This design comes from an exercise in tuning for small area, a short achievable clock period and few clock cycles per item on the open sky130 flow, not from production work.
RTL that was checked went through simulation tests only; none was proved equivalent to the original.
The series may have gaps, and a smaller design here may also do less where the tests do not look.
For runs 1 to 11, only the layout was checked, not whether the RTL still works.

==> flow/design.v, too long to show whole: its modules and the start of the top module <==
// module mult32x32_fast: 1862 lines
// module mfa: 4 lines
// module mha: 4 lines
// module mpg: 4 lines
// module mgpa: 4 lines
// module mgpb: 4 lines
// module mga: 3 lines
// module mgb: 3 lines
// module mencm: 10 lines
// module mencm0: 9 lines
// module mmx: 3 lines
// module menc: 4 lines
// module mbpp: 3 lines
module mult32x32_fast (
    input logic clk,
    input logic reset,
    input logic start,
    input logic [31:0] a,
    input logic [31:0] b,
    output logic busy,
    output logic [63:0] product
);
  // ...
==> flow/flow/run.sh <==
#!/bin/bash
# Own layout flow: the standard synthesis and layout (standard.sh), with two changes:
#  - before floorplanning, every combinational cell of the synthesized netlist is set to
#    the smallest drive strength of its footprint (flow/resize.py); registers are untouched,
#    and the layout's repair steps size cells up again where needed;
#  - ports are buffered with buf_2 instead of the default port buffer.
# Each tool's output goes to a log file in this folder.
set -euo pipefail
R=orfs/results/sky130hd/mult32x32_fast/base
export BUFFER_PORTS_ARGS="-buffer_cell sky130_fd_sc_hd__buf_2"
bash standard.sh synth > synth.log 2>&1
python3 flow/resize.py "$FLOW_HOME/platforms/sky130hd/lib/sky130_fd_sc_hd__tt_025C_1v80.lib" $R/1_2_yosys.v > resize.log 2>&1
touch $R/1_2_yosys.v
bash standard.sh > layout.log 2>&1
==> flow/flow/resize.py <==
#!/usr/bin/env python3
"""Set every combinational cell of the synthesized netlist to the smallest cell of its
footprint (the same function and pins, the lowest drive strength). Flip-flops, latches and
tie cells are left as synthesis made them. The layout's own repair steps size cells up
again where slew, capacitance or timing need it.
usage: resize.py LIBERTY NETLIST"""
import re, sys, collections
lib, path = sys.argv[1], sys.argv[2]
area, foot, seq = {}, {}, set()
cur = None
for line in open(lib):
    m = re.search(r'^\s*cell\s*\(\s*"?(sky130_fd_sc_hd__\w+)"?\s*\)', line)
    if m:
        cur = m.group(1); continue
    if cur is None:
        continue
    m = re.search(r'^\s*area\s*:\s*([\d.]+)', line)
    if m: area[cur] = float(m.group(1))
    m = re.search(r'cell_footprint\s*:\s*"([^"]+)"', line)
    if m: foot[cur] = m.group(1)
    if re.search(r'^\s*(ff|latch|statetable)\s*\(', line): seq.add(cur)
best = {}
for c, f in foot.items():
    if c in seq or "lpflow" in c or "probe" in c or c not in area:
        continue
    if f not in best or area[c] < area[best[f]]:
        best[f] = c
text = open(path).read()
used = collections.Counter(re.findall(r'^\s*(sky130_fd_sc_hd__\w+)\s', text, re.M))
for c, n in sorted(used.items()):
    if c in seq or c not in foot or "conb" in c:
        continue
    b = best.get(foot[c])
    if b and b != c and area[b] < area[c]:
        text = re.sub(r'(^\s*)%s(\s)' % c, r'\g<1>%s\g<2>' % b, text, flags=re.M)
        print(f"{c} -> {b}: {n}")
open(path, "w").write(text)
==> flow/standard.sh <==
#!/bin/bash
# synth_recipe.tcl (not shown) runs the flow's synth.tcl, then flattens the netlist and writes it again
# the make line also repeats each setting of config.mk as NAME=value (left out here)
make -C /OpenROAD-flow-scripts/flow DESIGN_CONFIG=/design/flow/config.mk WORK_HOME=/design/flow/orfs CLKGATE_MAP_FILE= SYNTH_SCRIPT=/design/flow/synth_recipe.tcl "${@:-finish}"
==> flow/config.mk <==
export PLATFORM = sky130hd
export DESIGN_NAME = mult32x32_fast
export DESIGN_NICKNAME = mult32x32_fast
export VERILOG_FILES = /design/flow/design.v
export SDC_FILE = /design/flow/constraint.sdc
export NUM_CORES = 4
export LEC_CHECK = 0
export CAP_MARGIN = 20
export CORE_MARGIN = 2
export CORE_UTILIZATION = 40
export SETUP_SLACK_MARGIN = 2.5
export SLEW_MARGIN = 20
export SYNTH_HIERARCHICAL = 1
export SYNTH_MINIMUM_KEEP_SIZE = 0
export TNS_END_PERCENT = 0
==> flow/constraint.sdc <==
create_clock -name core_clock -period 10.0 [get_ports {clk}]
set_input_delay 2.0000 -clock core_clock [delete_from_list [all_inputs] [get_ports {clk}]]
set_output_delay 2.0000 -clock core_clock [all_outputs]
set_load 0.01 [all_outputs]
Fig. 1: run 1, placed cells, one color a class
Drawn at 3 px/um.
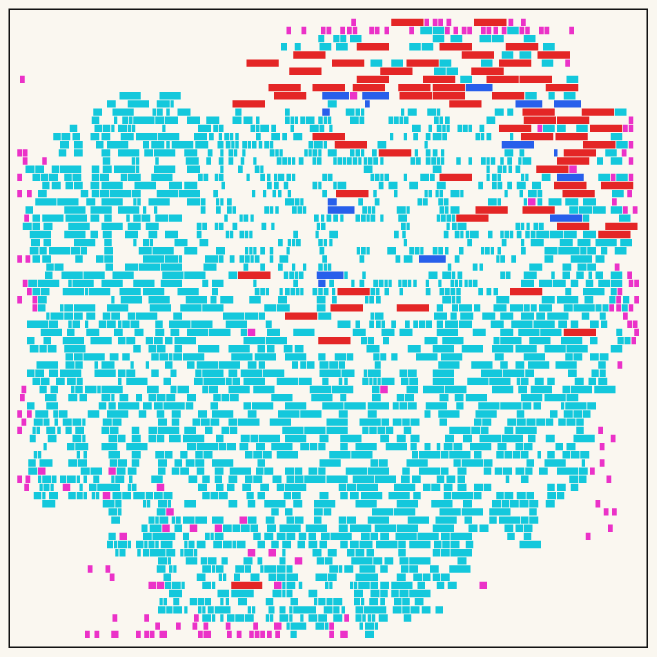
Key: blue = clock drivers and dummy loads [cells 16]; magenta = other buffers and delay cells [cells 153]; cyan = all other logic [cells 1738]; red = flip-flops [cells 66]
Finished Cell Area: 19440 um2
Core ar.: 42890 um2
Rows: 76
Core Util, Final: 0.4534
fraction of area in registers: 0.1019

Fig. 2: run 1, gate families picked out
Drawn at 2 px/um.
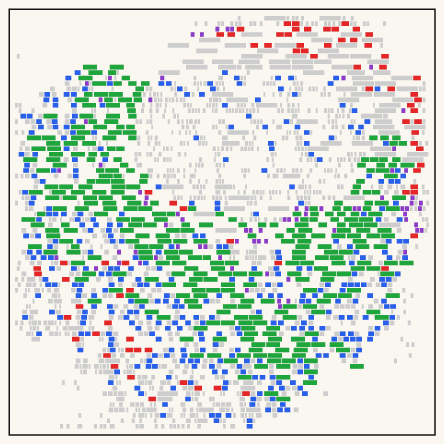
Key: green = adder and majority cells [cells 327, most used fa_1]; red = multiplexers [cells 76, most used mux2_1, where widely spread]; purple = AND and OR gates [cells 73, most used and2_1]; blue = XOR/XNOR gates [cells 353, most used xnor2_1, where widely spread]

Fig. 3: run 1, critical path on the layout
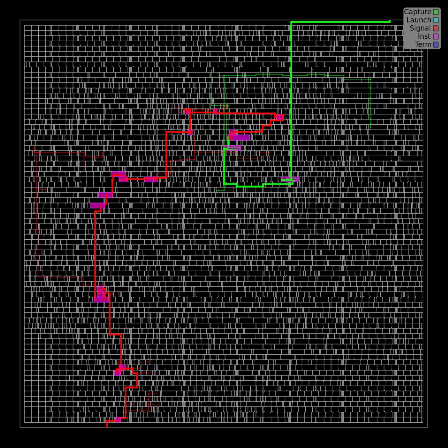
fin crit period: 7.342 ns
filler-free cell count of the finished design: 2559

Fig. 4: run 1, cells by drive strength
Drawn at 4 px/um.
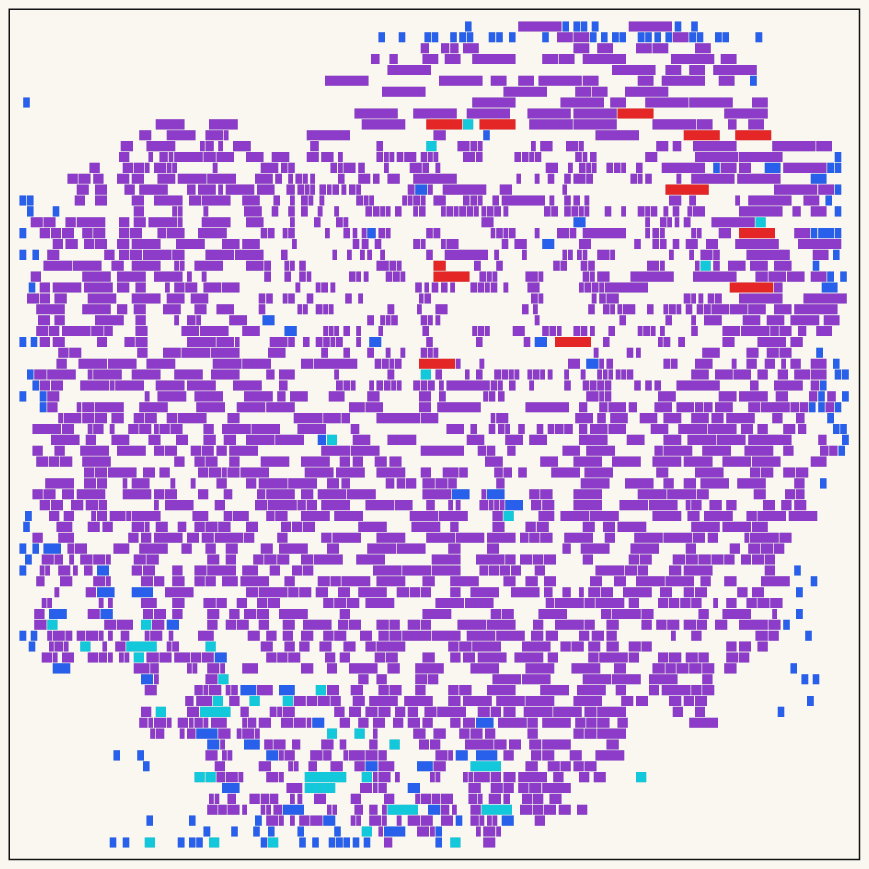
Key: red = drive 6 and up [cells 12]; blue = drive 2 [cells 172]; cyan = drive 3 to 4 [cells 37]; purple = drive 1 or less [cells 1752]

==> results_dict.tcl, run 1 <==
set metrics [dict create \
    clock_latency_ns 0.35 \
    drt_iter0_drc 1688 \
    drive_gt1_frac 0.1120 \
    clock-sinks 66 \
    drt_pre_antenna_iters 6 \
    route.detailed.drc 0 \
    syn_nets 2210 \
    wl_met3_um 4176 \
    numCtsBuffers 9 \
    startpoint_type "primary input" \
    post_cts_buffers 0 \
    setup_tns_ns 0 \
    fmax_ghz 0.1362 \
    min_path_cells 0 \
    ant_nets 0 \
    die-area_um2 45020 \
    status "no timing/DRC/antenna violations" \
    gp_congestion 0.9884 \
    path_clk_slew_ns 0.06 \
    period_share 0.7342 \
    final_hold_viol_count 0 \
    max_slew_margin 0.3642 \
    grt_usage 0.2911 \
    start_util 0.4042 \
    routed-wl-met2_um 29820 \
    die_h_um 212.2 \
    synthesis.area_um2 17340 \
    final_nets 2362 \
    portBuffers 131 \
    worstPathArrival_ns 7.42 \
]
run 1: per-layer routing:
layer / GRT usage / vias up
met4: 0.1525 / 0
met5: 0 / -
li1: - / 6847
met3: 0.03191 / 173
met1: 0.3835 / 7784
met2: 0.4728 / 806
run 1: placed cells by master, fill, tap and decap left out, types with 4 or more instances in the layout:
master / instances
mux2_1: 68
a22oi_1: 247
nor2_1: 115
inv_1: 38
a221oi_2: 5
buf_4: 25
a31oi_2: 5
clkbuf_16: 9
a221oi_1: 16
nand2b_1: 4
o21ai_1: 35
o21ai_0: 71
edfxtp_1: 65
o21ai_2: 14
a31oi_1: 10
xor2_1: 47
fa_1: 247
xnor2_1: 306
a31oi_4: 6
nand3b_1: 21
mux2_2: 8
a21oi_2: 8
ha_1: 80
nor2b_1: 21
and2_1: 72
nor4_1: 4
buf_2: 125
nand2_1: 171
a21oi_1: 112
run 1: worst max-delay path, stage by stage:
cell and delay, ns:
clkbuf_4 0.21, xnor2_1 0.17, o21ai_2 0.58, a22oi_1 0.21, xnor2_1 0.18, fa_1 0.49
fa_1 0.48, fa_1 0.57, fa_1 0.41, ha_1 0.32, ha_1 0.39, a21oi_1 0.30
o21ai_1 0.20, a21oi_1 0.23, o21ai_0 0.19, a21oi_1 0.15, o21ai_1 0.12, xor2_1 0.19
run 1: through the flow:
| stage | area, um2 | utilization | std cells | setup WS, ns |
|---|---|---|---|---|
| floorplan | 17340 | - | 1816 | 3.079 |
| global placement | 18850 | 0.4396 | 2542 | 1.912 |
| detailed placement | 18860 | 0.4397 | 2542 | 1.873 |
| CTS | 19250 | 0.4489 | 2558 | 2.500 |
| global route | 19440 | 0.4533 | 2558 | 2.423 |
| finish | 19440 | 0.4534 | 2559 | 2.658 |
run 1: layout make-up:
cell class | instances | area (um2) | area share
multi-input combinational | 1700 | 15430 | 0.7937
sequential | 66 | 1981 | 0.1019
timing repair buffer | 153 | 835.8 | 0.04298
tap | 585 | 732.0 | 0.03764
clock buffer | 10 | 229.0 | 0.01178
inverter | 38 | 142.6 | 0.007335
clock inverter | 6 | 88.84 | 0.004569
antenna | 1 | 2.502 | 0.0001287
Fig. 5: run 1, wire density map
Drawn at 2 px/um. 21 x 21 tiles, from dark purple (low) to yellow (high), scaled to the fullest tile. Values are wire area over tile area, all layers added.
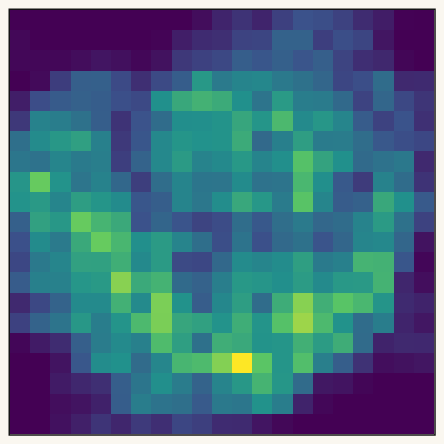

==> run 2: changes to the inputs <==
--- a/flow/config.mk
+++ b/flow/config.mk
@@ -7,7 +7,8 @@
 export LEC_CHECK = 0
 export CAP_MARGIN = 20
 export CORE_MARGIN = 2
-export CORE_UTILIZATION = 40
+export CORE_UTILIZATION = 60
+export PLACE_DENSITY = 0.75
 export SETUP_SLACK_MARGIN = 2.5
 export SLEW_MARGIN = 20
 export SYNTH_HIERARCHICAL = 1
Fig. 6: run 2, wire density map
Drawn at 2 px/um. 35 x 35 tiles, from dark purple (low) to yellow (high), scaled to the fullest tile. Values are wire area over tile area, all layers added.
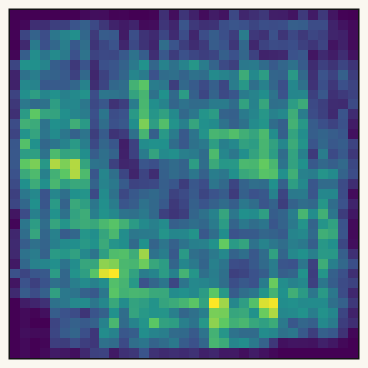
21% of the tiles are over half the peak. The mean over all tiles is 0.34. 3.3% of the tiles are nearly empty.
GRT Total Usage: 0.3908
routed wire length: 59550 um
Routed wire per std cell: 25.34 um
routed vias: 15927

==> run 2 against run 1 <==
Synthesized cell count is the same. Highest routed layer unchanged. Die area shrank 33%. Final area shrank 1.0%. Critical endpoint is now H[45].
==> results_dict.tcl, run 2 <==
set metrics [dict create \
    status "no timing/DRC/antenna violations" \
    final_hold_viol_count 0 \
    period_share 0.7389 \
    layout_common_cells "306 x xnor2_1, 246 x fa_1, 241 x a22oi_1" \
    drt_pre_antenna_iters 6 \
    cp.depth 18 \
    route.detailed.drc 0 \
    start_util 0.6073 \
    clock_latency_ns 0.35 \
    crit_chain "clkbuf_4 > xnor2_1 > o21ai_2 > a22oi_1 > xnor2_1 > fa_1 > fa_1 > fa_1 > fa_1 > fa_1 > ha_1 > a21oi_1 > o21ai_0 > a21oi_1 > o21ai_0 > a21oi_1 > o21ai_1 > xor2_1" \
    stdcell_area_um2 19240 \
    clock-sinks 66 \
    die_h_um 174.0 \
    critPathBufInv 1 \
    cpPeakStageDelay_ns 0.57 \
    synthesis.area_um2 17340 \
    gp_congestion 1.016 \
    drive_gt1_frac 0.1129 \
    max_slew_margin 0.3177 \
    final_nets 2355 \
    crit_top_cell "fa_1" \
    place_area_um2 18550 \
    fmax_ghz 0.1353 \
    ant_nets 0 \
    portBuffers 131 \
    layout_commonest_cell "xnor2_1" \
    rows 62 \
    drt_iter0_drc 2095 \
    worstPathArrival_ns 7.47 \
    startpoint_type "primary input" \
    post_cts_buffers 0 \
    cp_slowest_cell "o21ai_2" \
    syn_area_per_cell_um2 9.547 \
    critPathTopFamily "adder cells" \
    r2r_cells 16 \
    die-area_um2 30270 \
    period_minus_slack_ns 7.389 \
    diodes 0 \
    path_clk_slew_ns 0.06 \
    setup_tns_ns 0 \
]
Fig. 7: run 2, placed cells, one color a class
Drawn at 3 px/um.
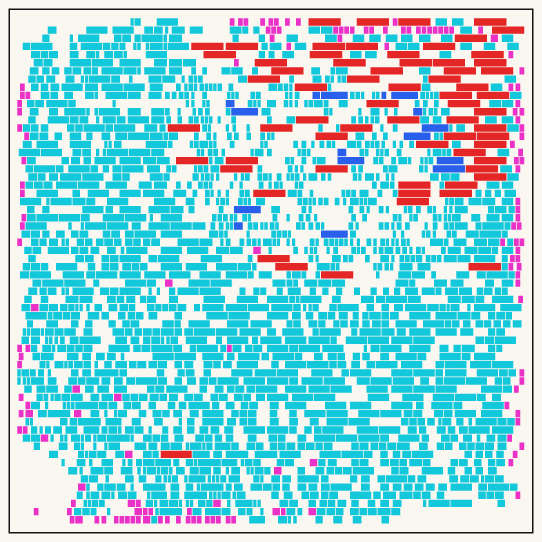
fraction of area in registers: 0.1029
Core ar.: 28550 um2

-- run 2: cell type report --
type,instances,area (um2)
flip-flops and latches,66,1981
clock inverters,7,77.57
repair buffers,146,780.7
multi-input cells,1700,15550
fillers,2386,9305
inverters,38,142.6
clock buffers,9,225.2
well taps,384,480.5
-- run 2: worst reg2reg max path: stages, from the launching register on --
cell,delay [ns]
dfrtp_4,0.95
buf_4,0.86
mux2_2,0.79
xnor2_1,0.22
fa_1,0.50
fa_1,0.48
fa_1,0.46
fa_1,0.47
fa_1,0.50
ha_1,0.39
a21oi_1,0.24
o21ai_0,0.17
a21oi_1,0.26
o21ai_0,0.21
a21oi_1,0.20
o21ai_1,0.12
xor2_1,0.18
-- run 2: layer usage --
| metal | routed length (um) | GRT usage | share of wire | vias up |
|---|---|---|---|---|
| met5 | 0 | 0 | 0 | - |
| met3 | 5287 | 0.05774 | 0.089 | 239 |
| li1 | - | - | - | 6839 |
| met4 | 3915 | 0.2234 | 0.066 | 0 |
| met1 | 22260 | 0.5011 | 0.37 | 7792 |
| met2 | 28080 | 0.6356 | 0.47 | 1057 |
-- run 2: what timing repair did --
action | 4_1_cts | 5_1_grt
pin swaps | 0 | 2
setup endpoints to repair | 19 | 32
gates resized for setup | 14 | 61
-- run 2: metrics by stage --
stage / cells / util / hold slack (ns) / setup WS (ns)
2_1_floorplan: 1816 / - / 0.4381 / 3.079
3_3_place_gp: 2333 / 0.6493 / 0.4537 / 1.861
3_5_place_dp: 2333 / 0.6498 / 0.4627 / 1.925
4_1_cts: 2349 / 0.6630 / 0.4776 / 2.475
5_1_grt: 2350 / 0.6740 / 0.4883 / 2.424
6_report: 2350 / 0.6740 / 0.4698 / 2.611
Fig. 8: run 2, gate families picked out
Drawn at 2 px/um.
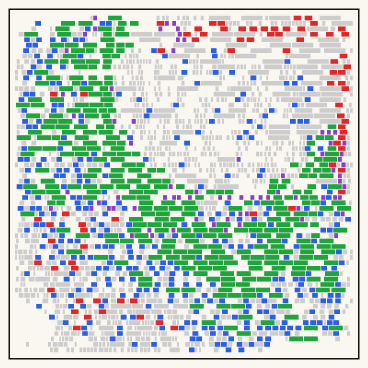

==> run 3: changes to the inputs <==
--- a/flow/design.v
+++ b/flow/design.v
@@ -7,12 +7,14 @@
     output logic busy,
     output logic [63:0] product
 );
-logic [47:0] H;
+wire [47:0] sum;
 logic [15:0] L;
 logic two;
 wire go = start & ~busy;
 wire [15:0] m = busy ? b[31:16] : b[15:0];
-wire [31:0] acc = busy ? H[47:16] : 32'd0;
+wire [31:0] acc = busy ? sum[47:16] : 32'd0;
+logic [47:0] hsr;
+logic [47:0] hcr;
 wire one0_0, two0_0, neg0_0;
 mencm0 ue0_0 (.s(busy), .l2(b[1]), .l1(b[0]), .h2(b[17]), .h1(b[16]), .one(one0_0), .two(two0_0), .neg(neg0_0));
 wire one0_1, two0_1, neg0_1;
@@ -1190,101 +1192,101 @@
 wire [47:0] ra = {c556, s555, c548, s547, c536, s535, c520, s519, c500, s499, c476, s475, c448, s447, c416, s415, c384, c368, c352, c336, c320, c304, c288, c272, c256, c240, c224, c208, c192, c176, c160, c144, c128, c112, c98, c84, s81, c60, c50, s47, s37, c24, s21, s17, s9, pp1_0, s3, s1};
 wire [47:0] rb = {s557, c552, s551, c542, s541, c528, s527, c510, s509, c488, s487, c462, s461, c432, s431, c400, s399, s383, s367, s351, s335, s319, s303, s287, s271, s255, s239, s223, s207, s191, s175, s159, s143, s127, s111, s97, s83, s71, s59, s49, s39, s31, s23, s15, s11, s7, pp0_1, pp0_0};
 wire ag0, ap0;
-mpg upg0 (.x(ra[0]), .y(rb[0]), .g(ag0), .p(ap0));
+mpg upg0 (.x(hsr[0]), .y(hcr[0]), .g(ag0), .p(ap0));
 wire ag1, ap1;
-mpg upg1 (.x(ra[1]), .y(rb[1]), .g(ag1), .p(ap1));
+mpg upg1 (.x(hsr[1]), .y(hcr[1]), .g(ag1), .p(ap1));
 wire ag2, ap2;
-mpg upg2 (.x(ra[2]), .y(rb[2]), .g(ag2), .p(ap2));
+mpg upg2 (.x(hsr[2]), .y(hcr[2]), .g(ag2), .p(ap2));
 wire ag3, ap3;
-mpg upg3 (.x(ra[3]), .y(rb[3]), .g(ag3), .p(ap3));
+mpg upg3 (.x(hsr[3]), .y(hcr[3]), .g(ag3), .p(ap3));
 wire ag4, ap4;
-mpg upg4 (.x(ra[4]), .y(rb[4]), .g(ag4), .p(ap4));
+mpg upg4 (.x(hsr[4]), .y(hcr[4]), .g(ag4), .p(ap4));
 wire ag5, ap5;
-mpg upg5 (.x(ra[5]), .y(rb[5]), .g(ag5), .p(ap5));
+mpg upg5 (.x(hsr[5]), .y(hcr[5]), .g(ag5), .p(ap5));
 wire ag6, ap6;
-mpg upg6 (.x(ra[6]), .y(rb[6]), .g(ag6), .p(ap6));
+mpg upg6 (.x(hsr[6]), .y(hcr[6]), .g(ag6), .p(ap6));
 wire ag7, ap7;
-mpg upg7 (.x(ra[7]), .y(rb[7]), .g(ag7), .p(ap7));
+mpg upg7 (.x(hsr[7]), .y(hcr[7]), .g(ag7), .p(ap7));
 wire ag8, ap8;
-mpg upg8 (.x(ra[8]), .y(rb[8]), .g(ag8), .p(ap8));
+mpg upg8 (.x(hsr[8]), .y(hcr[8]), .g(ag8), .p(ap8));
 wire ag9, ap9;
-mpg upg9 (.x(ra[9]), .y(rb[9]), .g(ag9), .p(ap9));
+mpg upg9 (.x(hsr[9]), .y(hcr[9]), .g(ag9), .p(ap9));
 wire ag10, ap10;
-mpg upg10 (.x(ra[10]), .y(rb[10]), .g(ag10), .p(ap10));
+mpg upg10 (.x(hsr[10]), .y(hcr[10]), .g(ag10), .p(ap10));
 wire ag11, ap11;
-mpg upg11 (.x(ra[11]), .y(rb[11]), .g(ag11), .p(ap11));
+mpg upg11 (.x(hsr[11]), .y(hcr[11]), .g(ag11), .p(ap11));
 wire ag12, ap12;
-mpg upg12 (.x(ra[12]), .y(rb[12]), .g(ag12), .p(ap12));
+mpg upg12 (.x(hsr[12]), .y(hcr[12]), .g(ag12), .p(ap12));
 wire ag13, ap13;
-mpg upg13 (.x(ra[13]), .y(rb[13]), .g(ag13), .p(ap13));
+mpg upg13 (.x(hsr[13]), .y(hcr[13]), .g(ag13), .p(ap13));
 wire ag14, ap14;
-mpg upg14 (.x(ra[14]), .y(rb[14]), .g(ag14), .p(ap14));
+mpg upg14 (.x(hsr[14]), .y(hcr[14]), .g(ag14), .p(ap14));
 wire ag15, ap15;
-mpg upg15 (.x(ra[15]), .y(rb[15]), .g(ag15), .p(ap15));
+mpg upg15 (.x(hsr[15]), .y(hcr[15]), .g(ag15), .p(ap15));
 wire ag16, ap16;
-mpg upg16 (.x(ra[16]), .y(rb[16]), .g(ag16), .p(ap16));
+mpg upg16 (.x(hsr[16]), .y(hcr[16]), .g(ag16), .p(ap16));
 wire ag17, ap17;
-mpg upg17 (.x(ra[17]), .y(rb[17]), .g(ag17), .p(ap17));
+mpg upg17 (.x(hsr[17]), .y(hcr[17]), .g(ag17), .p(ap17));
 wire ag18, ap18;
-mpg upg18 (.x(ra[18]), .y(rb[18]), .g(ag18), .p(ap18));
+mpg upg18 (.x(hsr[18]), .y(hcr[18]), .g(ag18), .p(ap18));
 wire ag19, ap19;
-mpg upg19 (.x(ra[19]), .y(rb[19]), .g(ag19), .p(ap19));
+mpg upg19 (.x(hsr[19]), .y(hcr[19]), .g(ag19), .p(ap19));
 wire ag20, ap20;
-mpg upg20 (.x(ra[20]), .y(rb[20]), .g(ag20), .p(ap20));
+mpg upg20 (.x(hsr[20]), .y(hcr[20]), .g(ag20), .p(ap20));
 wire ag21, ap21;
-mpg upg21 (.x(ra[21]), .y(rb[21]), .g(ag21), .p(ap21));
+mpg upg21 (.x(hsr[21]), .y(hcr[21]), .g(ag21), .p(ap21));
 wire ag22, ap22;
-mpg upg22 (.x(ra[22]), .y(rb[22]), .g(ag22), .p(ap22));
+mpg upg22 (.x(hsr[22]), .y(hcr[22]), .g(ag22), .p(ap22));
 wire ag23, ap23;
-mpg upg23 (.x(ra[23]), .y(rb[23]), .g(ag23), .p(ap23));
+mpg upg23 (.x(hsr[23]), .y(hcr[23]), .g(ag23), .p(ap23));
 wire ag24, ap24;
-mpg upg24 (.x(ra[24]), .y(rb[24]), .g(ag24), .p(ap24));
+mpg upg24 (.x(hsr[24]), .y(hcr[24]), .g(ag24), .p(ap24));
 wire ag25, ap25;
-mpg upg25 (.x(ra[25]), .y(rb[25]), .g(ag25), .p(ap25));
+mpg upg25 (.x(hsr[25]), .y(hcr[25]), .g(ag25), .p(ap25));
 wire ag26, ap26;
-mpg upg26 (.x(ra[26]), .y(rb[26]), .g(ag26), .p(ap26));
+mpg upg26 (.x(hsr[26]), .y(hcr[26]), .g(ag26), .p(ap26));
 wire ag27, ap27;
-mpg upg27 (.x(ra[27]), .y(rb[27]), .g(ag27), .p(ap27));
+mpg upg27 (.x(hsr[27]), .y(hcr[27]), .g(ag27), .p(ap27));
 wire ag28, ap28;
-mpg upg28 (.x(ra[28]), .y(rb[28]), .g(ag28), .p(ap28));
+mpg upg28 (.x(hsr[28]), .y(hcr[28]), .g(ag28), .p(ap28));
 wire ag29, ap29;
-mpg upg29 (.x(ra[29]), .y(rb[29]), .g(ag29), .p(ap29));
+mpg upg29 (.x(hsr[29]), .y(hcr[29]), .g(ag29), .p(ap29));
 wire ag30, ap30;
-mpg upg30 (.x(ra[30]), .y(rb[30]), .g(ag30), .p(ap30));
+mpg upg30 (.x(hsr[30]), .y(hcr[30]), .g(ag30), .p(ap30));
 wire ag31, ap31;
-mpg upg31 (.x(ra[31]), .y(rb[31]), .g(ag31), .p(ap31));
+mpg upg31 (.x(hsr[31]), .y(hcr[31]), .g(ag31), .p(ap31));
 wire ag32, ap32;
-mpg upg32 (.x(ra[32]), .y(rb[32]), .g(ag32), .p(ap32));
+mpg upg32 (.x(hsr[32]), .y(hcr[32]), .g(ag32), .p(ap32));
 wire ag33, ap33;
-mpg upg33 (.x(ra[33]), .y(rb[33]), .g(ag33), .p(ap33));
+mpg upg33 (.x(hsr[33]), .y(hcr[33]), .g(ag33), .p(ap33));
 wire ag34, ap34;
-mpg upg34 (.x(ra[34]), .y(rb[34]), .g(ag34), .p(ap34));
+mpg upg34 (.x(hsr[34]), .y(hcr[34]), .g(ag34), .p(ap34));
 wire ag35, ap35;
-mpg upg35 (.x(ra[35]), .y(rb[35]), .g(ag35), .p(ap35));
+mpg upg35 (.x(hsr[35]), .y(hcr[35]), .g(ag35), .p(ap35));
 wire ag36, ap36;
-mpg upg36 (.x(ra[36]), .y(rb[36]), .g(ag36), .p(ap36));
+mpg upg36 (.x(hsr[36]), .y(hcr[36]), .g(ag36), .p(ap36));
 wire ag37, ap37;
-mpg upg37 (.x(ra[37]), .y(rb[37]), .g(ag37), .p(ap37));
+mpg upg37 (.x(hsr[37]), .y(hcr[37]), .g(ag37), .p(ap37));
 wire ag38, ap38;
-mpg upg38 (.x(ra[38]), .y(rb[38]), .g(ag38), .p(ap38));
+mpg upg38 (.x(hsr[38]), .y(hcr[38]), .g(ag38), .p(ap38));
 wire ag39, ap39;
-mpg upg39 (.x(ra[39]), .y(rb[39]), .g(ag39), .p(ap39));
+mpg upg39 (.x(hsr[39]), .y(hcr[39]), .g(ag39), .p(ap39));
 wire ag40, ap40;
-mpg upg40 (.x(ra[40]), .y(rb[40]), .g(ag40), .p(ap40));
+mpg upg40 (.x(hsr[40]), .y(hcr[40]), .g(ag40), .p(ap40));
 wire ag41, ap41;
-mpg upg41 (.x(ra[41]), .y(rb[41]), .g(ag41), .p(ap41));
+mpg upg41 (.x(hsr[41]), .y(hcr[41]), .g(ag41), .p(ap41));
 wire ag42, ap42;
-mpg upg42 (.x(ra[42]), .y(rb[42]), .g(ag42), .p(ap42));
+mpg upg42 (.x(hsr[42]), .y(hcr[42]), .g(ag42), .p(ap42));
 wire ag43, ap43;
-mpg upg43 (.x(ra[43]), .y(rb[43]), .g(ag43), .p(ap43));
+mpg upg43 (.x(hsr[43]), .y(hcr[43]), .g(ag43), .p(ap43));
 wire ag44, ap44;
-mpg upg44 (.x(ra[44]), .y(rb[44]), .g(ag44), .p(ap44));
+mpg upg44 (.x(hsr[44]), .y(hcr[44]), .g(ag44), .p(ap44));
 wire ag45, ap45;
-mpg upg45 (.x(ra[45]), .y(rb[45]), .g(ag45), .p(ap45));
+mpg upg45 (.x(hsr[45]), .y(hcr[45]), .g(ag45), .p(ap45));
 wire ag46, ap46;
-mpg upg46 (.x(ra[46]), .y(rb[46]), .g(ag46), .p(ap46));
+mpg upg46 (.x(hsr[46]), .y(hcr[46]), .g(ag46), .p(ap46));
 wire ag47, ap47;
-mpg upg47 (.x(ra[47]), .y(rb[47]), .g(ag47), .p(ap47));
+mpg upg47 (.x(hsr[47]), .y(hcr[47]), .g(ag47), .p(ap47));
 wire g1_0 = ~ag0;
 wire g1_1;
 mga ug1_1 (.gi(ag1), .pi(ap1), .gj(ag0), .g(g1_1));
@@ -1798,7 +1800,6 @@
 mgb ug6_46 (.gi(g5_46), .pi(p5_46), .gj(g5_14), .g(g6_46));
 wire g6_47;
 mgb ug6_47 (.gi(g5_47), .pi(p5_47), .gj(g5_15), .g(g6_47));
-wire [47:0] sum;
 assign sum[0] = ap0 ^ 1'b0;
 assign sum[1] = ap1 ^ g6_0;
 assign sum[2] = ap2 ^ g6_1;
@@ -1853,12 +1854,13 @@
 end
 always_ff @(posedge clk) begin
 	if (go | busy) begin
-		H <= sum;
+		hsr <= {c556, s555, c548, s547, c536, s535, c520, s519, c500, s499, c476, s475, c448, s447, c416, s415, c384, c368, c352, c336, c320, c304, c288, c272, c256, c240, c224, c208, c192, c176, c160, c144, c128, c112, c98, c84, s81, c60, c50, s47, s37, c24, s21, s17, s9, pp1_0, s3, s1};
+		hcr <= {s557, c552, s551, c542, s541, c528, s527, c510, s509, c488, s487, c462, s461, c432, s431, c400, s399, s383, s367, s351, s335, s319, s303, s287, s271, s255, s239, s223, s207, s191, s175, s159, s143, s127, s111, s97, s83, s71, s59, s49, s39, s31, s23, s15, s11, s7, pp0_1, pp0_0};
 		two <= busy;
 	end
-	if (busy) L <= H[15:0];
+	if (busy) L <= sum[15:0];
 end
-assign product = two ? {H, L} : {16'd0, H};
+assign product = two ? {sum, L} : {16'd0, sum};
 endmodule
 module mfa (input logic x, input logic y, input logic z, output logic s, output logic c);
 	assign s = x ^ y ^ z;
==> flow/flow/resize.py (replaced) <==
#!/usr/bin/env python3
"""Size the combinational cells of the synthesized netlist by the fanout they drive:
each cell gets the variant of its footprint (same function and pins) whose drive suits its
fanout: the smallest for a fanout up to FO1, drive 2 up to FO2, else drive 4.
Flip-flops, latches and tie cells are left as synthesis made them. The layout's own repair
steps size cells again where slew, capacitance or timing need it.
usage: resize.py LIBERTY NETLIST [FO1 FO2]"""
import re, sys, collections
lib, path = sys.argv[1], sys.argv[2]
FO1 = int(sys.argv[3]) if len(sys.argv) > 3 else 5
FO2 = int(sys.argv[4]) if len(sys.argv) > 4 else 12
area, foot, seq, outs = {}, {}, set(), collections.defaultdict(set)
cur = None; pin = None
for line in open(lib):
    m = re.search(r'^\s*cell\s*\(\s*"?(sky130_fd_sc_hd__\w+)"?\s*\)', line)
    if m:
        cur = m.group(1); pin = None; continue
    if cur is None:
        continue
    m = re.search(r'^\s*area\s*:\s*([\d.]+)', line)
    if m: area[cur] = float(m.group(1))
    m = re.search(r'cell_footprint\s*:\s*"([^"]+)"', line)
    if m: foot[cur] = m.group(1)
    if re.search(r'^\s*(ff|latch|statetable)\s*\(', line): seq.add(cur)
    m = re.search(r'^\s*pin\s*\(\s*"?(\w+)"?\s*\)', line)
    if m: pin = m.group(1)
    if pin and re.search(r'direction\s*:\s*"?output', line): outs[cur].add(pin)
fam = collections.defaultdict(list)
for c, f in foot.items():
    if c in seq or "lpflow" in c or "probe" in c or c not in area:
        continue
    fam[f].append(c)
def strength(c):
    m = re.search(r'_(\d+)$', c)
    return int(m.group(1)) if m else 1
for f in fam:
    fam[f].sort(key=lambda c: (strength(c), area[c]))
text = open(path).read()
inst_re = re.compile(r'^(\s*)(sky130_fd_sc_hd__\w+)(\s+)(\S+)(\s*\((.*?)\);)', re.M | re.S)
insts = []
fanout = collections.Counter()
for m in inst_re.finditer(text):
    cell = m.group(2)
    conns = re.findall(r'\.(\w+)\(([^()]*)\)', m.group(6))
    o = [n.strip() for p, n in conns if p in outs.get(cell, ())]
    for p, n in conns:
        if p not in outs.get(cell, ()):
            fanout[n.strip()] += 1
    insts.append((m.start(2), m.end(2), cell, o))
out = []
last = 0
changes = collections.Counter()
for s, e, cell, o in insts:
    new = cell
    if cell not in seq and cell in foot and "conb" not in cell and foot[cell] in fam:
        fo = max([fanout[n] for n in o] + [0])
        want = 0 if fo <= FO1 else (2 if fo <= FO2 else 4)
        vs = fam[foot[cell]]
        ok = [v for v in vs if strength(v) >= want]
        new = ok[0] if ok else vs[-1]
        if want == 0:
            new = min(vs, key=lambda v: area[v])
    out.append(text[last:s]); out.append(new); last = e
    if new != cell: changes[(cell, new)] += 1
out.append(text[last:])
open(path, "w").write("".join(out))
for (a, b), n in sorted(changes.items()):
    print(f"{a} -> {b}: {n}")
--- a/flow/config.mk
+++ b/flow/config.mk
@@ -7,9 +7,8 @@
 export LEC_CHECK = 0
 export CAP_MARGIN = 20
 export CORE_MARGIN = 2
-export CORE_UTILIZATION = 60
-export PLACE_DENSITY = 0.75
-export SETUP_SLACK_MARGIN = 2.5
+export CORE_UTILIZATION = 40
+export SETUP_SLACK_MARGIN = 4.0
 export SLEW_MARGIN = 20
 export SYNTH_HIERARCHICAL = 1
 export SYNTH_MINIMUM_KEEP_SIZE = 0
Fig. 9: run 3, gate families picked out
Drawn at 1.5 px/um.
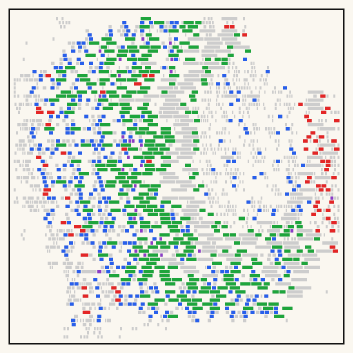
Key: red = multiplexers [cells 71, most used mux2i_1]; blue = XOR/XNOR gates [cells 353, most used xnor2_1, where widely spread]; purple = AND and OR gates [cells 28, most used and2_0]; green = adder and majority cells [cells 327, most used fa_1]
multi-input logic portion of the cell area: 0.7282
filler-free cell count of the finished design: 2650
commonest non-fill, non-tap cell in the layout: xnor2_1

Fig. 10: run 3, wire density map
Drawn at 1.5 px/um. 22 x 22 tiles, from dark purple (low) to yellow (high), scaled to the fullest tile. Values are wire area over tile area, all layers added.
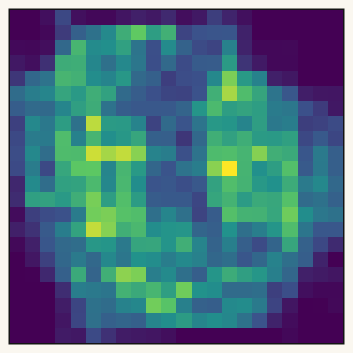
Routed wire per std cell: 24.57 um
routed vias: 15966
routed wire length: 65110 um

==> run 3 against run 2 <==
Largest cell class unchanged. Via count grew 0.24%. Setup slack better by 1.5 ns. Maximum frequency is 27% higher. Wire length grew 9.3%. Synthesized cell count rose by 3.9%.
==> results_dict.tcl, run 3 <==
set metrics [dict create \
    status "no timing/DRC/antenna violations" \
    clock_latency_ns 0.44 \
    drive_gt1_frac 0.1214 \
    numCtsBuffers 17 \
    gp_congestion 0.9427 \
    synthesis.area_um2 19000 \
    worstPathArrival_ns 6.00 \
    path_clk_slew_ns 0.07 \
    clock-sinks 114 \
    period_share 0.5840 \
    drt_iter0_drc 1637 \
    max_slew_margin 0.2879 \
    ant_nets 0 \
    whs_ns 0.6027 \
    final_hold_viol_count 0 \
    portBuffers 131 \
    drt_pre_antenna_iters 6 \
    hold_class "flop to flop" \
    die_h_um 222.0 \
    r2r_cells 14 \
    layout_common_cells "311 x xnor2_1, 248 x a22oi_1, 247 x fa_1" \
    core_area_um2 46750 \
    syn_area_per_cell_um2 10.08 \
    syn_nets 2280 \
    min_path_cells 1 \
    route.detailed.drc 0 \
    die-area_um2 49270 \
    post_cts_buffers 0 \
    grt_max_degree 78 \
    cts-resized-gates 0 \
    start_util 0.4065 \
    setup_tns_ns 0 \
    startpoint_type "flop" \
    grt_usage 0.2641 \
    rows 79 \
    antenna_found_initial 1 \
    fill_cells 4477 \
]
run 3: metal layers:
layer / up-vias / share of wire / global-route usage / routed length, um
li1: 7073 / - / - / -
met1: 7972 / 0.43 / 0.3651 / 28080
met2: 841 / 0.46 / 0.4285 / 30140
met3: 80 / 0.081 / 0.04347 / 5247
met4: 0 / 0.025 / 0.07411 / 1637
met5: - / 0 / 0 / 0
run 3: area by class of cell:
type                    count  area [um2]  share of cell area
clock inverters            15       206.4            0.009812
well taps                 607       759.5             0.03610
repair buffers            137       700.7             0.03330
flip-flops and latches    114        3422              0.1626
diodes                      1       2.502           0.0001189
clock buffers              17       425.4             0.02022
multi-input cells        1705       15320              0.7282
inverters                  54       202.7            0.009634
run 3: through the flow:
stage	std cells	util	instance area [um2]	setup slack [ns]
CTS	2649	0.4499	21030	4.044
detailed placement	2617	0.4364	20400	3.844
global route	2649	0.4500	21040	3.960
global placement	2617	0.4364	20400	3.927
finish	2650	0.4500	21040	4.160
floorplan	1886	-	19000	4.396
run 3: worst max-delay path, cell delays in order, from the launching register on:
cell,delay [ns]
edfxtp_1,0.42
ha_1,0.41
a21oi_1,0.36
o21ai_0,0.24
a21oi_1,0.28
o21ai_0,0.16
a21oi_1,0.13
o21ai_0,0.16
xnor2_1,0.80
nor2_1,0.20
fa_1,0.49
fa_1,0.48
fa_1,0.46
fa_1,0.51
fa_1,0.42
Fig. 11: run 3, critical path on the layout
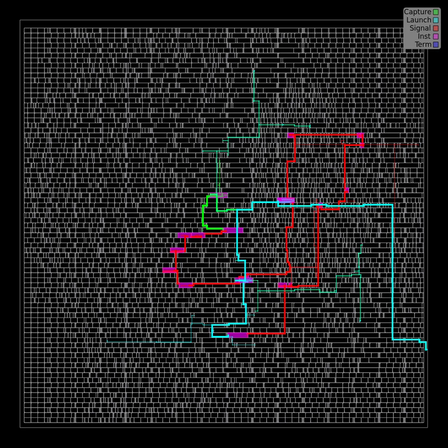

==> run 4: changes to the inputs <==
--- a/flow/config.mk
+++ b/flow/config.mk
@@ -8,7 +8,7 @@
 export CAP_MARGIN = 20
 export CORE_MARGIN = 2
 export CORE_UTILIZATION = 40
-export SETUP_SLACK_MARGIN = 4.0
+export SETUP_SLACK_MARGIN = 4.8
 export SLEW_MARGIN = 20
 export SYNTH_HIERARCHICAL = 1
 export SYNTH_MINIMUM_KEEP_SIZE = 0
Fig. 12: run 4, critical path on the layout
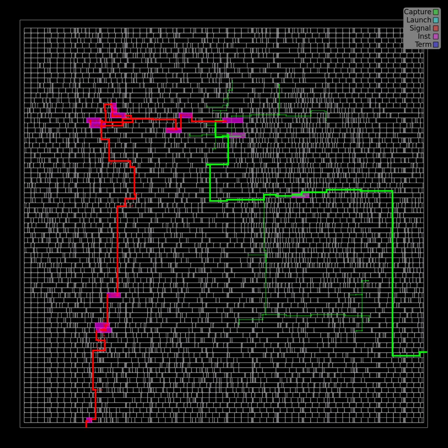
Core Util, Final: 0.4814
fin crit period: 5.351 ns

Fig. 13: run 4, wire density map
Drawn at 1.5 px/um. 22 x 22 tiles, from dark purple (low) to yellow (high), scaled to the fullest tile. Values are wire area over tile area, all layers added.
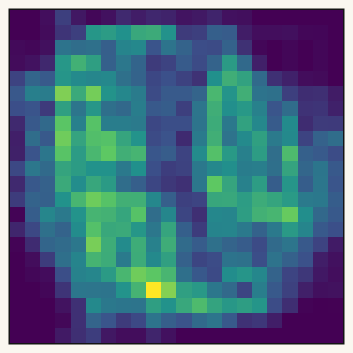
The emptiest ninth of the die: upper right. The fullest tile reaches 0.70. 13% of the tiles are nearly empty. The mean over all tiles is 0.22.
routed vias: 16270
GRT Total Usage: 0.2676

==> run 4 against run 3 <==
Wire length is 3.3% higher. Clock-buffer cell count is 1 higher. Sequential share of layout area fell by 1.1 points. Critical path depth is 2 lower. Setup slack better by 0.49 ns. Still clean on timing, DRC and antenna. Largest cell class unchanged. Non-clock buffer count is 49 higher.
==> results_dict.tcl, run 4 <==
set metrics [dict create \
    cp.depth 12 \
    layout_common_cells "294 x xnor2_1, 231 x a22oi_1, 200 x fa_1" \
    critPathBufInv 2 \
    worstPathArrival_ns 5.52 \
    synthesis.area_um2 19000 \
    core_area_um2 46750 \
    drt-total-wl_um 67240 \
    start_util 0.4065 \
    drt_pre_antenna_iters 6 \
    cpPeakStageDelay_ns 0.56 \
    post_drt_wl_per_cell_um 24.90 \
    path_clk_slew_ns 0.06 \
    clock-sinks 114 \
    die-area_um2 49270 \
    layout_commonest_cell "xnor2_1" \
    drt_iter0_drc 1523 \
    portBuffers 131 \
    status "no timing/DRC/antenna violations" \
    clock_latency_ns 0.44 \
    critPathTopFamily "adder cells" \
    grt_max_degree 66 \
    route.detailed.drc 0 \
    gp_congestion 0.9199 \
    drive_gt1_frac 0.1954 \
    startpoint_type "primary input" \
    fill_cells 4392 \
    hold_class "flop to flop" \
    syn_nets 2280 \
    antenna_found_initial 0 \
    crit_top_cell "fa_2" \
    syn_area_per_cell_um2 10.08 \
    diodes 0 \
    r2r_cells 14 \
    period_share 0.5351 \
    crit_chain "clkbuf_4 > nor2b_1 > a221oi_2 > a31oi_4 > buf_12 > a22oi_1 > xnor2_1 > fa_2 > fa_2 > fa_1 > fa_2 > fa_1" \
]
run 4: worst reg2reg max path: stages (launching register included):
cell      delay (ns)
edfxtp_1        0.41
ha_1            0.41
a21oi_1         0.13
o21ai_0         0.37
a21oi_1         0.16
o21ai_1         0.31
inv_1           0.10
o21ai_1         0.32
xnor2_2         0.26
nor2_1          0.16
fa_1            0.46
fa_1            0.48
fa_1            0.45
fa_1            0.51
fa_1            0.41
run 4: stage by stage:
step	cells	hold slack, ns	setup WS, ns	area [um2]
3_5_place_dp	2618	0.5927	3.828	20510
4_1_cts	2667	0.6032	4.664	21660
2_1_floorplan	1886	0.5453	4.618	19100
5_1_grt	2700	0.6418	4.628	22510
6_report	2700	0.5977	4.649	22510
3_3_place_gp	2618	0.5765	3.912	20510
run 4: layout make-up:
cell class	instances	area, um2	area share
Inverter	54	202.7	0.009006
Timing Repair Buffer	186	1349	0.05993
Clock inverter	14	155.1	0.006893
Tap cell	607	759.5	0.03374
Multi-Input combinational cell	1707	16190	0.7193
Clock buffer	18	429.2	0.01907
Sequential cell	114	3422	0.1520
run 4: timing repair:
item / in CTS / in global routing
setup buffers: 17 / 29
endpoints found under the setup margin: 94 / 109
gates resized for setup: 64 / 110
gates cloned: 0 / 4
pin swaps: 12 / 44
run 4: per-layer routing:
layer / wire length [um] / GRT usage / vias up
met3: 5502 / 0.04453 / 99
li1: - / - / 7178
met1: 28340 / 0.3659 / 8153
met4: 2087 / 0.07825 / 0
met5: 0 / 0 / -
met2: 31310 / 0.4371 / 840
Fig. 14: run 4, cells by drive strength
Drawn at 3 px/um.
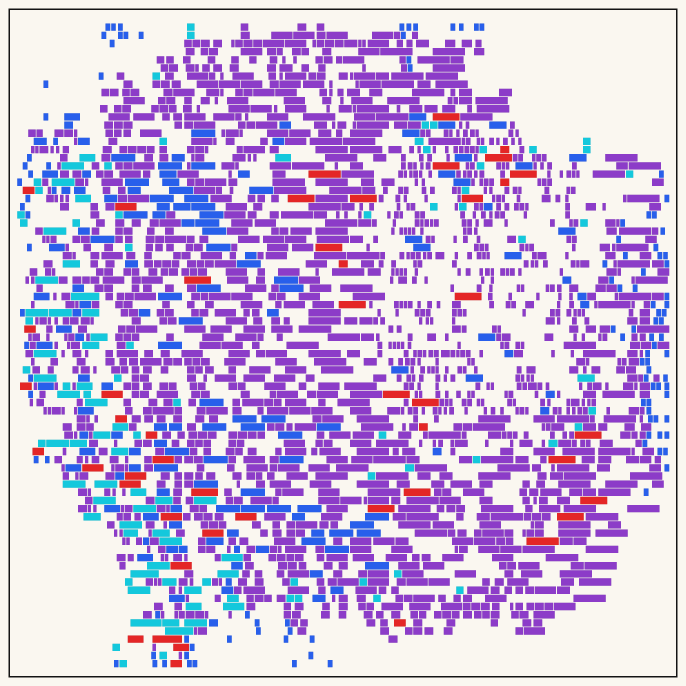

==> run 5: changes to the inputs <==
--- a/flow/flow/resize.py
+++ b/flow/flow/resize.py
@@ -56,10 +56,9 @@
         fo = max([fanout[n] for n in o] + [0])
         want = 0 if fo <= FO1 else (2 if fo <= FO2 else 4)
         vs = fam[foot[cell]]
-        ok = [v for v in vs if strength(v) >= want]
-        new = ok[0] if ok else vs[-1]
-        if want == 0:
-            new = min(vs, key=lambda v: area[v])
+        ok = [v for v in vs if strength(v) >= want] or [vs[-1]]
+        # the smallest area that gives the drive; among equal areas the strongest
+        new = min(ok, key=lambda v: (area[v], -strength(v)))
     out.append(text[last:s]); out.append(new); last = e
     if new != cell: changes[(cell, new)] += 1
 out.append(text[last:])
--- a/flow/config.mk
+++ b/flow/config.mk
@@ -8,7 +8,7 @@
 export CAP_MARGIN = 20
 export CORE_MARGIN = 2
 export CORE_UTILIZATION = 40
-export SETUP_SLACK_MARGIN = 4.8
+export SETUP_SLACK_MARGIN = 4.0
 export SLEW_MARGIN = 20
 export SYNTH_HIERARCHICAL = 1
 export SYNTH_MINIMUM_KEEP_SIZE = 0
Fig. 15: run 5, cells by drive strength
Drawn at 3 px/um.
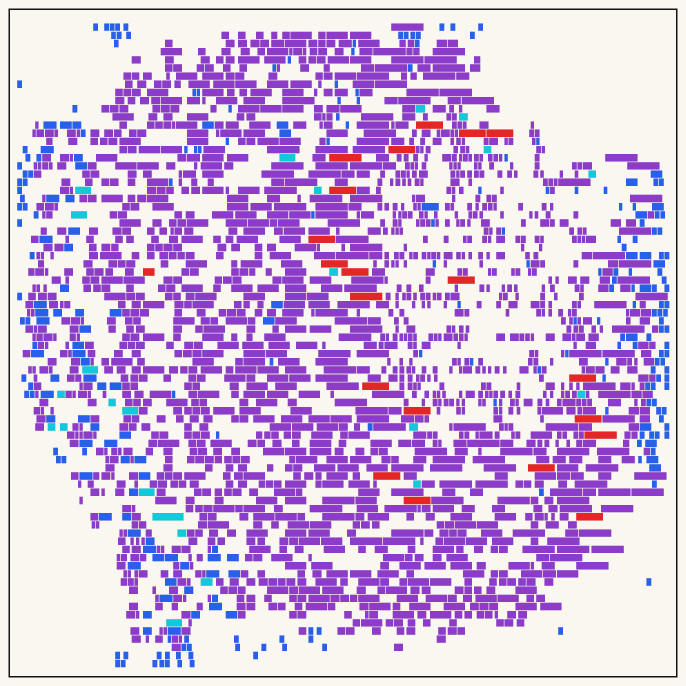
Key: cyan = drive 3 to 4 [cells 23]; blue = drive 2 [cells 269]; red = drive 6 and up [cells 21]; purple = drive 1 or less [cells 1730]

==> run 5 against run 4 <==
Synthesized area stayed put. Die area stayed put. Worst hold slack better by 0.00093 ns. Sequential share of layout area is 1.1 points higher. First-iteration DRC count is 15% higher. Synthesized cell count stayed put. Setup slack worse by 0.47 ns. Clock skew is 0.0027 ns lower. Utilization is 3.2 points lower. Via count is 1.4% lower. Global-route usage is 0.16 points lower.
==> results_dict.tcl, run 5 <==
set metrics [dict create \
    synthesis.area_um2 19000 \
    whs_ns 0.5986 \
    route.detailed.drc 0 \
    cts-resized-gates 0 \
    startpoint_type "primary input" \
    clock-sinks 114 \
    gp_congestion 0.9375 \
    status "no timing/DRC/antenna violations" \
    start_util 0.4065 \
    max_slew_margin 0.3164 \
    core_area_um2 46750 \
    vias 16043 \
    antenna_found_initial 0 \
    globalRoute.busiestLayer "met2" \
    layout_common_cells "311 x xnor2_1, 248 x a22oi_1, 247 x fa_1" \
    drt_iter0_drc 1745 \
    fmax_ghz 0.1717 \
    drive_gt1_frac 0.1532 \
    min_path_cells 1 \
    die_h_um 222.0 \
    layout_commonest_cell "xnor2_1" \
    path_clk_slew_ns 0.06 \
    drt-total-wl_um 65360 \
    drt_pre_antenna_iters 9 \
    period_minus_slack_ns 5.825 \
    grt_max_degree 74 \
    rows 79 \
    period_share 0.5825 \
    final_hold_viol_count 0 \
    grt_usage 0.2660 \
    hold_class "flop to flop" \
    grt_use_met3 0.04439 \
    syn_area_per_cell_um2 10.08 \
    diodes 0 \
    setup_tns_ns 0 \
    clock_latency_ns 0.43 \
    post_cts_buffers 0 \
]
Fig. 16: run 5, critical path on the layout
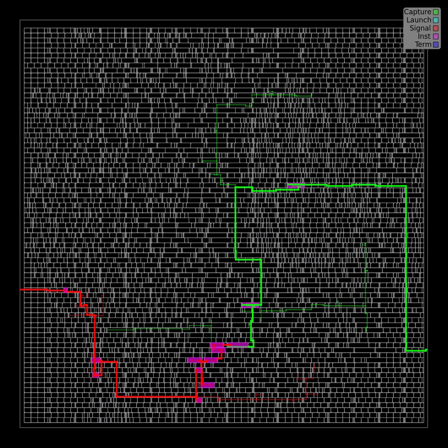
final worst setup slack: 4.175 ns
Core Util, Final: 0.4495

## run 5: metrics by stage
step / util / instances / instance area, um2 / setup slack [ns]
after CTS: 0.4492 / 2650 / 21000 / 4.209
after detailed placement: 0.4365 / 2618 / 20410 / 3.833
final: 0.4495 / 2650 / 21020 / 4.175
after global placement: 0.4365 / 2618 / 20410 / 3.923
after global routing: 0.4495 / 2650 / 21020 / 3.997
after floorplan: - / 1886 / 19000 / 4.395
## run 5: layout make-up
cell class                 instances  area, um2
clock buffer                      18      429.2
clock inverter                    14      165.2
fill                            4499      25740
inverter                          54      202.7
multi-input combinational       1705      15320
sequential                       114       3422
tap                              607      759.5
timing repair buffer             138      711.9
## run 5: metal layers
metal	wire length, um	share of wire
met2	30280	0.46
met5	0	0
met4	1778	0.027
met3	4920	0.075
met1	28380	0.43
## run 5: worst max-delay path, cell delays in order
cell      delay [ns]
buf_2           0.29
a221oi_1        0.17
a31oi_2         0.73
a22oi_1         0.21
xnor2_1         0.20
fa_1            0.48
fa_1            0.52
fa_1            0.50
fa_1            0.40
fa_1            0.47
Fig. 17: run 5, gate families picked out
Drawn at 1.5 px/um.
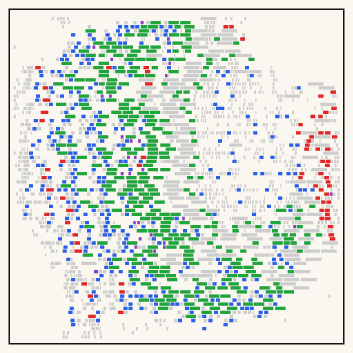

==> run 6: changes to the inputs <==
--- a/flow/design.v
+++ b/flow/design.v
@@ -632,19 +632,19 @@
 wire pt30 = a[30] & mt3;
 wire pt31 = a[31] & mt3;
 wire s1, c2;
-mha us1 (.x(acc[0]), .y(neg0), .s(s1), .c(c2));
+mha us1 (.x(neg0), .y(acc[0]), .s(s1), .c(c2));
 wire s3, c4;
 mha us3 (.x(acc[1]), .y(c2), .s(s3), .c(c4));
 wire s5, c6;
-mfa us5 (.x(c4), .y(neg1), .z(acc[2]), .s(s5), .c(c6));
+mfa us5 (.x(c4), .y(acc[2]), .z(neg1), .s(s5), .c(c6));
 wire s7, c8;
-mha us7 (.x(s5), .y(pp0_2), .s(s7), .c(c8));
+mha us7 (.x(pp0_2), .y(pp1_0), .s(s7), .c(c8));
 wire s9, c10;
 mfa us9 (.x(pp0_3), .y(c6), .z(acc[3]), .s(s9), .c(c10));
 wire s11, c12;
 mha us11 (.x(pp1_1), .y(c8), .s(s11), .c(c12));
 wire s13, c14;
-mfa us13 (.x(pp0_4), .y(neg2), .z(acc[4]), .s(s13), .c(c14));
+mfa us13 (.x(pp0_4), .y(acc[4]), .z(neg2), .s(s13), .c(c14));
 wire s15, c16;
 mfa us15 (.x(c10), .y(pp2_0), .z(pp1_2), .s(s15), .c(c16));
 wire s17, c18;
@@ -656,7 +656,7 @@
 wire s23, c24;
 mha us23 (.x(c18), .y(c16), .s(s23), .c(c24));
 wire s25, c26;
-mfa us25 (.x(pp0_6), .y(neg3), .z(acc[6]), .s(s25), .c(c26));
+mfa us25 (.x(pp0_6), .y(acc[6]), .z(neg3), .s(s25), .c(c26));
 wire s27, c28;
 mfa us27 (.x(pp3_0), .y(pp2_2), .z(pp1_4), .s(s27), .c(c28));
 wire s29, c30;
@@ -672,7 +672,7 @@
 wire s39, c40;
 mha us39 (.x(c30), .y(c32), .s(s39), .c(c40));
 wire s41, c42;
-mfa us41 (.x(pp0_8), .y(neg4), .z(acc[8]), .s(s41), .c(c42));
+mfa us41 (.x(pp0_8), .y(acc[8]), .z(neg4), .s(s41), .c(c42));
 wire s43, c44;
 mfa us43 (.x(pp3_2), .y(pp2_4), .z(pp1_6), .s(s43), .c(c44));
 wire s45, c46;
@@ -692,7 +692,7 @@
 wire s59, c60;
 mha us59 (.x(c48), .y(s57), .s(s59), .c(c60));
 wire s61, c62;
-mfa us61 (.x(pp0_10), .y(neg5), .z(acc[10]), .s(s61), .c(c62));
+mfa us61 (.x(pp0_10), .y(acc[10]), .z(neg5), .s(s61), .c(c62));
 wire s63, c64;
 mfa us63 (.x(pp3_4), .y(pp2_6), .z(pp1_8), .s(s63), .c(c64));
 wire s65, c66;
@@ -716,7 +716,7 @@
 wire s83, c84;
 mha us83 (.x(c70), .y(c72), .s(s83), .c(c84));
 wire s85, c86;
-mfa us85 (.x(pp0_12), .y(neg6), .z(acc[12]), .s(s85), .c(c86));
+mfa us85 (.x(pp0_12), .y(acc[12]), .z(neg6), .s(s85), .c(c86));
 wire s87, c88;
 mfa us87 (.x(pp3_6), .y(pp2_8), .z(pp1_10), .s(s87), .c(c88));
 wire s89, c90;
@@ -744,7 +744,7 @@
 wire s111, c112;
 mha us111 (.x(c96), .y(s109), .s(s111), .c(c112));
 wire s113, c114;
-mfa us113 (.x(pp0_14), .y(neg7), .z(acc[14]), .s(s113), .c(c114));
+mfa us113 (.x(pp0_14), .y(acc[14]), .z(neg7), .s(s113), .c(c114));
 wire s115, c116;
 mfa us115 (.x(pp3_8), .y(pp2_10), .z(pp1_12), .s(s115), .c(c116));
 wire s117, c118;
@@ -1189,7 +1189,7 @@
 mha us555 (.x(c550), .y(s553), .s(s555), .c(c556));
 wire s557, c558;
 mfa us557 (.x(c554), .y(pt31), .z(sn7), .s(s557), .c(c558));
-wire [47:0] ra = {c556, s555, c548, s547, c536, s535, c520, s519, c500, s499, c476, s475, c448, s447, c416, s415, c384, c368, c352, c336, c320, c304, c288, c272, c256, c240, c224, c208, c192, c176, c160, c144, c128, c112, c98, c84, s81, c60, c50, s47, s37, c24, s21, s17, s9, pp1_0, s3, s1};
+wire [47:0] ra = {c556, s555, c548, s547, c536, s535, c520, s519, c500, s499, c476, s475, c448, s447, c416, s415, c384, c368, c352, c336, c320, c304, c288, c272, c256, c240, c224, c208, c192, c176, c160, c144, c128, c112, c98, c84, s81, c60, c50, s47, s37, c24, s21, s17, s9, s5, s3, s1};
 wire [47:0] rb = {s557, c552, s551, c542, s541, c528, s527, c510, s509, c488, s487, c462, s461, c432, s431, c400, s399, s383, s367, s351, s335, s319, s303, s287, s271, s255, s239, s223, s207, s191, s175, s159, s143, s127, s111, s97, s83, s71, s59, s49, s39, s31, s23, s15, s11, s7, pp0_1, pp0_0};
 wire ag0, ap0;
 mpg upg0 (.x(hsr[0]), .y(hcr[0]), .g(ag0), .p(ap0));
@@ -1854,13 +1854,13 @@
 end
 always_ff @(posedge clk) begin
 	if (go | busy) begin
-		hsr <= {c556, s555, c548, s547, c536, s535, c520, s519, c500, s499, c476, s475, c448, s447, c416, s415, c384, c368, c352, c336, c320, c304, c288, c272, c256, c240, c224, c208, c192, c176, c160, c144, c128, c112, c98, c84, s81, c60, c50, s47, s37, c24, s21, s17, s9, pp1_0, s3, s1};
+		hsr <= {c556, s555, c548, s547, c536, s535, c520, s519, c500, s499, c476, s475, c448, s447, c416, s415, c384, c368, c352, c336, c320, c304, c288, c272, c256, c240, c224, c208, c192, c176, c160, c144, c128, c112, c98, c84, s81, c60, c50, s47, s37, c24, s21, s17, s9, s5, s3, s1};
 		hcr <= {s557, c552, s551, c542, s541, c528, s527, c510, s509, c488, s487, c462, s461, c432, s431, c400, s399, s383, s367, s351, s335, s319, s303, s287, s271, s255, s239, s223, s207, s191, s175, s159, s143, s127, s111, s97, s83, s71, s59, s49, s39, s31, s23, s15, s11, s7, pp0_1, pp0_0};
 		two <= busy;
 	end
 	if (busy) L <= sum[15:0];
 end
-assign product = two ? {sum, L} : {16'd0, sum};
+assign product = two ? {sum[47:0], L} : {16'd0, sum[47:0]};
 endmodule
 module mfa (input logic x, input logic y, input logic z, output logic s, output logic c);
 	assign s = x ^ y ^ z;
==> flow/flow/run.sh (replaced) <==
#!/bin/bash
# Own layout flow: the standard synthesis and layout (standard.sh), with these changes:
#  - before floorplanning, each combinational cell of the synthesized netlist gets the drive
#    strength its fanout calls for (flow/resize.py): the smallest variant of its footprint for
#    a small fanout, larger ones for large fanouts. Registers are untouched; the layout's repair
#    steps size cells again where slew, capacitance or timing need it;
#  - ports are buffered with buf_2 instead of the default port buffer;
#  - timing repair only sizes cells up and swaps pins (no buffering or cloning), and the
#    repair after global routing is skipped (the repair after clock tree synthesis remains).
# Each tool's output goes to a log file in this folder.
set -euo pipefail
R=orfs/results/sky130hd/mult32x32_fast/base
export BUFFER_PORTS_ARGS="-buffer_cell sky130_fd_sc_hd__buf_2"
export SKIP_INCREMENTAL_REPAIR=1
export SETUP_MOVE_SEQUENCE="sizeup,swap"
bash standard.sh synth > synth.log 2>&1
python3 flow/resize.py "$FLOW_HOME/platforms/sky130hd/lib/sky130_fd_sc_hd__tt_025C_1v80.lib" $R/1_2_yosys.v > resize.log 2>&1
touch $R/1_2_yosys.v
bash standard.sh > layout.log 2>&1
--- a/flow/config.mk
+++ b/flow/config.mk
@@ -8,7 +8,9 @@
 export CAP_MARGIN = 20
 export CORE_MARGIN = 2
 export CORE_UTILIZATION = 40
-export SETUP_SLACK_MARGIN = 4.0
+export CTS_BUF_LIST = sky130_fd_sc_hd__clkbuf_4 sky130_fd_sc_hd__clkbuf_8
+export GPL_ROUTABILITY_DRIVEN = 0
+export SETUP_SLACK_MARGIN = 4.8
 export SLEW_MARGIN = 20
 export SYNTH_HIERARCHICAL = 1
 export SYNTH_MINIMUM_KEEP_SIZE = 0
Fig. 18: run 6, gate families picked out
Drawn at 1.5 px/um.
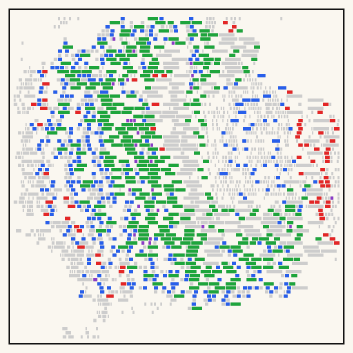
multi-input logic portion of the cell area: 0.7420
filler-free cell count of the finished design: 2648

==> run 6 against run 5 <==
Clock-buffer cell count fell by 1. Global-route usage shrank 0.59 points. Via count is 0.16% higher. Still clean on timing, DRC and antenna.
==> results_dict.tcl, run 6 <==
set metrics [dict create \
    met1_length_um 27270 \
    worstPathArrival_ns 5.54 \
    syn_area_per_cell_um2 10.08 \
    clock-sinks 114 \
    die-area_um2 49270 \
    portBuffers 131 \
    startpoint_type "primary input" \
    drt_iter0_drc 1792 \
    status "no timing/DRC/antenna violations" \
    layout_commonest_cell "xnor2_1" \
    post_cts_buffers 0 \
    rows 79 \
    synthesis.area_um2 19000 \
    die_h_um 222.0 \
    core_area_um2 46750 \
    r2r_cells 14 \
    cp.depth 11 \
    critPathBufInv 1 \
    period_share 0.5353 \
    hold_class "flop to flop" \
    post_drt_wl_per_cell_um 24.21 \
    final_nets 2421 \
    setup_tns_ns 0 \
    wl_met3_um 6144 \
    clock_latency_ns 0.47 \
    critPathTopFamily "adder cells" \
    crit_top_cell "fa_1" \
    period_minus_slack_ns 5.353 \
    place_area_um2 20480 \
    ant_nets 0 \
    cpPeakStageDelay_ns 0.55 \
    dr.max_layer_used "met4" \
    min_path_cells 1 \
    grt_max_degree 62 \
    vias 16069 \
    grt_usage 0.2601 \
    max_slew_margin 0.3910 \
]
Fig. 19: run 6, cells by drive strength
Drawn at 3 px/um.
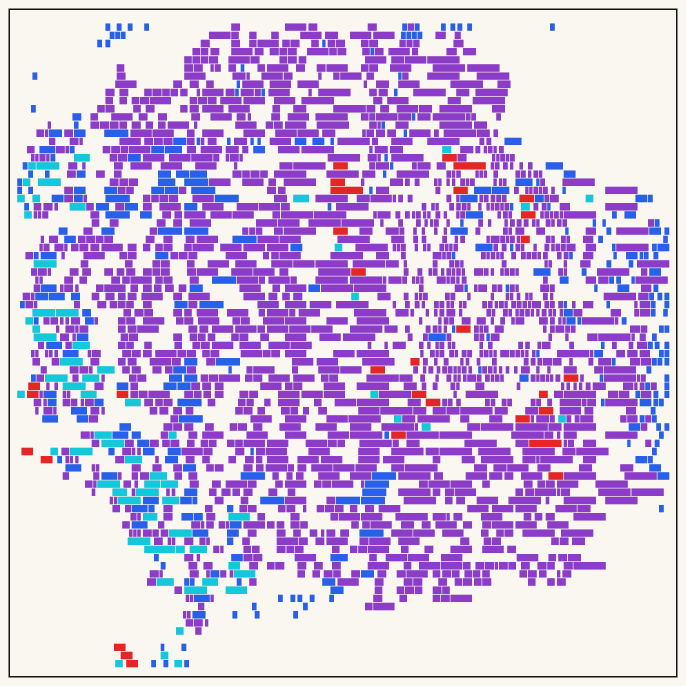
Key: purple = drive 1 or less [cells 1637]; cyan = drive 3 to 4 [cells 65]; red = drive 6 and up [cells 31]; blue = drive 2 [cells 307]
count of non-CTS buffers in the layout: 135
Finished Cell Area: 21580 um2
Area growth, synth to finish: 13.58%
final worst setup slack: 4.647 ns

-- run 6: layout make-up --
class,instances,area (um2)
Timing Repair Buffer,135,765.7
Clock buffer,17,234.0
Inverter,54,202.7
Fill cell,4411,25170
Clock inverter,15,181.4
Sequential cell,114,3422
Multi-Input combinational cell,1705,16020
Antenna cell,1,2.502
Tap cell,607,759.5
-- run 6: per-layer routing --
metal,vias to the layer above,global-route usage
met1,7999,0.3530
met3,109,0.06003
li1,7070,-
met5,-,0
met4,0,0.07912
met2,891,0.4136
-- run 6: per-stage QoR --
step                      worst slack [ns]  hold slack, ns  std cells  utilization
after global placement               3.922          0.5756       2615       0.4381
final                                4.647          0.6177       2648       0.4617
after CTS                            4.742          0.6257       2647       0.4616
after global routing                 4.458          0.6685       2648       0.4617
after detailed placement             3.844          0.5996       2615       0.4381
after floorplan                      4.618          0.5468       1886            -
Fig. 20: run 6, critical path on the layout
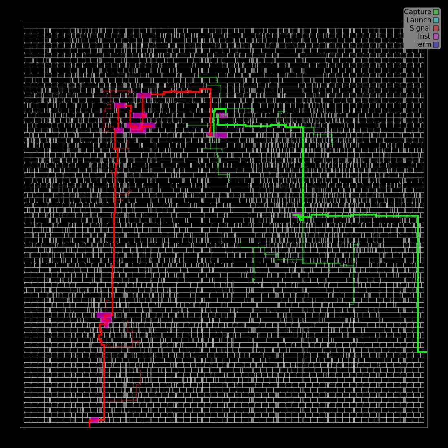

==> run 7: too many edits to list; what changed since run 6 <==
flow/design.v: 1919 -> 2016 lines; modules unchanged: 12
  mult32x32_fast: edited, 1864 -> 1961 lines
--- a/flow/config.mk
+++ b/flow/config.mk
@@ -10,5 +10,4 @@
 export CORE_UTILIZATION = 40
 export CTS_BUF_LIST = sky130_fd_sc_hd__clkbuf_4 sky130_fd_sc_hd__clkbuf_8
-export GPL_ROUTABILITY_DRIVEN = 0
 export SETUP_SLACK_MARGIN = 4.8
 export SLEW_MARGIN = 20
Fig. 21: run 7, critical path on the layout
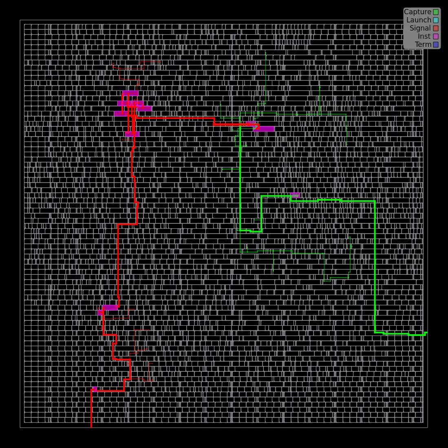
filler-free cell count of the finished design: 2470
fin crit period: 5.517 ns
Core Util, Final: 0.4514

Fig. 22: run 7, placed cells, one color a class
Drawn at 3 px/um.
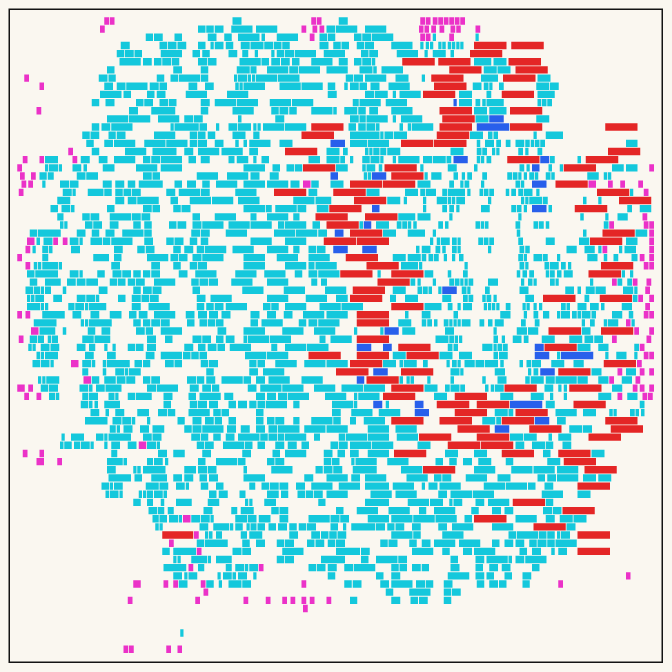
Key: blue = clock drivers and dummy loads [cells 32]; red = flip-flops [cells 114]; magenta = other buffers and delay cells [cells 137]; cyan = all other logic [cells 1587]

==> run 7 against run 6 <==
First-iteration DRC count decreased by 32%. Die area decreased by 4.3%. Register-to-register slack worse by 0.12 ns. Sequential share of layout area increased by 0.96 points. Wire length is 4.8% lower. Critical path type unchanged.
==> results_dict.tcl, run 7 <==
set metrics [dict create \
    worstPathArrival_ns 5.69 \
    die-area_um2 47170 \
    post_cts_buffers 0 \
    rows 78 \
    wl_met3_um 4804 \
    drt-total-wl_um 61040 \
    die_h_um 217.2 \
    routed-wl-met2_um 28520 \
    final_hold_viol_count 0 \
    setup_tns_ns 0 \
    status "no timing/DRC/antenna violations" \
    vias 14668 \
    grt_usage 0.2617 \
    max_slew_margin 0.3305 \
    fmax_ghz 0.1813 \
    synthToLayoutAreaGrowth_pct 11.98 \
    drive_gt1_frac 0.1877 \
    r2r_cells 14 \
    gp_congestion 0.9198 \
    start_util 0.4032 \
    core_area_um2 45090 \
    cts-resized-gates 43 \
    drt_iter0_drc 1225 \
    post_drt_wl_per_cell_um 24.71 \
    syn_area_per_cell_um2 10.61 \
    route.detailed.drc 0 \
    antenna_found_initial 1 \
]
[run 7: cell types whose count changed in the layout (fill, tap and decap cells not counted), moves of 21 or more]
cell     change
a22oi_1     +28
o21ai_1     -48
nand2_1     -46
a21oi_1     -40
nor2_1      -21
a22oi_2     -28
[run 7: critical path, stage by stage]
cell      delay [ns]
buf_2           0.32
nand3b_1        0.18
a31oi_4         0.48
a22oi_1         0.15
xnor2_1         0.18
fa_1            0.46
fa_1            0.48
fa_1            0.44
fa_2            0.42
fa_1            0.57
[run 7: cell type report]
class	count	area [um2]	share of cell area
inverters	55	206.4	0.01014
repair buffers	137	713.2	0.03504
multi-input cells	1532	14840	0.7293
clock buffers	17	234.0	0.01149
flip-flops and latches	114	3422	0.1681
well taps	600	750.7	0.03688
clock inverters	15	183.9	0.009036
[run 7: stage by stage]
stage | hold slack (ns) | instances | util
6_report | 0.6976 | 2470 | 0.4514
5_1_grt | 0.7111 | 2470 | 0.4514
4_1_cts | 0.6962 | 2470 | 0.4514
3_5_place_dp | 0.6750 | 2438 | 0.4361
3_3_place_gp | 0.6545 | 2438 | 0.4361
2_1_floorplan | 0.5484 | 1714 | -
[run 7: metal layers]
layer | track usage | vias to the layer above
li1 | - | 6454
met1 | 0.3612 | 7411
met2 | 0.4227 | 721
met3 | 0.04822 | 80
met4 | 0.07009 | 2
met5 | 0 | -
Fig. 23: run 7, wire density map
Drawn at 1.5 px/um. 22 x 22 tiles, from dark purple (low) to yellow (high), scaled to the fullest tile. Values are wire area over tile area, all layers added.
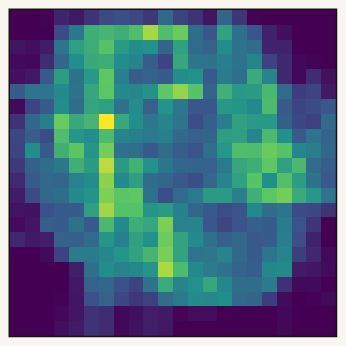

==> run 8: changes to the inputs <==
--- a/flow/config.mk
+++ b/flow/config.mk
@@ -7,7 +7,7 @@
 export LEC_CHECK = 0
 export CAP_MARGIN = 20
 export CORE_MARGIN = 2
-export CORE_UTILIZATION = 40
+export CORE_UTILIZATION = 50
 export CTS_BUF_LIST = sky130_fd_sc_hd__clkbuf_4 sky130_fd_sc_hd__clkbuf_8
 export SETUP_SLACK_MARGIN = 4.8
 export SLEW_MARGIN = 20
Fig. 24: run 8, wire density map
Drawn at 2 px/um. 39 x 39 tiles, from dark purple (low) to yellow (high), scaled to the fullest tile. Values are wire area over tile area, all layers added.
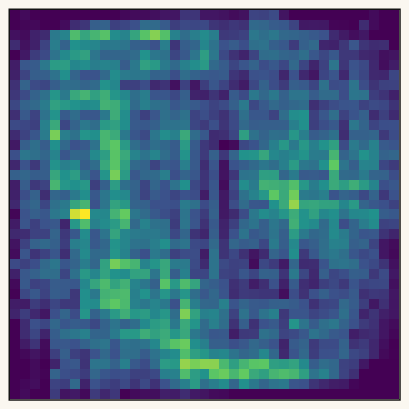
The fullest tile reaches 0.85. 14% of the tiles are over half the peak. 5.6% of the tiles are nearly empty. The mean over all tiles is 0.26.
routed vias: 14604
Routed wire per std cell: 25.66 um
routed wire length: 59780 um
GRT Total Usage: 0.3215

Fig. 25: run 8, placed cells, one color a class
Drawn at 3 px/um.
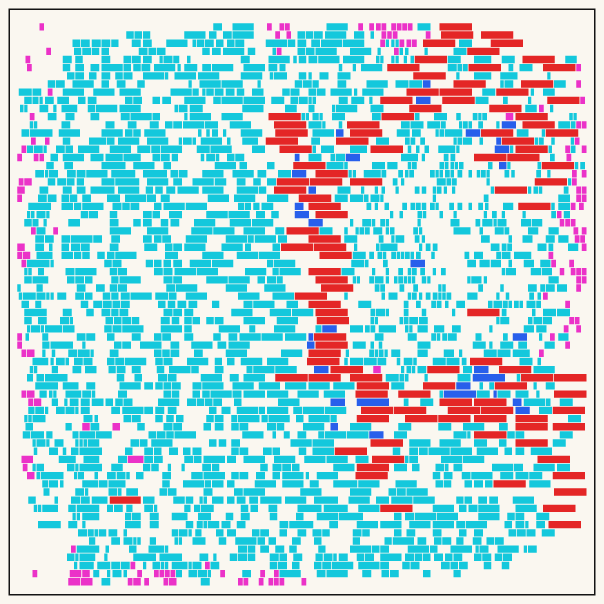
Key: red = flip-flops [cells 114]; magenta = other buffers and delay cells [cells 136]; blue = clock drivers and dummy loads [cells 32]; cyan = all other logic [cells 1587]
Core Util, Final: 0.5704
Rows: 69
Core ar.: 35660 um2
fraction of area in registers: 0.1682

==> run 8 against run 7 <==
Final area about the same. Via count is 0.44% lower. Flip-flop and latch count unchanged. Critical path type unchanged. Largest cell class unchanged.
==> results_dict.tcl, run 8 <==
set metrics [dict create \
    worstPathArrival_ns 5.66 \
    crit_fanout 10 \
    max_slew_margin 0.3259 \
    cts-resized-gates 83 \
    min_path_cells 1 \
    antenna_found_initial 0 \
    syn_nets 2108 \
    grt_pass1_wl_um 92310 \
    hold_class "flop to flop" \
    final_nets 2250 \
    numCtsBuffers 17 \
    period_minus_slack_ns 5.468 \
    die_h_um 194.7 \
    synthCells 1714 \
    status "no timing/DRC/antenna violations" \
    ant_nets 0 \
    synthesis.area_um2 18180 \
    place_ws_ns 3.779 \
    worst_slack_ns 4.532 \
    startpoint_type "primary input" \
    layout_common_cells "293 x xnor2_1, 240 x a22oi_1, 236 x fa_1" \
    post_cts_buffers 0 \
    clock_latency_ns 0.46 \
    fill_cells 3157 \
    fmax_ghz 0.1829 \
    period_share 0.5468 \
    gp_congestion 0.9266 \
    portBuffers 131 \
    tritoncts "yes" \
    diodes 0 \
    grt_pass1_vias 14930 \
    layout_commonest_cell "xnor2_1" \
    r2r_cells 15 \
    route.detailed.drc 0 \
    drt_pre_antenna_iters 8 \
    cts_hold_buffers 0 \
    path_clk_slew_ns 0.07 \
    grt_max_degree 78 \
    die-area_um2 37900 \
    drive_gt1_frac 0.1958 \
    start_util 0.5098 \
    syn_area_per_cell_um2 10.61 \
    setup_tns_ns 0 \
    synthToLayoutAreaGrowth_pct 11.89 \
    drt_iter0_drc 1653 \
    chipWidth_um 194.7 \
    final_hold_viol_count 0 \
    skew_ns 0.02307 \
    clock-sinks 114 \
]
## run 8: cell type report
class                           count  area, um2  area share
Clock buffer                       18      241.5     0.01187
Timing Repair Buffer              136      753.2     0.03703
Sequential cell                   114       3422      0.1682
Clock inverter                     14      163.9    0.008059
Inverter                           55      206.4     0.01015
Multi-Input combinational cell   1532      14980      0.7363
Tap cell                          461      576.8     0.02836
## run 8: critical path: stages
cell and delay, ns:
buf_4 0.14, nor2b_1 0.14, a221oi_1 0.09, a31oi_2 0.67
a22oi_1 0.17, xnor2_1 0.27, fa_2 0.50, fa_2 0.40
fa_2 0.54, fa_2 0.44, ha_1 0.30
## run 8: through the flow
step	hold slack [ns]	cells	area, um2	util
finish	0.7343	2330	20340	0.5704
global route	0.7361	2330	20340	0.5704
CTS	0.7473	2330	20340	0.5704
detailed placement	0.7213	2298	19480	0.5464
global placement	0.7110	2298	19480	0.5464
floorplan	0.5484	1714	18280	-
## run 8: metal layers
metal	vias up	share of wire	global-route usage
met1	7374	0.43	0.4501
met2	701	0.46	0.5155
met3	80	0.080	0.05327
li1	6449	-	-
met4	0	0.028	0.09601
met5	-	0	0
Fig. 26: run 8, gate families picked out
Drawn at 2 px/um.
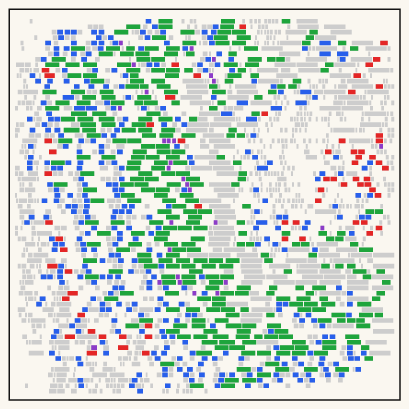

==> run 9: changes to the inputs <==
--- a/flow/config.mk
+++ b/flow/config.mk
@@ -7,8 +7,9 @@
 export LEC_CHECK = 0
 export CAP_MARGIN = 20
 export CORE_MARGIN = 2
-export CORE_UTILIZATION = 50
+export CORE_UTILIZATION = 40
 export CTS_BUF_LIST = sky130_fd_sc_hd__clkbuf_4 sky130_fd_sc_hd__clkbuf_8
+export GPL_ROUTABILITY_DRIVEN = 0
 export SETUP_SLACK_MARGIN = 4.8
 export SLEW_MARGIN = 20
 export SYNTH_HIERARCHICAL = 1
Fig. 27: run 9, gate families picked out
Drawn at 1.5 px/um.
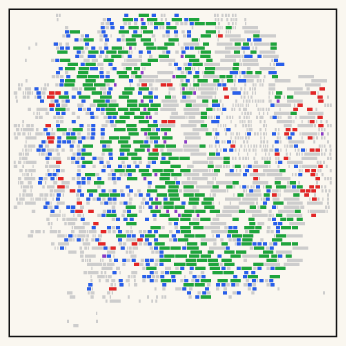
multi-input logic portion of the cell area: 0.7293

Fig. 28: run 9, placed cells, one color a class
Drawn at 3 px/um.
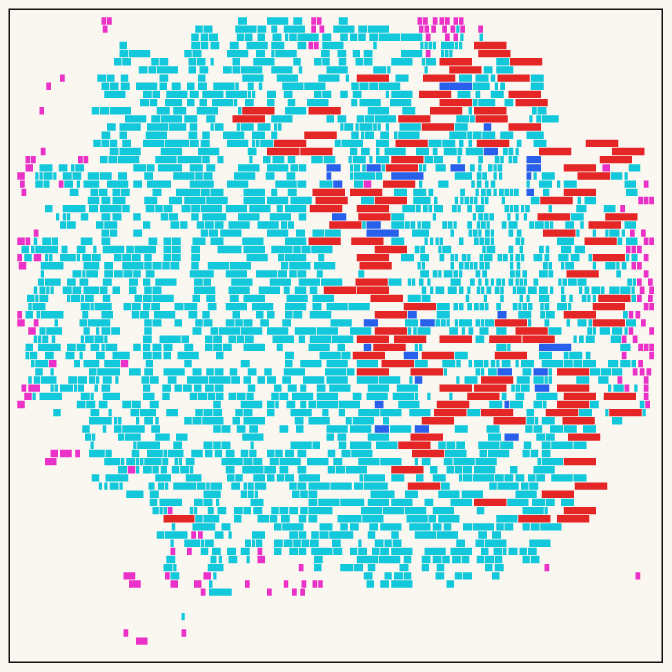
Key: magenta = other buffers and delay cells [cells 137]; blue = clock drivers and dummy loads [cells 32]; red = flip-flops [cells 114]; cyan = all other logic [cells 1587]

==> run 9 against run 8 <==
Synthesized cell count did not move. Die area up 24%. Flip-flop and latch count unchanged. Register-to-register slack got worse by 0.03 ns. Largest cell class unchanged. Utilization shrank 11 points. Still clean on timing, DRC and antenna. Non-clock buffer count rose by 1. Critical path depth is 1 lower.
==> results_dict.tcl, run 9 <==
set metrics [dict create \
    hold_class "flop to flop" \
    start_util 0.4032 \
    die-area_um2 47170 \
    layout_common_cells "294 x xnor2_1, 233 x a22oi_1, 232 x fa_1" \
    r2r_cells 14 \
    antenna_found_initial 0 \
    whs_ns 0.6253 \
    drt_iter0_drc 1541 \
    synthCells 1714 \
    die_h_um 217.2 \
    route.detailed.drc 0 \
    drt_pre_antenna_iters 7 \
    place_ws_ns 3.835 \
    worstPathArrival_ns 3.42 \
    rows 78 \
    layout_commonest_cell "xnor2_1" \
    diodes 0 \
    cts_hold_buffers 0 \
    status "no timing/DRC/antenna violations" \
    tritoncts "yes" \
    worst_slack_ns 4.580 \
    path_clk_slew_ns 0.07 \
    cts-resized-gates 102 \
    multi_input_area_um2 15040 \
    post_drt_wl_per_cell_um 24.54 \
    synthToLayoutAreaGrowth_pct 13.47 \
    chipWidth_um 217.2 \
    place_area_um2 19670 \
    post_cts_buffers 0 \
    fmax_ghz 0.1845 \
    setup_tns_ns 0 \
    fill_cells 4236 \
    min_path_cells 1 \
    portBuffers 131 \
    final_nets 2251 \
    vias 14742 \
    core_area_um2 45090 \
    max_slew_margin 0.2370 \
    grt_pass1_vias 14757 \
    period_minus_slack_ns 5.420 \
    crit_fanout 3 \
    grt_usage 0.2593 \
    skew_ns 0.02368 \
]
==> run 9: layer usage <==
layer / part of all wire / track usage
met3: 0.079 / 0.03480
met5: 0 / 0
met2: 0.47 / 0.4220
met4: 0.027 / 0.06689
met1: 0.43 / 0.3646
==> run 9: through the flow <==
step	utilization	cells
after floorplan	-	1714
after global placement	0.4361	2438
after detailed placement	0.4361	2438
after CTS	0.4575	2470
after global routing	0.4575	2470
final	0.4575	2470
==> run 9: worst max-delay path, cell delays in order (launching register included) <==
cell and delay, ns:
edfxtp_1 0.37, ha_1 0.37, a21oi_1 0.28, o21ai_1 0.17, a21oi_1 0.24, o21ai_1 0.13
a21oi_1 0.16, o21ai_1 0.17, xnor2_1 0.70, mux2i_1 0.20, buf_2 0.20
==> run 9: cell type report <==
class,instances,area share
clock inverter,13,0.008978
timing repair buffer,137,0.03737
multi-input combinational,1532,0.7293
sequential,114,0.1659
tap,600,0.03640
clock buffer,19,0.01207
inverter,55,0.01001
Fig. 29: run 9, cells by drive strength
Drawn at 4 px/um.
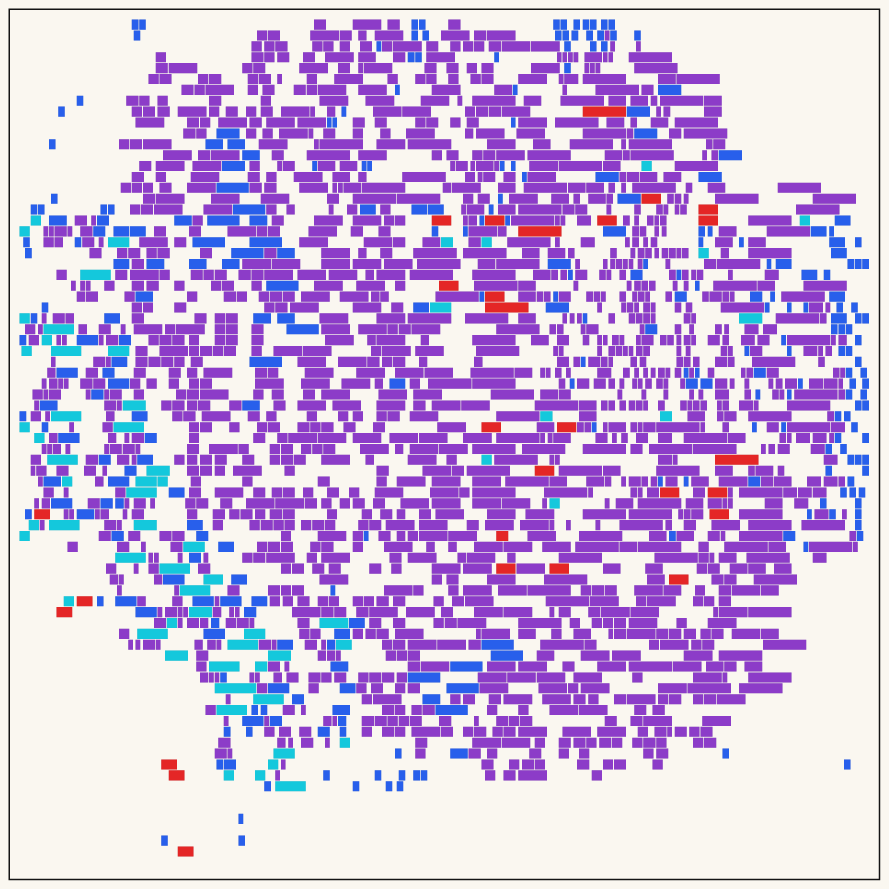

==> run 10: changes to the inputs <==
--- a/flow/flow/run.sh
+++ b/flow/flow/run.sh
@@ -10,7 +10,7 @@
 # Each tool's output goes to a log file in this folder.
 set -euo pipefail
 R=orfs/results/sky130hd/mult32x32_fast/base
-export BUFFER_PORTS_ARGS="-buffer_cell sky130_fd_sc_hd__buf_2"
+export BUFFER_PORTS_ARGS="-buffer_cell sky130_fd_sc_hd__buf_4"
 export SKIP_INCREMENTAL_REPAIR=1
 export SETUP_MOVE_SEQUENCE="sizeup,swap"
 bash standard.sh synth > synth.log 2>&1
Fig. 30: run 10, cells by drive strength
Drawn at 4 px/um.
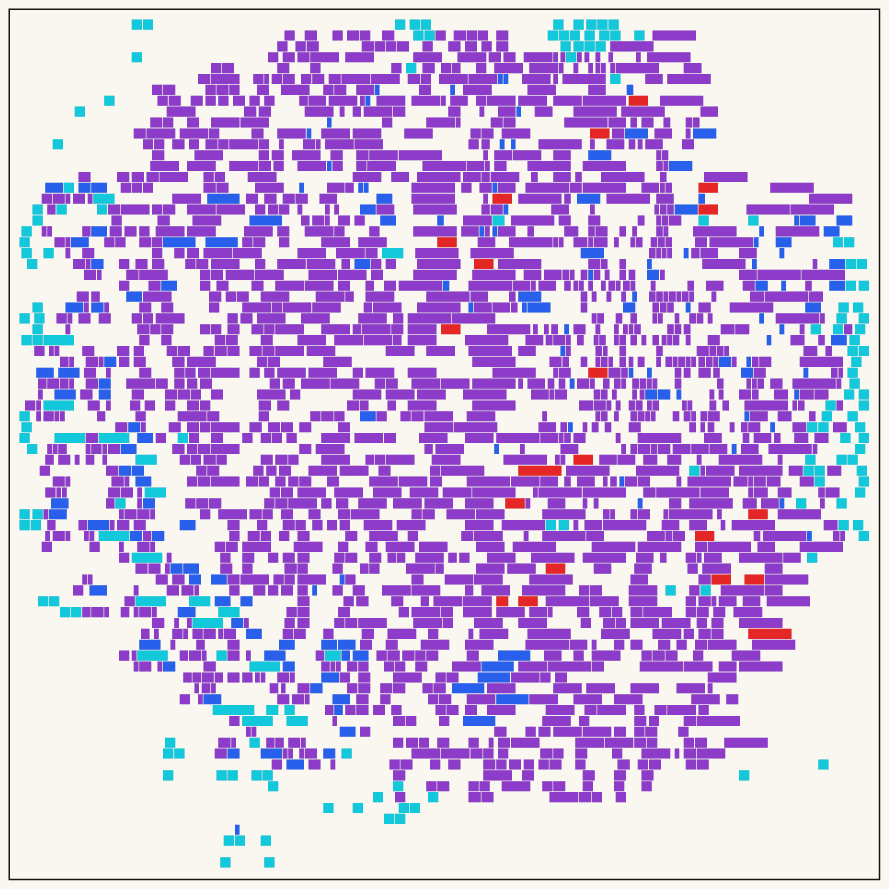
Key: cyan = drive 3 to 4 [cells 164]; red = drive 6 and up [cells 20]; blue = drive 2 [cells 156]; purple = drive 1 or less [cells 1530]

==> run 10 against run 9 <==
Utilization shrank 0.22 points. Cell count is the same. First-iteration DRC count shrank 3.2%. Final area shrank 0.49%. Maximum frequency shrank 1.5%. Wire length shrank 1.0%. Global-route usage shrank 0.31 points. Setup slack lost 0.084 ns. Flip-flop and latch count is the same. Clock-buffer cell count shrank 2. Synthesized cell count is the same. Clock skew grew 0.0017 ns.
==> results_dict.tcl, run 10 <==
set metrics [dict create \
    rrSetupSlack_ns 4.53 \
    die-area_um2 47170 \
    synthToLayoutAreaGrowth_pct 12.91 \
    worstPathArrival_ns 5.67 \
    fill_cells 4289 \
    rows 78 \
    vias 14625 \
    skew_ns 0.02537 \
    min_path_cells 1 \
    place_area_um2 19990 \
    post_drt_wl_per_cell_um 24.30 \
    period_minus_slack_ns 5.505 \
    status "no timing/DRC/antenna violations" \
    stdcell_area_um2 20520 \
    clk_path_buf_depth 2 \
    vias_per_cell 5.921 \
    cts-resized-gates 23 \
    synthCells 1714 \
    core_area_um2 45090 \
    chipWidth_um 217.2 \
    startpoint_type "primary input" \
    synthesis.area_um2 18180 \
    antenna_found_initial 0 \
    multi_input_area_um2 14740 \
    clock-sinks 114 \
    setup_tns_ns 0 \
    max_slew_margin 0.2546 \
    grt_pass1_vias 14862 \
    final_nets 2251 \
    hold_class "flop to flop" \
    final_hold_viol_count 0 \
    portBuffers 131 \
    grt_usage 0.2562 \
    path_clk_slew_ns 0.07 \
    r2r_cells 14 \
    start_util 0.4032 \
    cts_hold_buffers 0 \
    crit_fanout 18 \
    fmax_ghz 0.1817 \
    tritoncts "yes" \
    register_area_um2 3422 \
    finish.utilization 0.4552 \
    ant_nets 0 \
    syn_area_per_cell_um2 10.61 \
    post_cts_buffers 0 \
    cts_root_buf "clkbuf_8" \
    route.detailed.drc 0 \
    clock_latency_ns 0.46 \
    drt-total-wl_um 60010 \
    drt_pre_antenna_iters 5 \
    grt_max_degree 84 \
    drive_gt1_frac 0.1818 \
    drt_iter0_drc 1491 \
    diodes 0 \
    die_h_um 217.2 \
    period_share 0.5505 \
    numCtsBuffers 17 \
]
Fig. 31: run 10, gate families picked out
Drawn at 1.5 px/um.
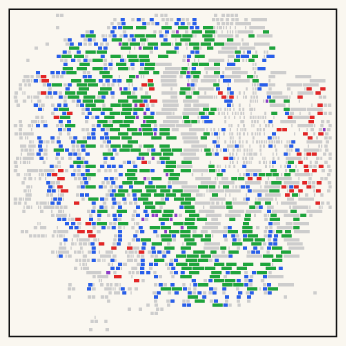
Key: blue = XOR/XNOR gates [cells 353, most used xnor2_1]; red = multiplexers [cells 66, most used mux2i_1]; purple = AND and OR gates [cells 28, most used and2_1]; green = adder and majority cells [cells 327, most used fa_1]

[run 10: cell types whose count changed in the layout (fill, tap and decap cells not counted), moves of 6 or more]
cell	before	now
buf_2	112	0
a22oi_2	15	0
a221oi_2	14	6
buf_6	6	0
a31oi_2	4	10
a22oi_1	233	248
a221oi_1	7	15
o21ai_4	6	0
a31oi_4	17	11
buf_4	19	137
[run 10: metrics by stage]
step / hold WS (ns) / worst slack [ns] / instances
floorplan: 0.5484 / 4.618 / 1714
finish: 0.6350 / 4.495 / 2470
global route: 0.6750 / 4.327 / 2470
CTS: 0.6553 / 4.565 / 2470
global placement: 0.5979 / 3.954 / 2438
detailed placement: 0.6257 / 3.881 / 2438
[run 10: worst max-delay path, stage by stage]
cell and delay, ns:
buf_4 0.21, nor2_1 0.07, a221oi_1 0.42, a31oi_4 0.16
a22oi_1 0.33, xnor2_1 0.12, fa_1 0.42, fa_1 0.41
fa_1 0.52, fa_1 0.45, fa_1 0.54
[run 10: metal layers]
metal / track usage / share of wire / up-vias
li1: - / - / 6465
met1: 0.3572 / 0.43 / 7337
met2: 0.4080 / 0.46 / 720
met3: 0.03788 / 0.081 / 103
met4: 0.08721 / 0.031 / 0
met5: 0 / 0 / -
[run 10: area by class of cell]
| type | count | share of cell area |
|---|---|---|
| Clock inverter | 15 | 0.006950 |
| Sequential cell | 114 | 0.1667 |
| Inverter | 55 | 0.01006 |
| Multi-Input combinational cell | 1532 | 0.7182 |
| Timing Repair Buffer | 137 | 0.05011 |
| Tap cell | 600 | 0.03658 |
| Clock buffer | 17 | 0.01140 |
Fig. 32: run 10, wire density map
Drawn at 1.5 px/um. 22 x 22 tiles, from dark purple (low) to yellow (high), scaled to the fullest tile. Values are wire area over tile area, all layers added.
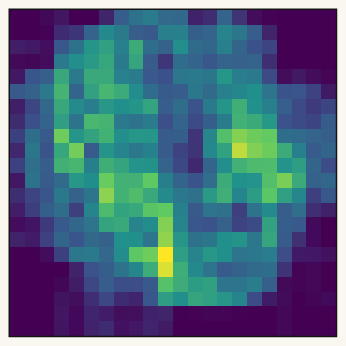

==> run 11: changes to the inputs <==
--- a/flow/flow/run.sh
+++ b/flow/flow/run.sh
@@ -10,10 +10,10 @@
 # Each tool's output goes to a log file in this folder.
 set -euo pipefail
 R=orfs/results/sky130hd/mult32x32_fast/base
-export BUFFER_PORTS_ARGS="-buffer_cell sky130_fd_sc_hd__buf_4"
+export BUFFER_PORTS_ARGS="-buffer_cell sky130_fd_sc_hd__buf_2"
 export SKIP_INCREMENTAL_REPAIR=1
 export SETUP_MOVE_SEQUENCE="sizeup,swap"
 bash standard.sh synth > synth.log 2>&1
-python3 flow/resize.py "$FLOW_HOME/platforms/sky130hd/lib/sky130_fd_sc_hd__tt_025C_1v80.lib" $R/1_2_yosys.v > resize.log 2>&1
+python3 flow/resize.py "$FLOW_HOME/platforms/sky130hd/lib/sky130_fd_sc_hd__tt_025C_1v80.lib" $R/1_2_yosys.v 5 12 '(one|two|neg)[0-9]+_[0-9]+' > resize.log 2>&1
 touch $R/1_2_yosys.v
 bash standard.sh > layout.log 2>&1
--- a/flow/flow/resize.py
+++ b/flow/flow/resize.py
@@ -4,11 +4,13 @@
 fanout: the smallest for a fanout up to FO1, drive 2 up to FO2, else drive 4.
 Flip-flops, latches and tie cells are left as synthesis made them. The layout's own repair
 steps size cells again where slew, capacitance or timing need it.
-usage: resize.py LIBERTY NETLIST [FO1 FO2]"""
+Cells driving a net whose name matches STRONG (a regular expression) get drive 4.
+usage: resize.py LIBERTY NETLIST [FO1 FO2 [STRONG]]"""
 import re, sys, collections
 lib, path = sys.argv[1], sys.argv[2]
 FO1 = int(sys.argv[3]) if len(sys.argv) > 3 else 5
 FO2 = int(sys.argv[4]) if len(sys.argv) > 4 else 12
+STRONG = re.compile(sys.argv[5]) if len(sys.argv) > 5 else None
 area, foot, seq, outs = {}, {}, set(), collections.defaultdict(set)
 cur = None; pin = None
 for line in open(lib):
@@ -55,6 +57,8 @@
     if cell not in seq and cell in foot and "conb" not in cell and foot[cell] in fam:
         fo = max([fanout[n] for n in o] + [0])
         want = 0 if fo <= FO1 else (2 if fo <= FO2 else 4)
+        if STRONG and any(STRONG.fullmatch(n) for n in o):
+            want = 4
         vs = fam[foot[cell]]
         ok = [v for v in vs if strength(v) >= want] or [vs[-1]]
         # the smallest area that gives the drive; among equal areas the strongest
Fig. 33: run 11, wire density map
Drawn at 1.5 px/um. 22 x 22 tiles, from dark purple (low) to yellow (high), scaled to the fullest tile. Values are wire area over tile area, all layers added.
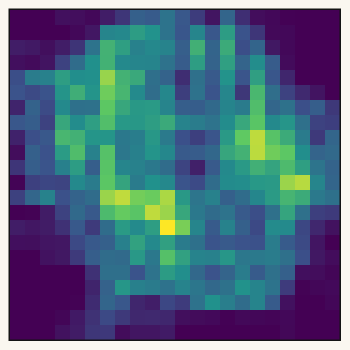
The emptiest ninth of the die: lower left. The fullest tile reaches 0.67. 15% of the tiles are nearly empty. 20% of the tiles are over half the peak.

Fig. 34: run 11, placed cells, one color a class
Drawn at 2 px/um.
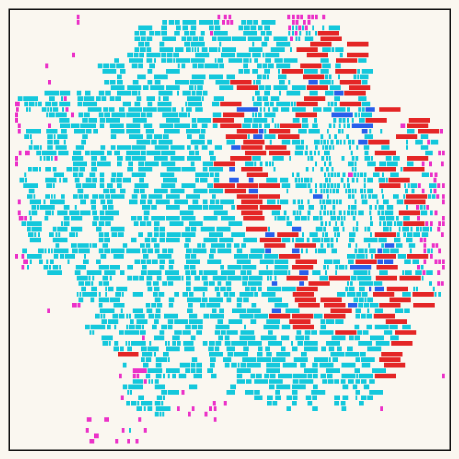
Key: cyan = all other logic [cells 1587]; magenta = other buffers and delay cells [cells 134]; blue = clock drivers and dummy loads [cells 32]; red = flip-flops [cells 114]

==> run 11 against run 10 <==
Via count about the same. Critical path type unchanged. Flip-flop and latch count did not move. Cell count up 0.16%. Final area up 1.4%. Wire length is 0.83% higher. Setup slack improved by 0.070 ns. Global-route usage down 0.26 points. Clock skew is 0.0019 ns lower. Sequential share of layout area down 0.23 points.
==> results_dict.tcl, run 11 <==
set metrics [dict create \
    layout_common_cells "293 x xnor2_1, 239 x fa_1, 224 x a22oi_1" \
    stdcell_area_um2 20820 \
    drt-total-wl_um 60510 \
    drive_gt1_frac 0.1987 \
    cts_root_buf "clkbuf_8" \
    skew_ns 0.02342 \
    drt_iter0_drc 1439 \
    cts_hold_buffers 0 \
    synthToLayoutAreaGrowth_pct 11.83 \
    core_area_um2 46260 \
    ant_nets 0 \
    layout_commonest_cell "xnor2_1" \
    status "no timing/DRC/antenna violations" \
    diodes 0 \
    start_util 0.4024 \
    die_h_um 219.7 \
    portBuffers 131 \
    min_path_cells 1 \
    vias 14638 \
    worstPathArrival_ns 5.62 \
    r2r_cells 14 \
    route.detailed.drc 0 \
    grt_max_degree 121 \
    rrSetupSlack_ns 4.62 \
    synthCells 1714 \
    clock_latency_ns 0.46 \
    multi_input_area_um2 15270 \
    startpoint_type "primary input" \
    max_slew_margin 0.3547 \
    grt_pass1_vias 14910 \
    fmax_ghz 0.1840 \
    fill_cells 4372 \
    crit_fanout 12 \
    grt_pass1_wl_um 91910 \
]
run 11: worst max-delay path, cell delays in order:
cell and delay (ns):
buf_2 0.25, nor2_1 0.08, a221oi_1 0.43, a31oi_4 0.15, a22oi_1 0.28, xnor2_1 0.13, fa_1 0.46, fa_1 0.49
fa_1 0.42, fa_1 0.51, fa_1 0.40
run 11: routing by layer:
metal / vias up / global-route usage / routed length, um / part of all wire
li1: 6447 / - / - / -
met1: 7375 / 0.3465 / 25610 / 0.42
met2: 710 / 0.4034 / 27950 / 0.46
met3: 106 / 0.04224 / 4886 / 0.081
met4: 0 / 0.09664 / 2060 / 0.034
met5: - / 0 / 0 / 0
run 11: final cells by class:
type | count | area share
timing repair buffer | 134 | 0.03426
clock buffer | 17 | 0.01124
tap | 607 | 0.03648
clock inverter | 15 | 0.01004
multi-input combinational | 1532 | 0.7337
sequential | 114 | 0.1644
inverter | 55 | 0.009917
run 11: through the flow:
stage | hold slack, ns | util | std cells | setup WS (ns)
after global routing | 0.6905 | 0.4500 | 2474 | 4.400
after global placement | 0.5996 | 0.4360 | 2442 | 4.014
final | 0.6364 | 0.4500 | 2474 | 4.565
after detailed placement | 0.6280 | 0.4360 | 2442 | 3.981
after floorplan | 0.5484 | - | 1714 | 4.545
after CTS | 0.6477 | 0.4500 | 2474 | 4.615
Fig. 35: run 11, gate families picked out
Drawn at 1.5 px/um.
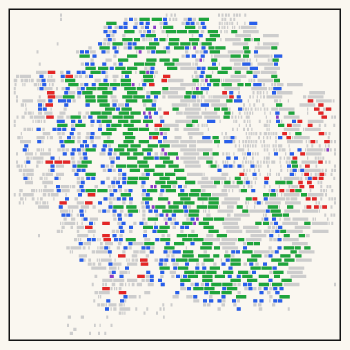

==> run 12: changes to the inputs <==
--- a/flow/design.v
+++ b/flow/design.v
@@ -632,19 +632,19 @@
 wire pt30 = a[30] & mt3;
 wire pt31 = a[31] & mt3;
 wire s1, c2;
-mha us1 (.x(neg0), .y(acc[0]), .s(s1), .c(c2));
+mha us1 (.x(acc[0]), .y(neg0), .s(s1), .c(c2));
 wire s3, c4;
 mha us3 (.x(acc[1]), .y(c2), .s(s3), .c(c4));
 wire s5, c6;
-mfa us5 (.x(c4), .y(acc[2]), .z(neg1), .s(s5), .c(c6));
+mfa us5 (.x(c4), .y(neg1), .z(acc[2]), .s(s5), .c(c6));
 wire s7, c8;
-mha us7 (.x(pp0_2), .y(pp1_0), .s(s7), .c(c8));
+mha us7 (.x(s5), .y(pp0_2), .s(s7), .c(c8));
 wire s9, c10;
 mfa us9 (.x(pp0_3), .y(c6), .z(acc[3]), .s(s9), .c(c10));
 wire s11, c12;
 mha us11 (.x(pp1_1), .y(c8), .s(s11), .c(c12));
 wire s13, c14;
-mfa us13 (.x(pp0_4), .y(acc[4]), .z(neg2), .s(s13), .c(c14));
+mfa us13 (.x(pp0_4), .y(neg2), .z(acc[4]), .s(s13), .c(c14));
 wire s15, c16;
 mfa us15 (.x(c10), .y(pp2_0), .z(pp1_2), .s(s15), .c(c16));
 wire s17, c18;
@@ -656,7 +656,7 @@
 wire s23, c24;
 mha us23 (.x(c18), .y(c16), .s(s23), .c(c24));
 wire s25, c26;
-mfa us25 (.x(pp0_6), .y(acc[6]), .z(neg3), .s(s25), .c(c26));
+mfa us25 (.x(pp0_6), .y(neg3), .z(acc[6]), .s(s25), .c(c26));
 wire s27, c28;
 mfa us27 (.x(pp3_0), .y(pp2_2), .z(pp1_4), .s(s27), .c(c28));
 wire s29, c30;
@@ -672,7 +672,7 @@
 wire s39, c40;
 mha us39 (.x(c30), .y(c32), .s(s39), .c(c40));
 wire s41, c42;
-mfa us41 (.x(pp0_8), .y(acc[8]), .z(neg4), .s(s41), .c(c42));
+mfa us41 (.x(pp0_8), .y(neg4), .z(acc[8]), .s(s41), .c(c42));
 wire s43, c44;
 mfa us43 (.x(pp3_2), .y(pp2_4), .z(pp1_6), .s(s43), .c(c44));
 wire s45, c46;
@@ -692,7 +692,7 @@
 wire s59, c60;
 mha us59 (.x(c48), .y(s57), .s(s59), .c(c60));
 wire s61, c62;
-mfa us61 (.x(pp0_10), .y(acc[10]), .z(neg5), .s(s61), .c(c62));
+mfa us61 (.x(pp0_10), .y(neg5), .z(acc[10]), .s(s61), .c(c62));
 wire s63, c64;
 mfa us63 (.x(pp3_4), .y(pp2_6), .z(pp1_8), .s(s63), .c(c64));
 wire s65, c66;
@@ -716,7 +716,7 @@
 wire s83, c84;
 mha us83 (.x(c70), .y(c72), .s(s83), .c(c84));
 wire s85, c86;
-mfa us85 (.x(pp0_12), .y(acc[12]), .z(neg6), .s(s85), .c(c86));
+mfa us85 (.x(pp0_12), .y(neg6), .z(acc[12]), .s(s85), .c(c86));
 wire s87, c88;
 mfa us87 (.x(pp3_6), .y(pp2_8), .z(pp1_10), .s(s87), .c(c88));
 wire s89, c90;
@@ -744,7 +744,7 @@
 wire s111, c112;
 mha us111 (.x(c96), .y(s109), .s(s111), .c(c112));
 wire s113, c114;
-mfa us113 (.x(pp0_14), .y(acc[14]), .z(neg7), .s(s113), .c(c114));
+mfa us113 (.x(pp0_14), .y(neg7), .z(acc[14]), .s(s113), .c(c114));
 wire s115, c116;
 mfa us115 (.x(pp3_8), .y(pp2_10), .z(pp1_12), .s(s115), .c(c116));
 wire s117, c118;
@@ -1189,7 +1189,7 @@
 mha us555 (.x(c550), .y(s553), .s(s555), .c(c556));
 wire s557, c558;
 mfa us557 (.x(c554), .y(pt31), .z(sn7), .s(s557), .c(c558));
-wire [47:0] ra = {c556, s555, c548, s547, c536, s535, c520, s519, c500, s499, c476, s475, c448, s447, c416, s415, c384, c368, c352, c336, c320, c304, c288, c272, c256, c240, c224, c208, c192, c176, c160, c144, c128, c112, c98, c84, s81, c60, c50, s47, s37, c24, s21, s17, s9, s5, s3, s1};
+wire [47:0] ra = {c556, s555, c548, s547, c536, s535, c520, s519, c500, s499, c476, s475, c448, s447, c416, s415, c384, c368, c352, c336, c320, c304, c288, c272, c256, c240, c224, c208, c192, c176, c160, c144, c128, c112, c98, c84, s81, c60, c50, s47, s37, c24, s21, s17, s9, pp1_0, s3, s1};
 wire [47:0] rb = {s557, c552, s551, c542, s541, c528, s527, c510, s509, c488, s487, c462, s461, c432, s431, c400, s399, s383, s367, s351, s335, s319, s303, s287, s271, s255, s239, s223, s207, s191, s175, s159, s143, s127, s111, s97, s83, s71, s59, s49, s39, s31, s23, s15, s11, s7, pp0_1, pp0_0};
 wire ag0, ap0;
 mpg upg0 (.x(hsr[0]), .y(hcr[0]), .g(ag0), .p(ap0));
@@ -1951,7 +1951,7 @@
 end
 always_ff @(posedge clk) begin
 	if (go | busy) begin
-		hsr <= {c556, s555, c548, s547, c536, s535, c520, s519, c500, s499, c476, s475, c448, s447, c416, s415, c384, c368, c352, c336, c320, c304, c288, c272, c256, c240, c224, c208, c192, c176, c160, c144, c128, c112, c98, c84, s81, c60, c50, s47, s37, c24, s21, s17, s9, s5, s3, s1};
+		hsr <= {c556, s555, c548, s547, c536, s535, c520, s519, c500, s499, c476, s475, c448, s447, c416, s415, c384, c368, c352, c336, c320, c304, c288, c272, c256, c240, c224, c208, c192, c176, c160, c144, c128, c112, c98, c84, s81, c60, c50, s47, s37, c24, s21, s17, s9, pp1_0, s3, s1};
 		hcr <= {s557, c552, s551, c542, s541, c528, s527, c510, s509, c488, s487, c462, s461, c432, s431, c400, s399, s383, s367, s351, s335, s319, s303, s287, s271, s255, s239, s223, s207, s191, s175, s159, s143, s127, s111, s97, s83, s71, s59, s49, s39, s31, s23, s15, s11, s7, pp0_1, pp0_0};
 		two <= busy;
 	end
==> flow/flow/run.sh (replaced) <==
#!/bin/bash
# Own layout flow: the standard synthesis and layout (standard.sh), with two changes:
#  - before floorplanning, every combinational cell of the synthesized netlist is set to
#    the smallest drive strength of its footprint (flow/resize.py); registers are untouched,
#    and the layout's repair steps size cells up again where needed;
#  - ports are buffered with buf_2 instead of the default port buffer.
# Each tool's output goes to a log file in this folder.
set -euo pipefail
R=orfs/results/sky130hd/mult32x32_fast/base
export BUFFER_PORTS_ARGS="-buffer_cell sky130_fd_sc_hd__buf_2"
bash standard.sh synth > synth.log 2>&1
python3 flow/resize.py "$FLOW_HOME/platforms/sky130hd/lib/sky130_fd_sc_hd__tt_025C_1v80.lib" $R/1_2_yosys.v > resize.log 2>&1
touch $R/1_2_yosys.v
bash standard.sh > layout.log 2>&1
--- a/flow/flow/resize.py
+++ b/flow/flow/resize.py
@@ -4,13 +4,11 @@
 fanout: the smallest for a fanout up to FO1, drive 2 up to FO2, else drive 4.
 Flip-flops, latches and tie cells are left as synthesis made them. The layout's own repair
 steps size cells again where slew, capacitance or timing need it.
-Cells driving a net whose name matches STRONG (a regular expression) get drive 4.
-usage: resize.py LIBERTY NETLIST [FO1 FO2 [STRONG]]"""
+usage: resize.py LIBERTY NETLIST [FO1 FO2]"""
 import re, sys, collections
 lib, path = sys.argv[1], sys.argv[2]
 FO1 = int(sys.argv[3]) if len(sys.argv) > 3 else 5
 FO2 = int(sys.argv[4]) if len(sys.argv) > 4 else 12
-STRONG = re.compile(sys.argv[5]) if len(sys.argv) > 5 else None
 area, foot, seq, outs = {}, {}, set(), collections.defaultdict(set)
 cur = None; pin = None
 for line in open(lib):
@@ -57,8 +55,6 @@
     if cell not in seq and cell in foot and "conb" not in cell and foot[cell] in fam:
         fo = max([fanout[n] for n in o] + [0])
         want = 0 if fo <= FO1 else (2 if fo <= FO2 else 4)
-        if STRONG and any(STRONG.fullmatch(n) for n in o):
-            want = 4
         vs = fam[foot[cell]]
         ok = [v for v in vs if strength(v) >= want] or [vs[-1]]
         # the smallest area that gives the drive; among equal areas the strongest
--- a/flow/config.mk
+++ b/flow/config.mk
@@ -8,9 +8,7 @@
 export CAP_MARGIN = 20
 export CORE_MARGIN = 2
 export CORE_UTILIZATION = 40
-export CTS_BUF_LIST = sky130_fd_sc_hd__clkbuf_4 sky130_fd_sc_hd__clkbuf_8
-export GPL_ROUTABILITY_DRIVEN = 0
-export SETUP_SLACK_MARGIN = 4.8
+export SETUP_SLACK_MARGIN = 4.0
 export SLEW_MARGIN = 20
 export SYNTH_HIERARCHICAL = 1
 export SYNTH_MINIMUM_KEEP_SIZE = 0
Fig. 36: run 12, gate families picked out
Drawn at 1.5 px/um.
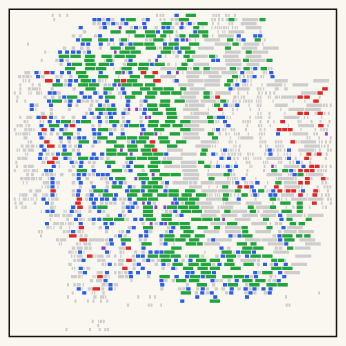
Key: green = adder and majority cells [cells 327, most used fa_1]; blue = XOR/XNOR gates [cells 353, most used xnor2_1]; purple = AND and OR gates [cells 28, most used and2_1]; red = multiplexers [cells 66, most used mux2i_1]

Fig. 37: run 12, wire density map
Drawn at 1.5 px/um. 22 x 22 tiles, from dark purple (low) to yellow (high), scaled to the fullest tile. Values are wire area over tile area, all layers added.
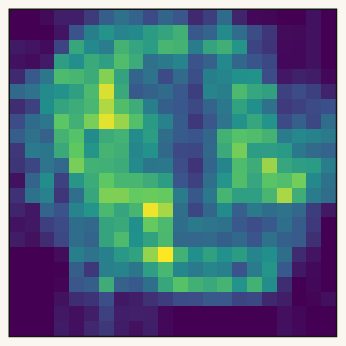
routed wire length: 60320 um
routed vias: 14497
Routed wire per std cell: 24.44 um

==> run 12 against run 11 <==
Utilization fell by 0.29 points. Clock-buffer cell count unchanged. Cell count is 0.24% lower. Critical path depth up 2. Non-clock buffer count grew 2. Synthesized cell count is the same. Critical path type is now flop to flop. Highest routed layer unchanged.
==> results_dict.tcl, run 12 <==
set metrics [dict create \
    whs_ns 0.6859 \
    final_hold_viol_count 0 \
    crit_top_cell "fa_1" \
    core_area_um2 45090 \
    critPathBufInv 0 \
    synthToLayoutAreaGrowth_pct 10.90 \
    register_area_um2 3422 \
    startpoint_type "flop" \
    antenna_found_initial 0 \
    numCtsBuffers 17 \
    grt_pass1_vias 14626 \
    cp.depth 13 \
    final_nets 2250 \
    fmax_ghz 0.1699 \
    cts-resized-gates 0 \
    grt_max_degree 76 \
    synthCells 1714 \
    cts_hold_buffers 0 \
    critPathTopFamily "adder cells" \
    clk_path_buf_depth 2 \
    die_h_um 217.2 \
    rows 78 \
    crit_chain "ha_1 > a21oi_1 > o21ai_1 > a21oi_1 > o21ai_1 > a21oi_1 > xor2_1 > nor2_1 > fa_1 > fa_1 > fa_1 > fa_1 > fa_1" \
    tritoncts "yes" \
    route.detailed.drc 0 \
    worstPathArrival_ns 6.04 \
    start_util 0.4032 \
    place_area_um2 19560 \
    cpPeakStageDelay_ns 0.60 \
    grt_pass1_wl_um 91510 \
    rrSetupSlack_ns 4.11 \
    layout_commonest_cell "xnor2_1" \
    crit_fanout 5 \
    stdcell_area_um2 20160 \
    period_minus_slack_ns 5.887 \
    grt_usage 0.2559 \
    hold_class "flop to flop" \
    syn_nets 2108 \
    fill_cells 4290 \
    max_slew_margin 0.3762 \
    gp_congestion 0.9626 \
    status "no timing/DRC/antenna violations" \
    period_share 0.5887 \
    multi_input_area_um2 14500 \
    clock_latency_ns 0.43 \
]
Testbench counts for the RTL of run 12, summed over its fixed seeds: cycles 4,794, items 3,200.
-- run 12: changes by cell type in the layout (fill, tap and decap cells not counted), moves of 18 or more --
| cell | before | now |
|---|---|---|
| a31oi_2 | 0 | 21 |
| o21ai_2 | 3 | 21 |
| a22oi_1 | 224 | 248 |
| a31oi_4 | 21 | 0 |
| o21ai_4 | 21 | 0 |
| a22oi_2 | 24 | 0 |
-- run 12: worst register-to-register path: stages, from the launching register on --
cell      delay, ns
edfxtp_1       0.38
ha_1           0.33
a21oi_1        0.42
o21ai_1        0.32
a21oi_1        0.46
o21ai_1        0.27
a21oi_1        0.22
xor2_1         0.60
nor2_1         0.24
fa_1           0.48
fa_1           0.51
fa_1           0.44
fa_1           0.52
fa_1           0.42
-- run 12: layout make-up --
| type | count | share of cell area |
|---|---|---|
| clock inverters | 14 | 0.008255 |
| inverters | 55 | 0.01024 |
| repair buffers | 136 | 0.03438 |
| flip-flops and latches | 114 | 0.1697 |
| clock buffers | 17 | 0.02110 |
| well taps | 600 | 0.03724 |
| multi-input cells | 1532 | 0.7190 |
-- run 12: through the flow --
| step | instances | util | setup WS (ns) |
|---|---|---|---|
| 4_1_cts | 2468 | 0.4469 | 4.188 |
| 3_3_place_gp | 2437 | 0.4338 | 3.905 |
| 5_1_grt | 2468 | 0.4471 | 3.960 |
| 2_1_floorplan | 1714 | - | 4.395 |
| 6_report | 2468 | 0.4471 | 4.113 |
| 3_5_place_dp | 2437 | 0.4338 | 3.789 |
-- run 12: routing by layer --
layer	up-vias	GRT usage	wire length, um
met2	733	0.4112	27920
met4	0	0.06712	1368
li1	6463	-	-
met3	76	0.05003	5225
met5	-	0	0
met1	7225	0.3538	25800
Fig. 38: run 12, cells by drive strength
Drawn at 4 px/um.
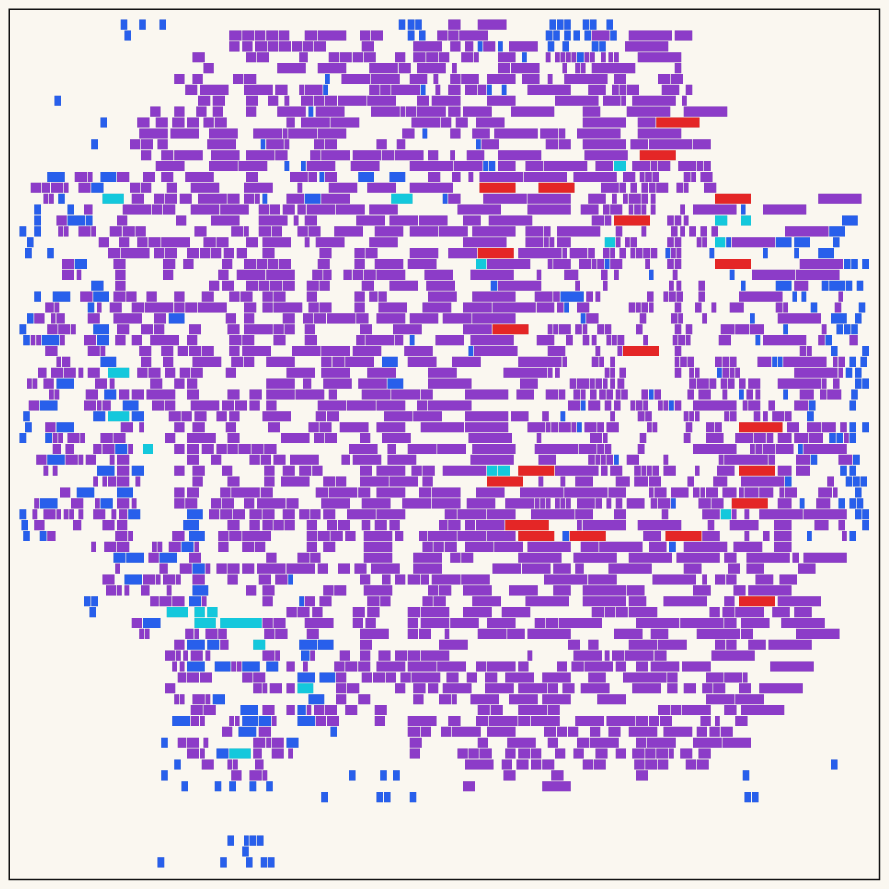

## Run 13: large edit since run 12, in outline
flow/design.v: 2016 -> 2016 lines; modules unchanged: 12
  mult32x32_fast: edited, 1961 -> 1961 lines
--- a/flow/flow/run.sh
+++ b/flow/flow/run.sh
@@ -9,4 +9,5 @@
 R=orfs/results/sky130hd/mult32x32_fast/base
 export BUFFER_PORTS_ARGS="-buffer_cell sky130_fd_sc_hd__buf_2"
+export SKIP_INCREMENTAL_REPAIR=1
 bash standard.sh synth > synth.log 2>&1
 python3 flow/resize.py "$FLOW_HOME/platforms/sky130hd/lib/sky130_fd_sc_hd__tt_025C_1v80.lib" $R/1_2_yosys.v > resize.log 2>&1
--- a/flow/config.mk
+++ b/flow/config.mk
@@ -9,5 +9,6 @@
 export CORE_MARGIN = 2
 export CORE_UTILIZATION = 40
-export SETUP_SLACK_MARGIN = 4.0
+export CTS_BUF_LIST = sky130_fd_sc_hd__clkbuf_4 sky130_fd_sc_hd__clkbuf_8
+export SETUP_SLACK_MARGIN = 4.8
 export SLEW_MARGIN = 20
 export SYNTH_HIERARCHICAL = 1
Fig. 39: run 13, cells by drive strength
Drawn at 4 px/um.
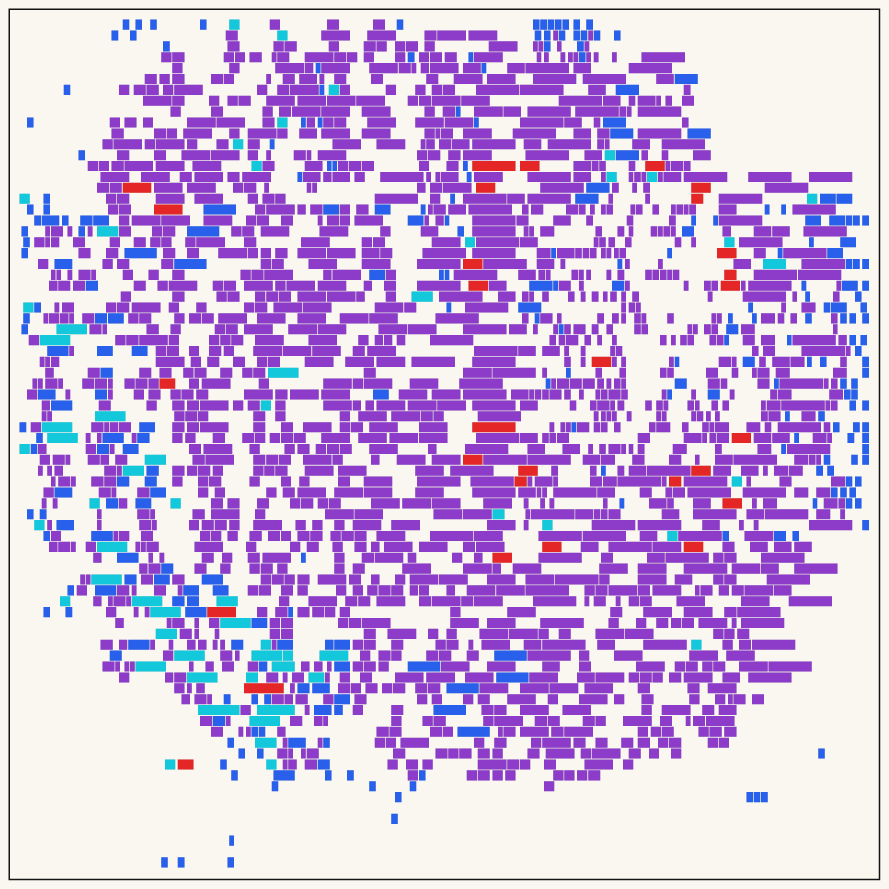
count of non-CTS buffers in the layout: 151
Area growth, synth to finish: 12.99%

==> run 13 against run 12 <==
Still clean on timing, DRC and antenna. Clock-buffer cell count is the same. First-iteration DRC count up 4.0%. Utilization up 0.84 points. Critical endpoint is now hcr[17]. Largest cell class unchanged. Highest routed layer unchanged.
==> results_dict.tcl, run 13 <==
set metrics [dict create \
    portBuffers 131 \
    skew_ns 0.02898 \
    fill_cells 4346 \
    start_util 0.4032 \
    synthCells 1714 \
    grt_max_degree 86 \
    period_share 0.5479 \
    final_nets 2266 \
    diodes 0 \
    clock_latency_ns 0.47 \
    register_area_um2 3422 \
    numCtsBuffers 17 \
    cp.depth 10 \
    tritoncts "yes" \
    crit_top_cell "fa_1" \
    rows 78 \
    core_area_um2 45090 \
    layout_common_cells "296 x xnor2_1, 248 x a22oi_1, 237 x fa_1" \
    post_cts_buffers 15 \
    drt_iter0_drc 1447 \
    syn_nets 2108 \
    startpoint_type "primary input" \
    route.detailed.drc 0 \
    cts-resized-gates 50 \
    status "no timing/DRC/antenna violations" \
    cp_slowest_cell "o21ai_2" \
    cpPeakStageDelay_ns 0.65 \
    worst_slack_ns 4.521 \
    vias_per_cell 5.915 \
    critPathTopFamily "adder cells" \
    cts_hold_buffers 0 \
    die-area_um2 47170 \
    crit_fanout 18 \
    drt-total-wl_um 61760 \
    die_h_um 217.2 \
    grt_pass1_wl_um 93100 \
    max_slew_margin 0.2798 \
    path_clk_slew_ns 0.07 \
    fmax_ghz 0.1825 \
    clock-sinks 114 \
    chipWidth_um 217.2 \
    clk_path_buf_depth 2 \
]
Testbench counts for the RTL of run 13, summed over its fixed seeds: cycles 4,794, items 3,200.
Fig. 40: run 13, critical path on the layout
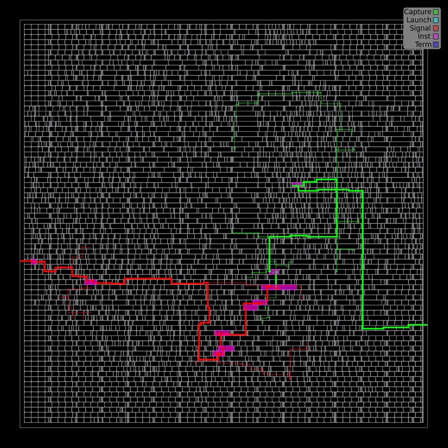
Fin Setup TNS: 0 ns
fin crit period: 5.479 ns
filler-free cell count of the finished design: 2485

## run 13: cell count changes in the layout (fill, tap and decap cells not counted), moves of 11 or more
cell	before	now
a221oi_1	21	10
a31oi_2	21	6
a31oi_4	0	16
buf_4	5	22
clkbuf_16	17	0
clkbuf_8	0	17
## run 13: final cells by class
cell class                      count  area share
Clock inverter                     15    0.007737
Tap cell                          600     0.03655
Multi-Input combinational cell   1533      0.7243
Clock buffer                       17     0.01139
Sequential cell                   114      0.1666
Timing Repair Buffer              151     0.04338
Inverter                           55     0.01005
## run 13: per-layer routing
metal / vias to the layer above / track usage / routed length (um)
met5: - / 0 / 0
met4: 0 / 0.07489 / 1613
met3: 74 / 0.04416 / 5017
met2: 657 / 0.4267 / 28940
met1: 7472 / 0.3624 / 26190
li1: 6497 / - / -
## run 13: metrics by stage
stage / utilization / std cells / instance area (um2)
after floorplan: - / 1714 / 18280
after global placement: 0.4360 / 2437 / 19660
after detailed placement: 0.4360 / 2437 / 19660
after CTS: 0.4555 / 2485 / 20540
after global routing: 0.4555 / 2485 / 20540
final: 0.4555 / 2485 / 20540

what the ideal ports hide:
How much do the figures lean on ideal ports? The routed layouts below were timed once more, with nothing changed but the port constraints.
Step 1 (the two cells are an assumption about what drives the block):
set clk [get_ports {clk}]
set_driving_cell -lib_cell sky130_fd_sc_hd__clkbuf_16 $clk
set_driving_cell -lib_cell sky130_fd_sc_hd__buf_2 [delete_from_list [all_inputs] $clk]
Step 2 also shifts input and output timing later by t, the mid clock arrival at the registers, as if the neighbouring blocks saw the same clock.
a / b / c = ideal ports / drivers / drivers and shift; a / b = the first two.
run | shift t [ns] | setup slack, ns | hold slack, ns | slew at the worst register clock pin (ns) | worst data-port slew with drivers (ns)
run 1 | 0.391 | 2.658 / 2.681 / 2.291 | 0.474 / 0.474 / 0.474 | 0.08 / 0.08 | 0.04
run 2 | 0.388 | 2.611 / 2.636 / 2.248 | 0.470 / 0.470 / 0.470 | 0.07 / 0.07 | 0.03
run 3 | 0.478 | 4.160 / 4.132 / 3.774 | 0.603 / 0.603 / 0.603 | 0.07 / 0.07 | 0.04
run 4 | 0.485 | 4.649 / 4.677 / 4.192 | 0.598 / 0.598 / 0.598 | 0.07 / 0.07 | 0.05
run 5 | 0.476 | 4.175 / 4.183 / 3.716 | 0.599 / 0.599 / 0.599 | 0.06 / 0.06 | 0.04
run 6 | 0.504 | 4.647 / 4.620 / 4.151 | 0.618 / 0.618 / 0.618 | 0.10 / 0.10 | 0.07
run 7 | 0.497 | 4.483 / 4.498 / 4.000 | 0.698 / 0.698 / 0.698 | 0.10 / 0.10 | 0.05
run 8 | 0.493 | 4.532 / 4.550 / 4.057 | 0.734 / 0.734 / 0.734 | 0.09 / 0.09 | 0.04
run 9 | 0.478 | 4.580 / 4.536 / 4.133 | 0.625 / 0.625 / 0.625 | 0.09 / 0.09 | 0.06
run 10 | 0.497 | 4.495 / 4.494 / 4.004 | 0.635 / 0.635 / 0.635 | 0.09 / 0.09 | 0.04
run 11 | 0.499 | 4.565 / 4.531 / 4.092 | 0.636 / 0.636 / 0.636 | 0.09 / 0.09 | 0.06
run 12 | 0.462 | 4.113 / 4.113 / 3.704 | 0.686 / 0.686 / 0.686 | 0.06 / 0.06 | 0.05
run 13 | 0.504 | 4.521 / 4.531 / 4.039 | 0.615 / 0.615 / 0.615 | 0.10 / 0.10 | 0.05
After both steps every run listed still meets setup and hold. For run 6, which loses most, drivers alone change the setup slack by -0.027 ns; drivers and shift together by -0.496 ns.
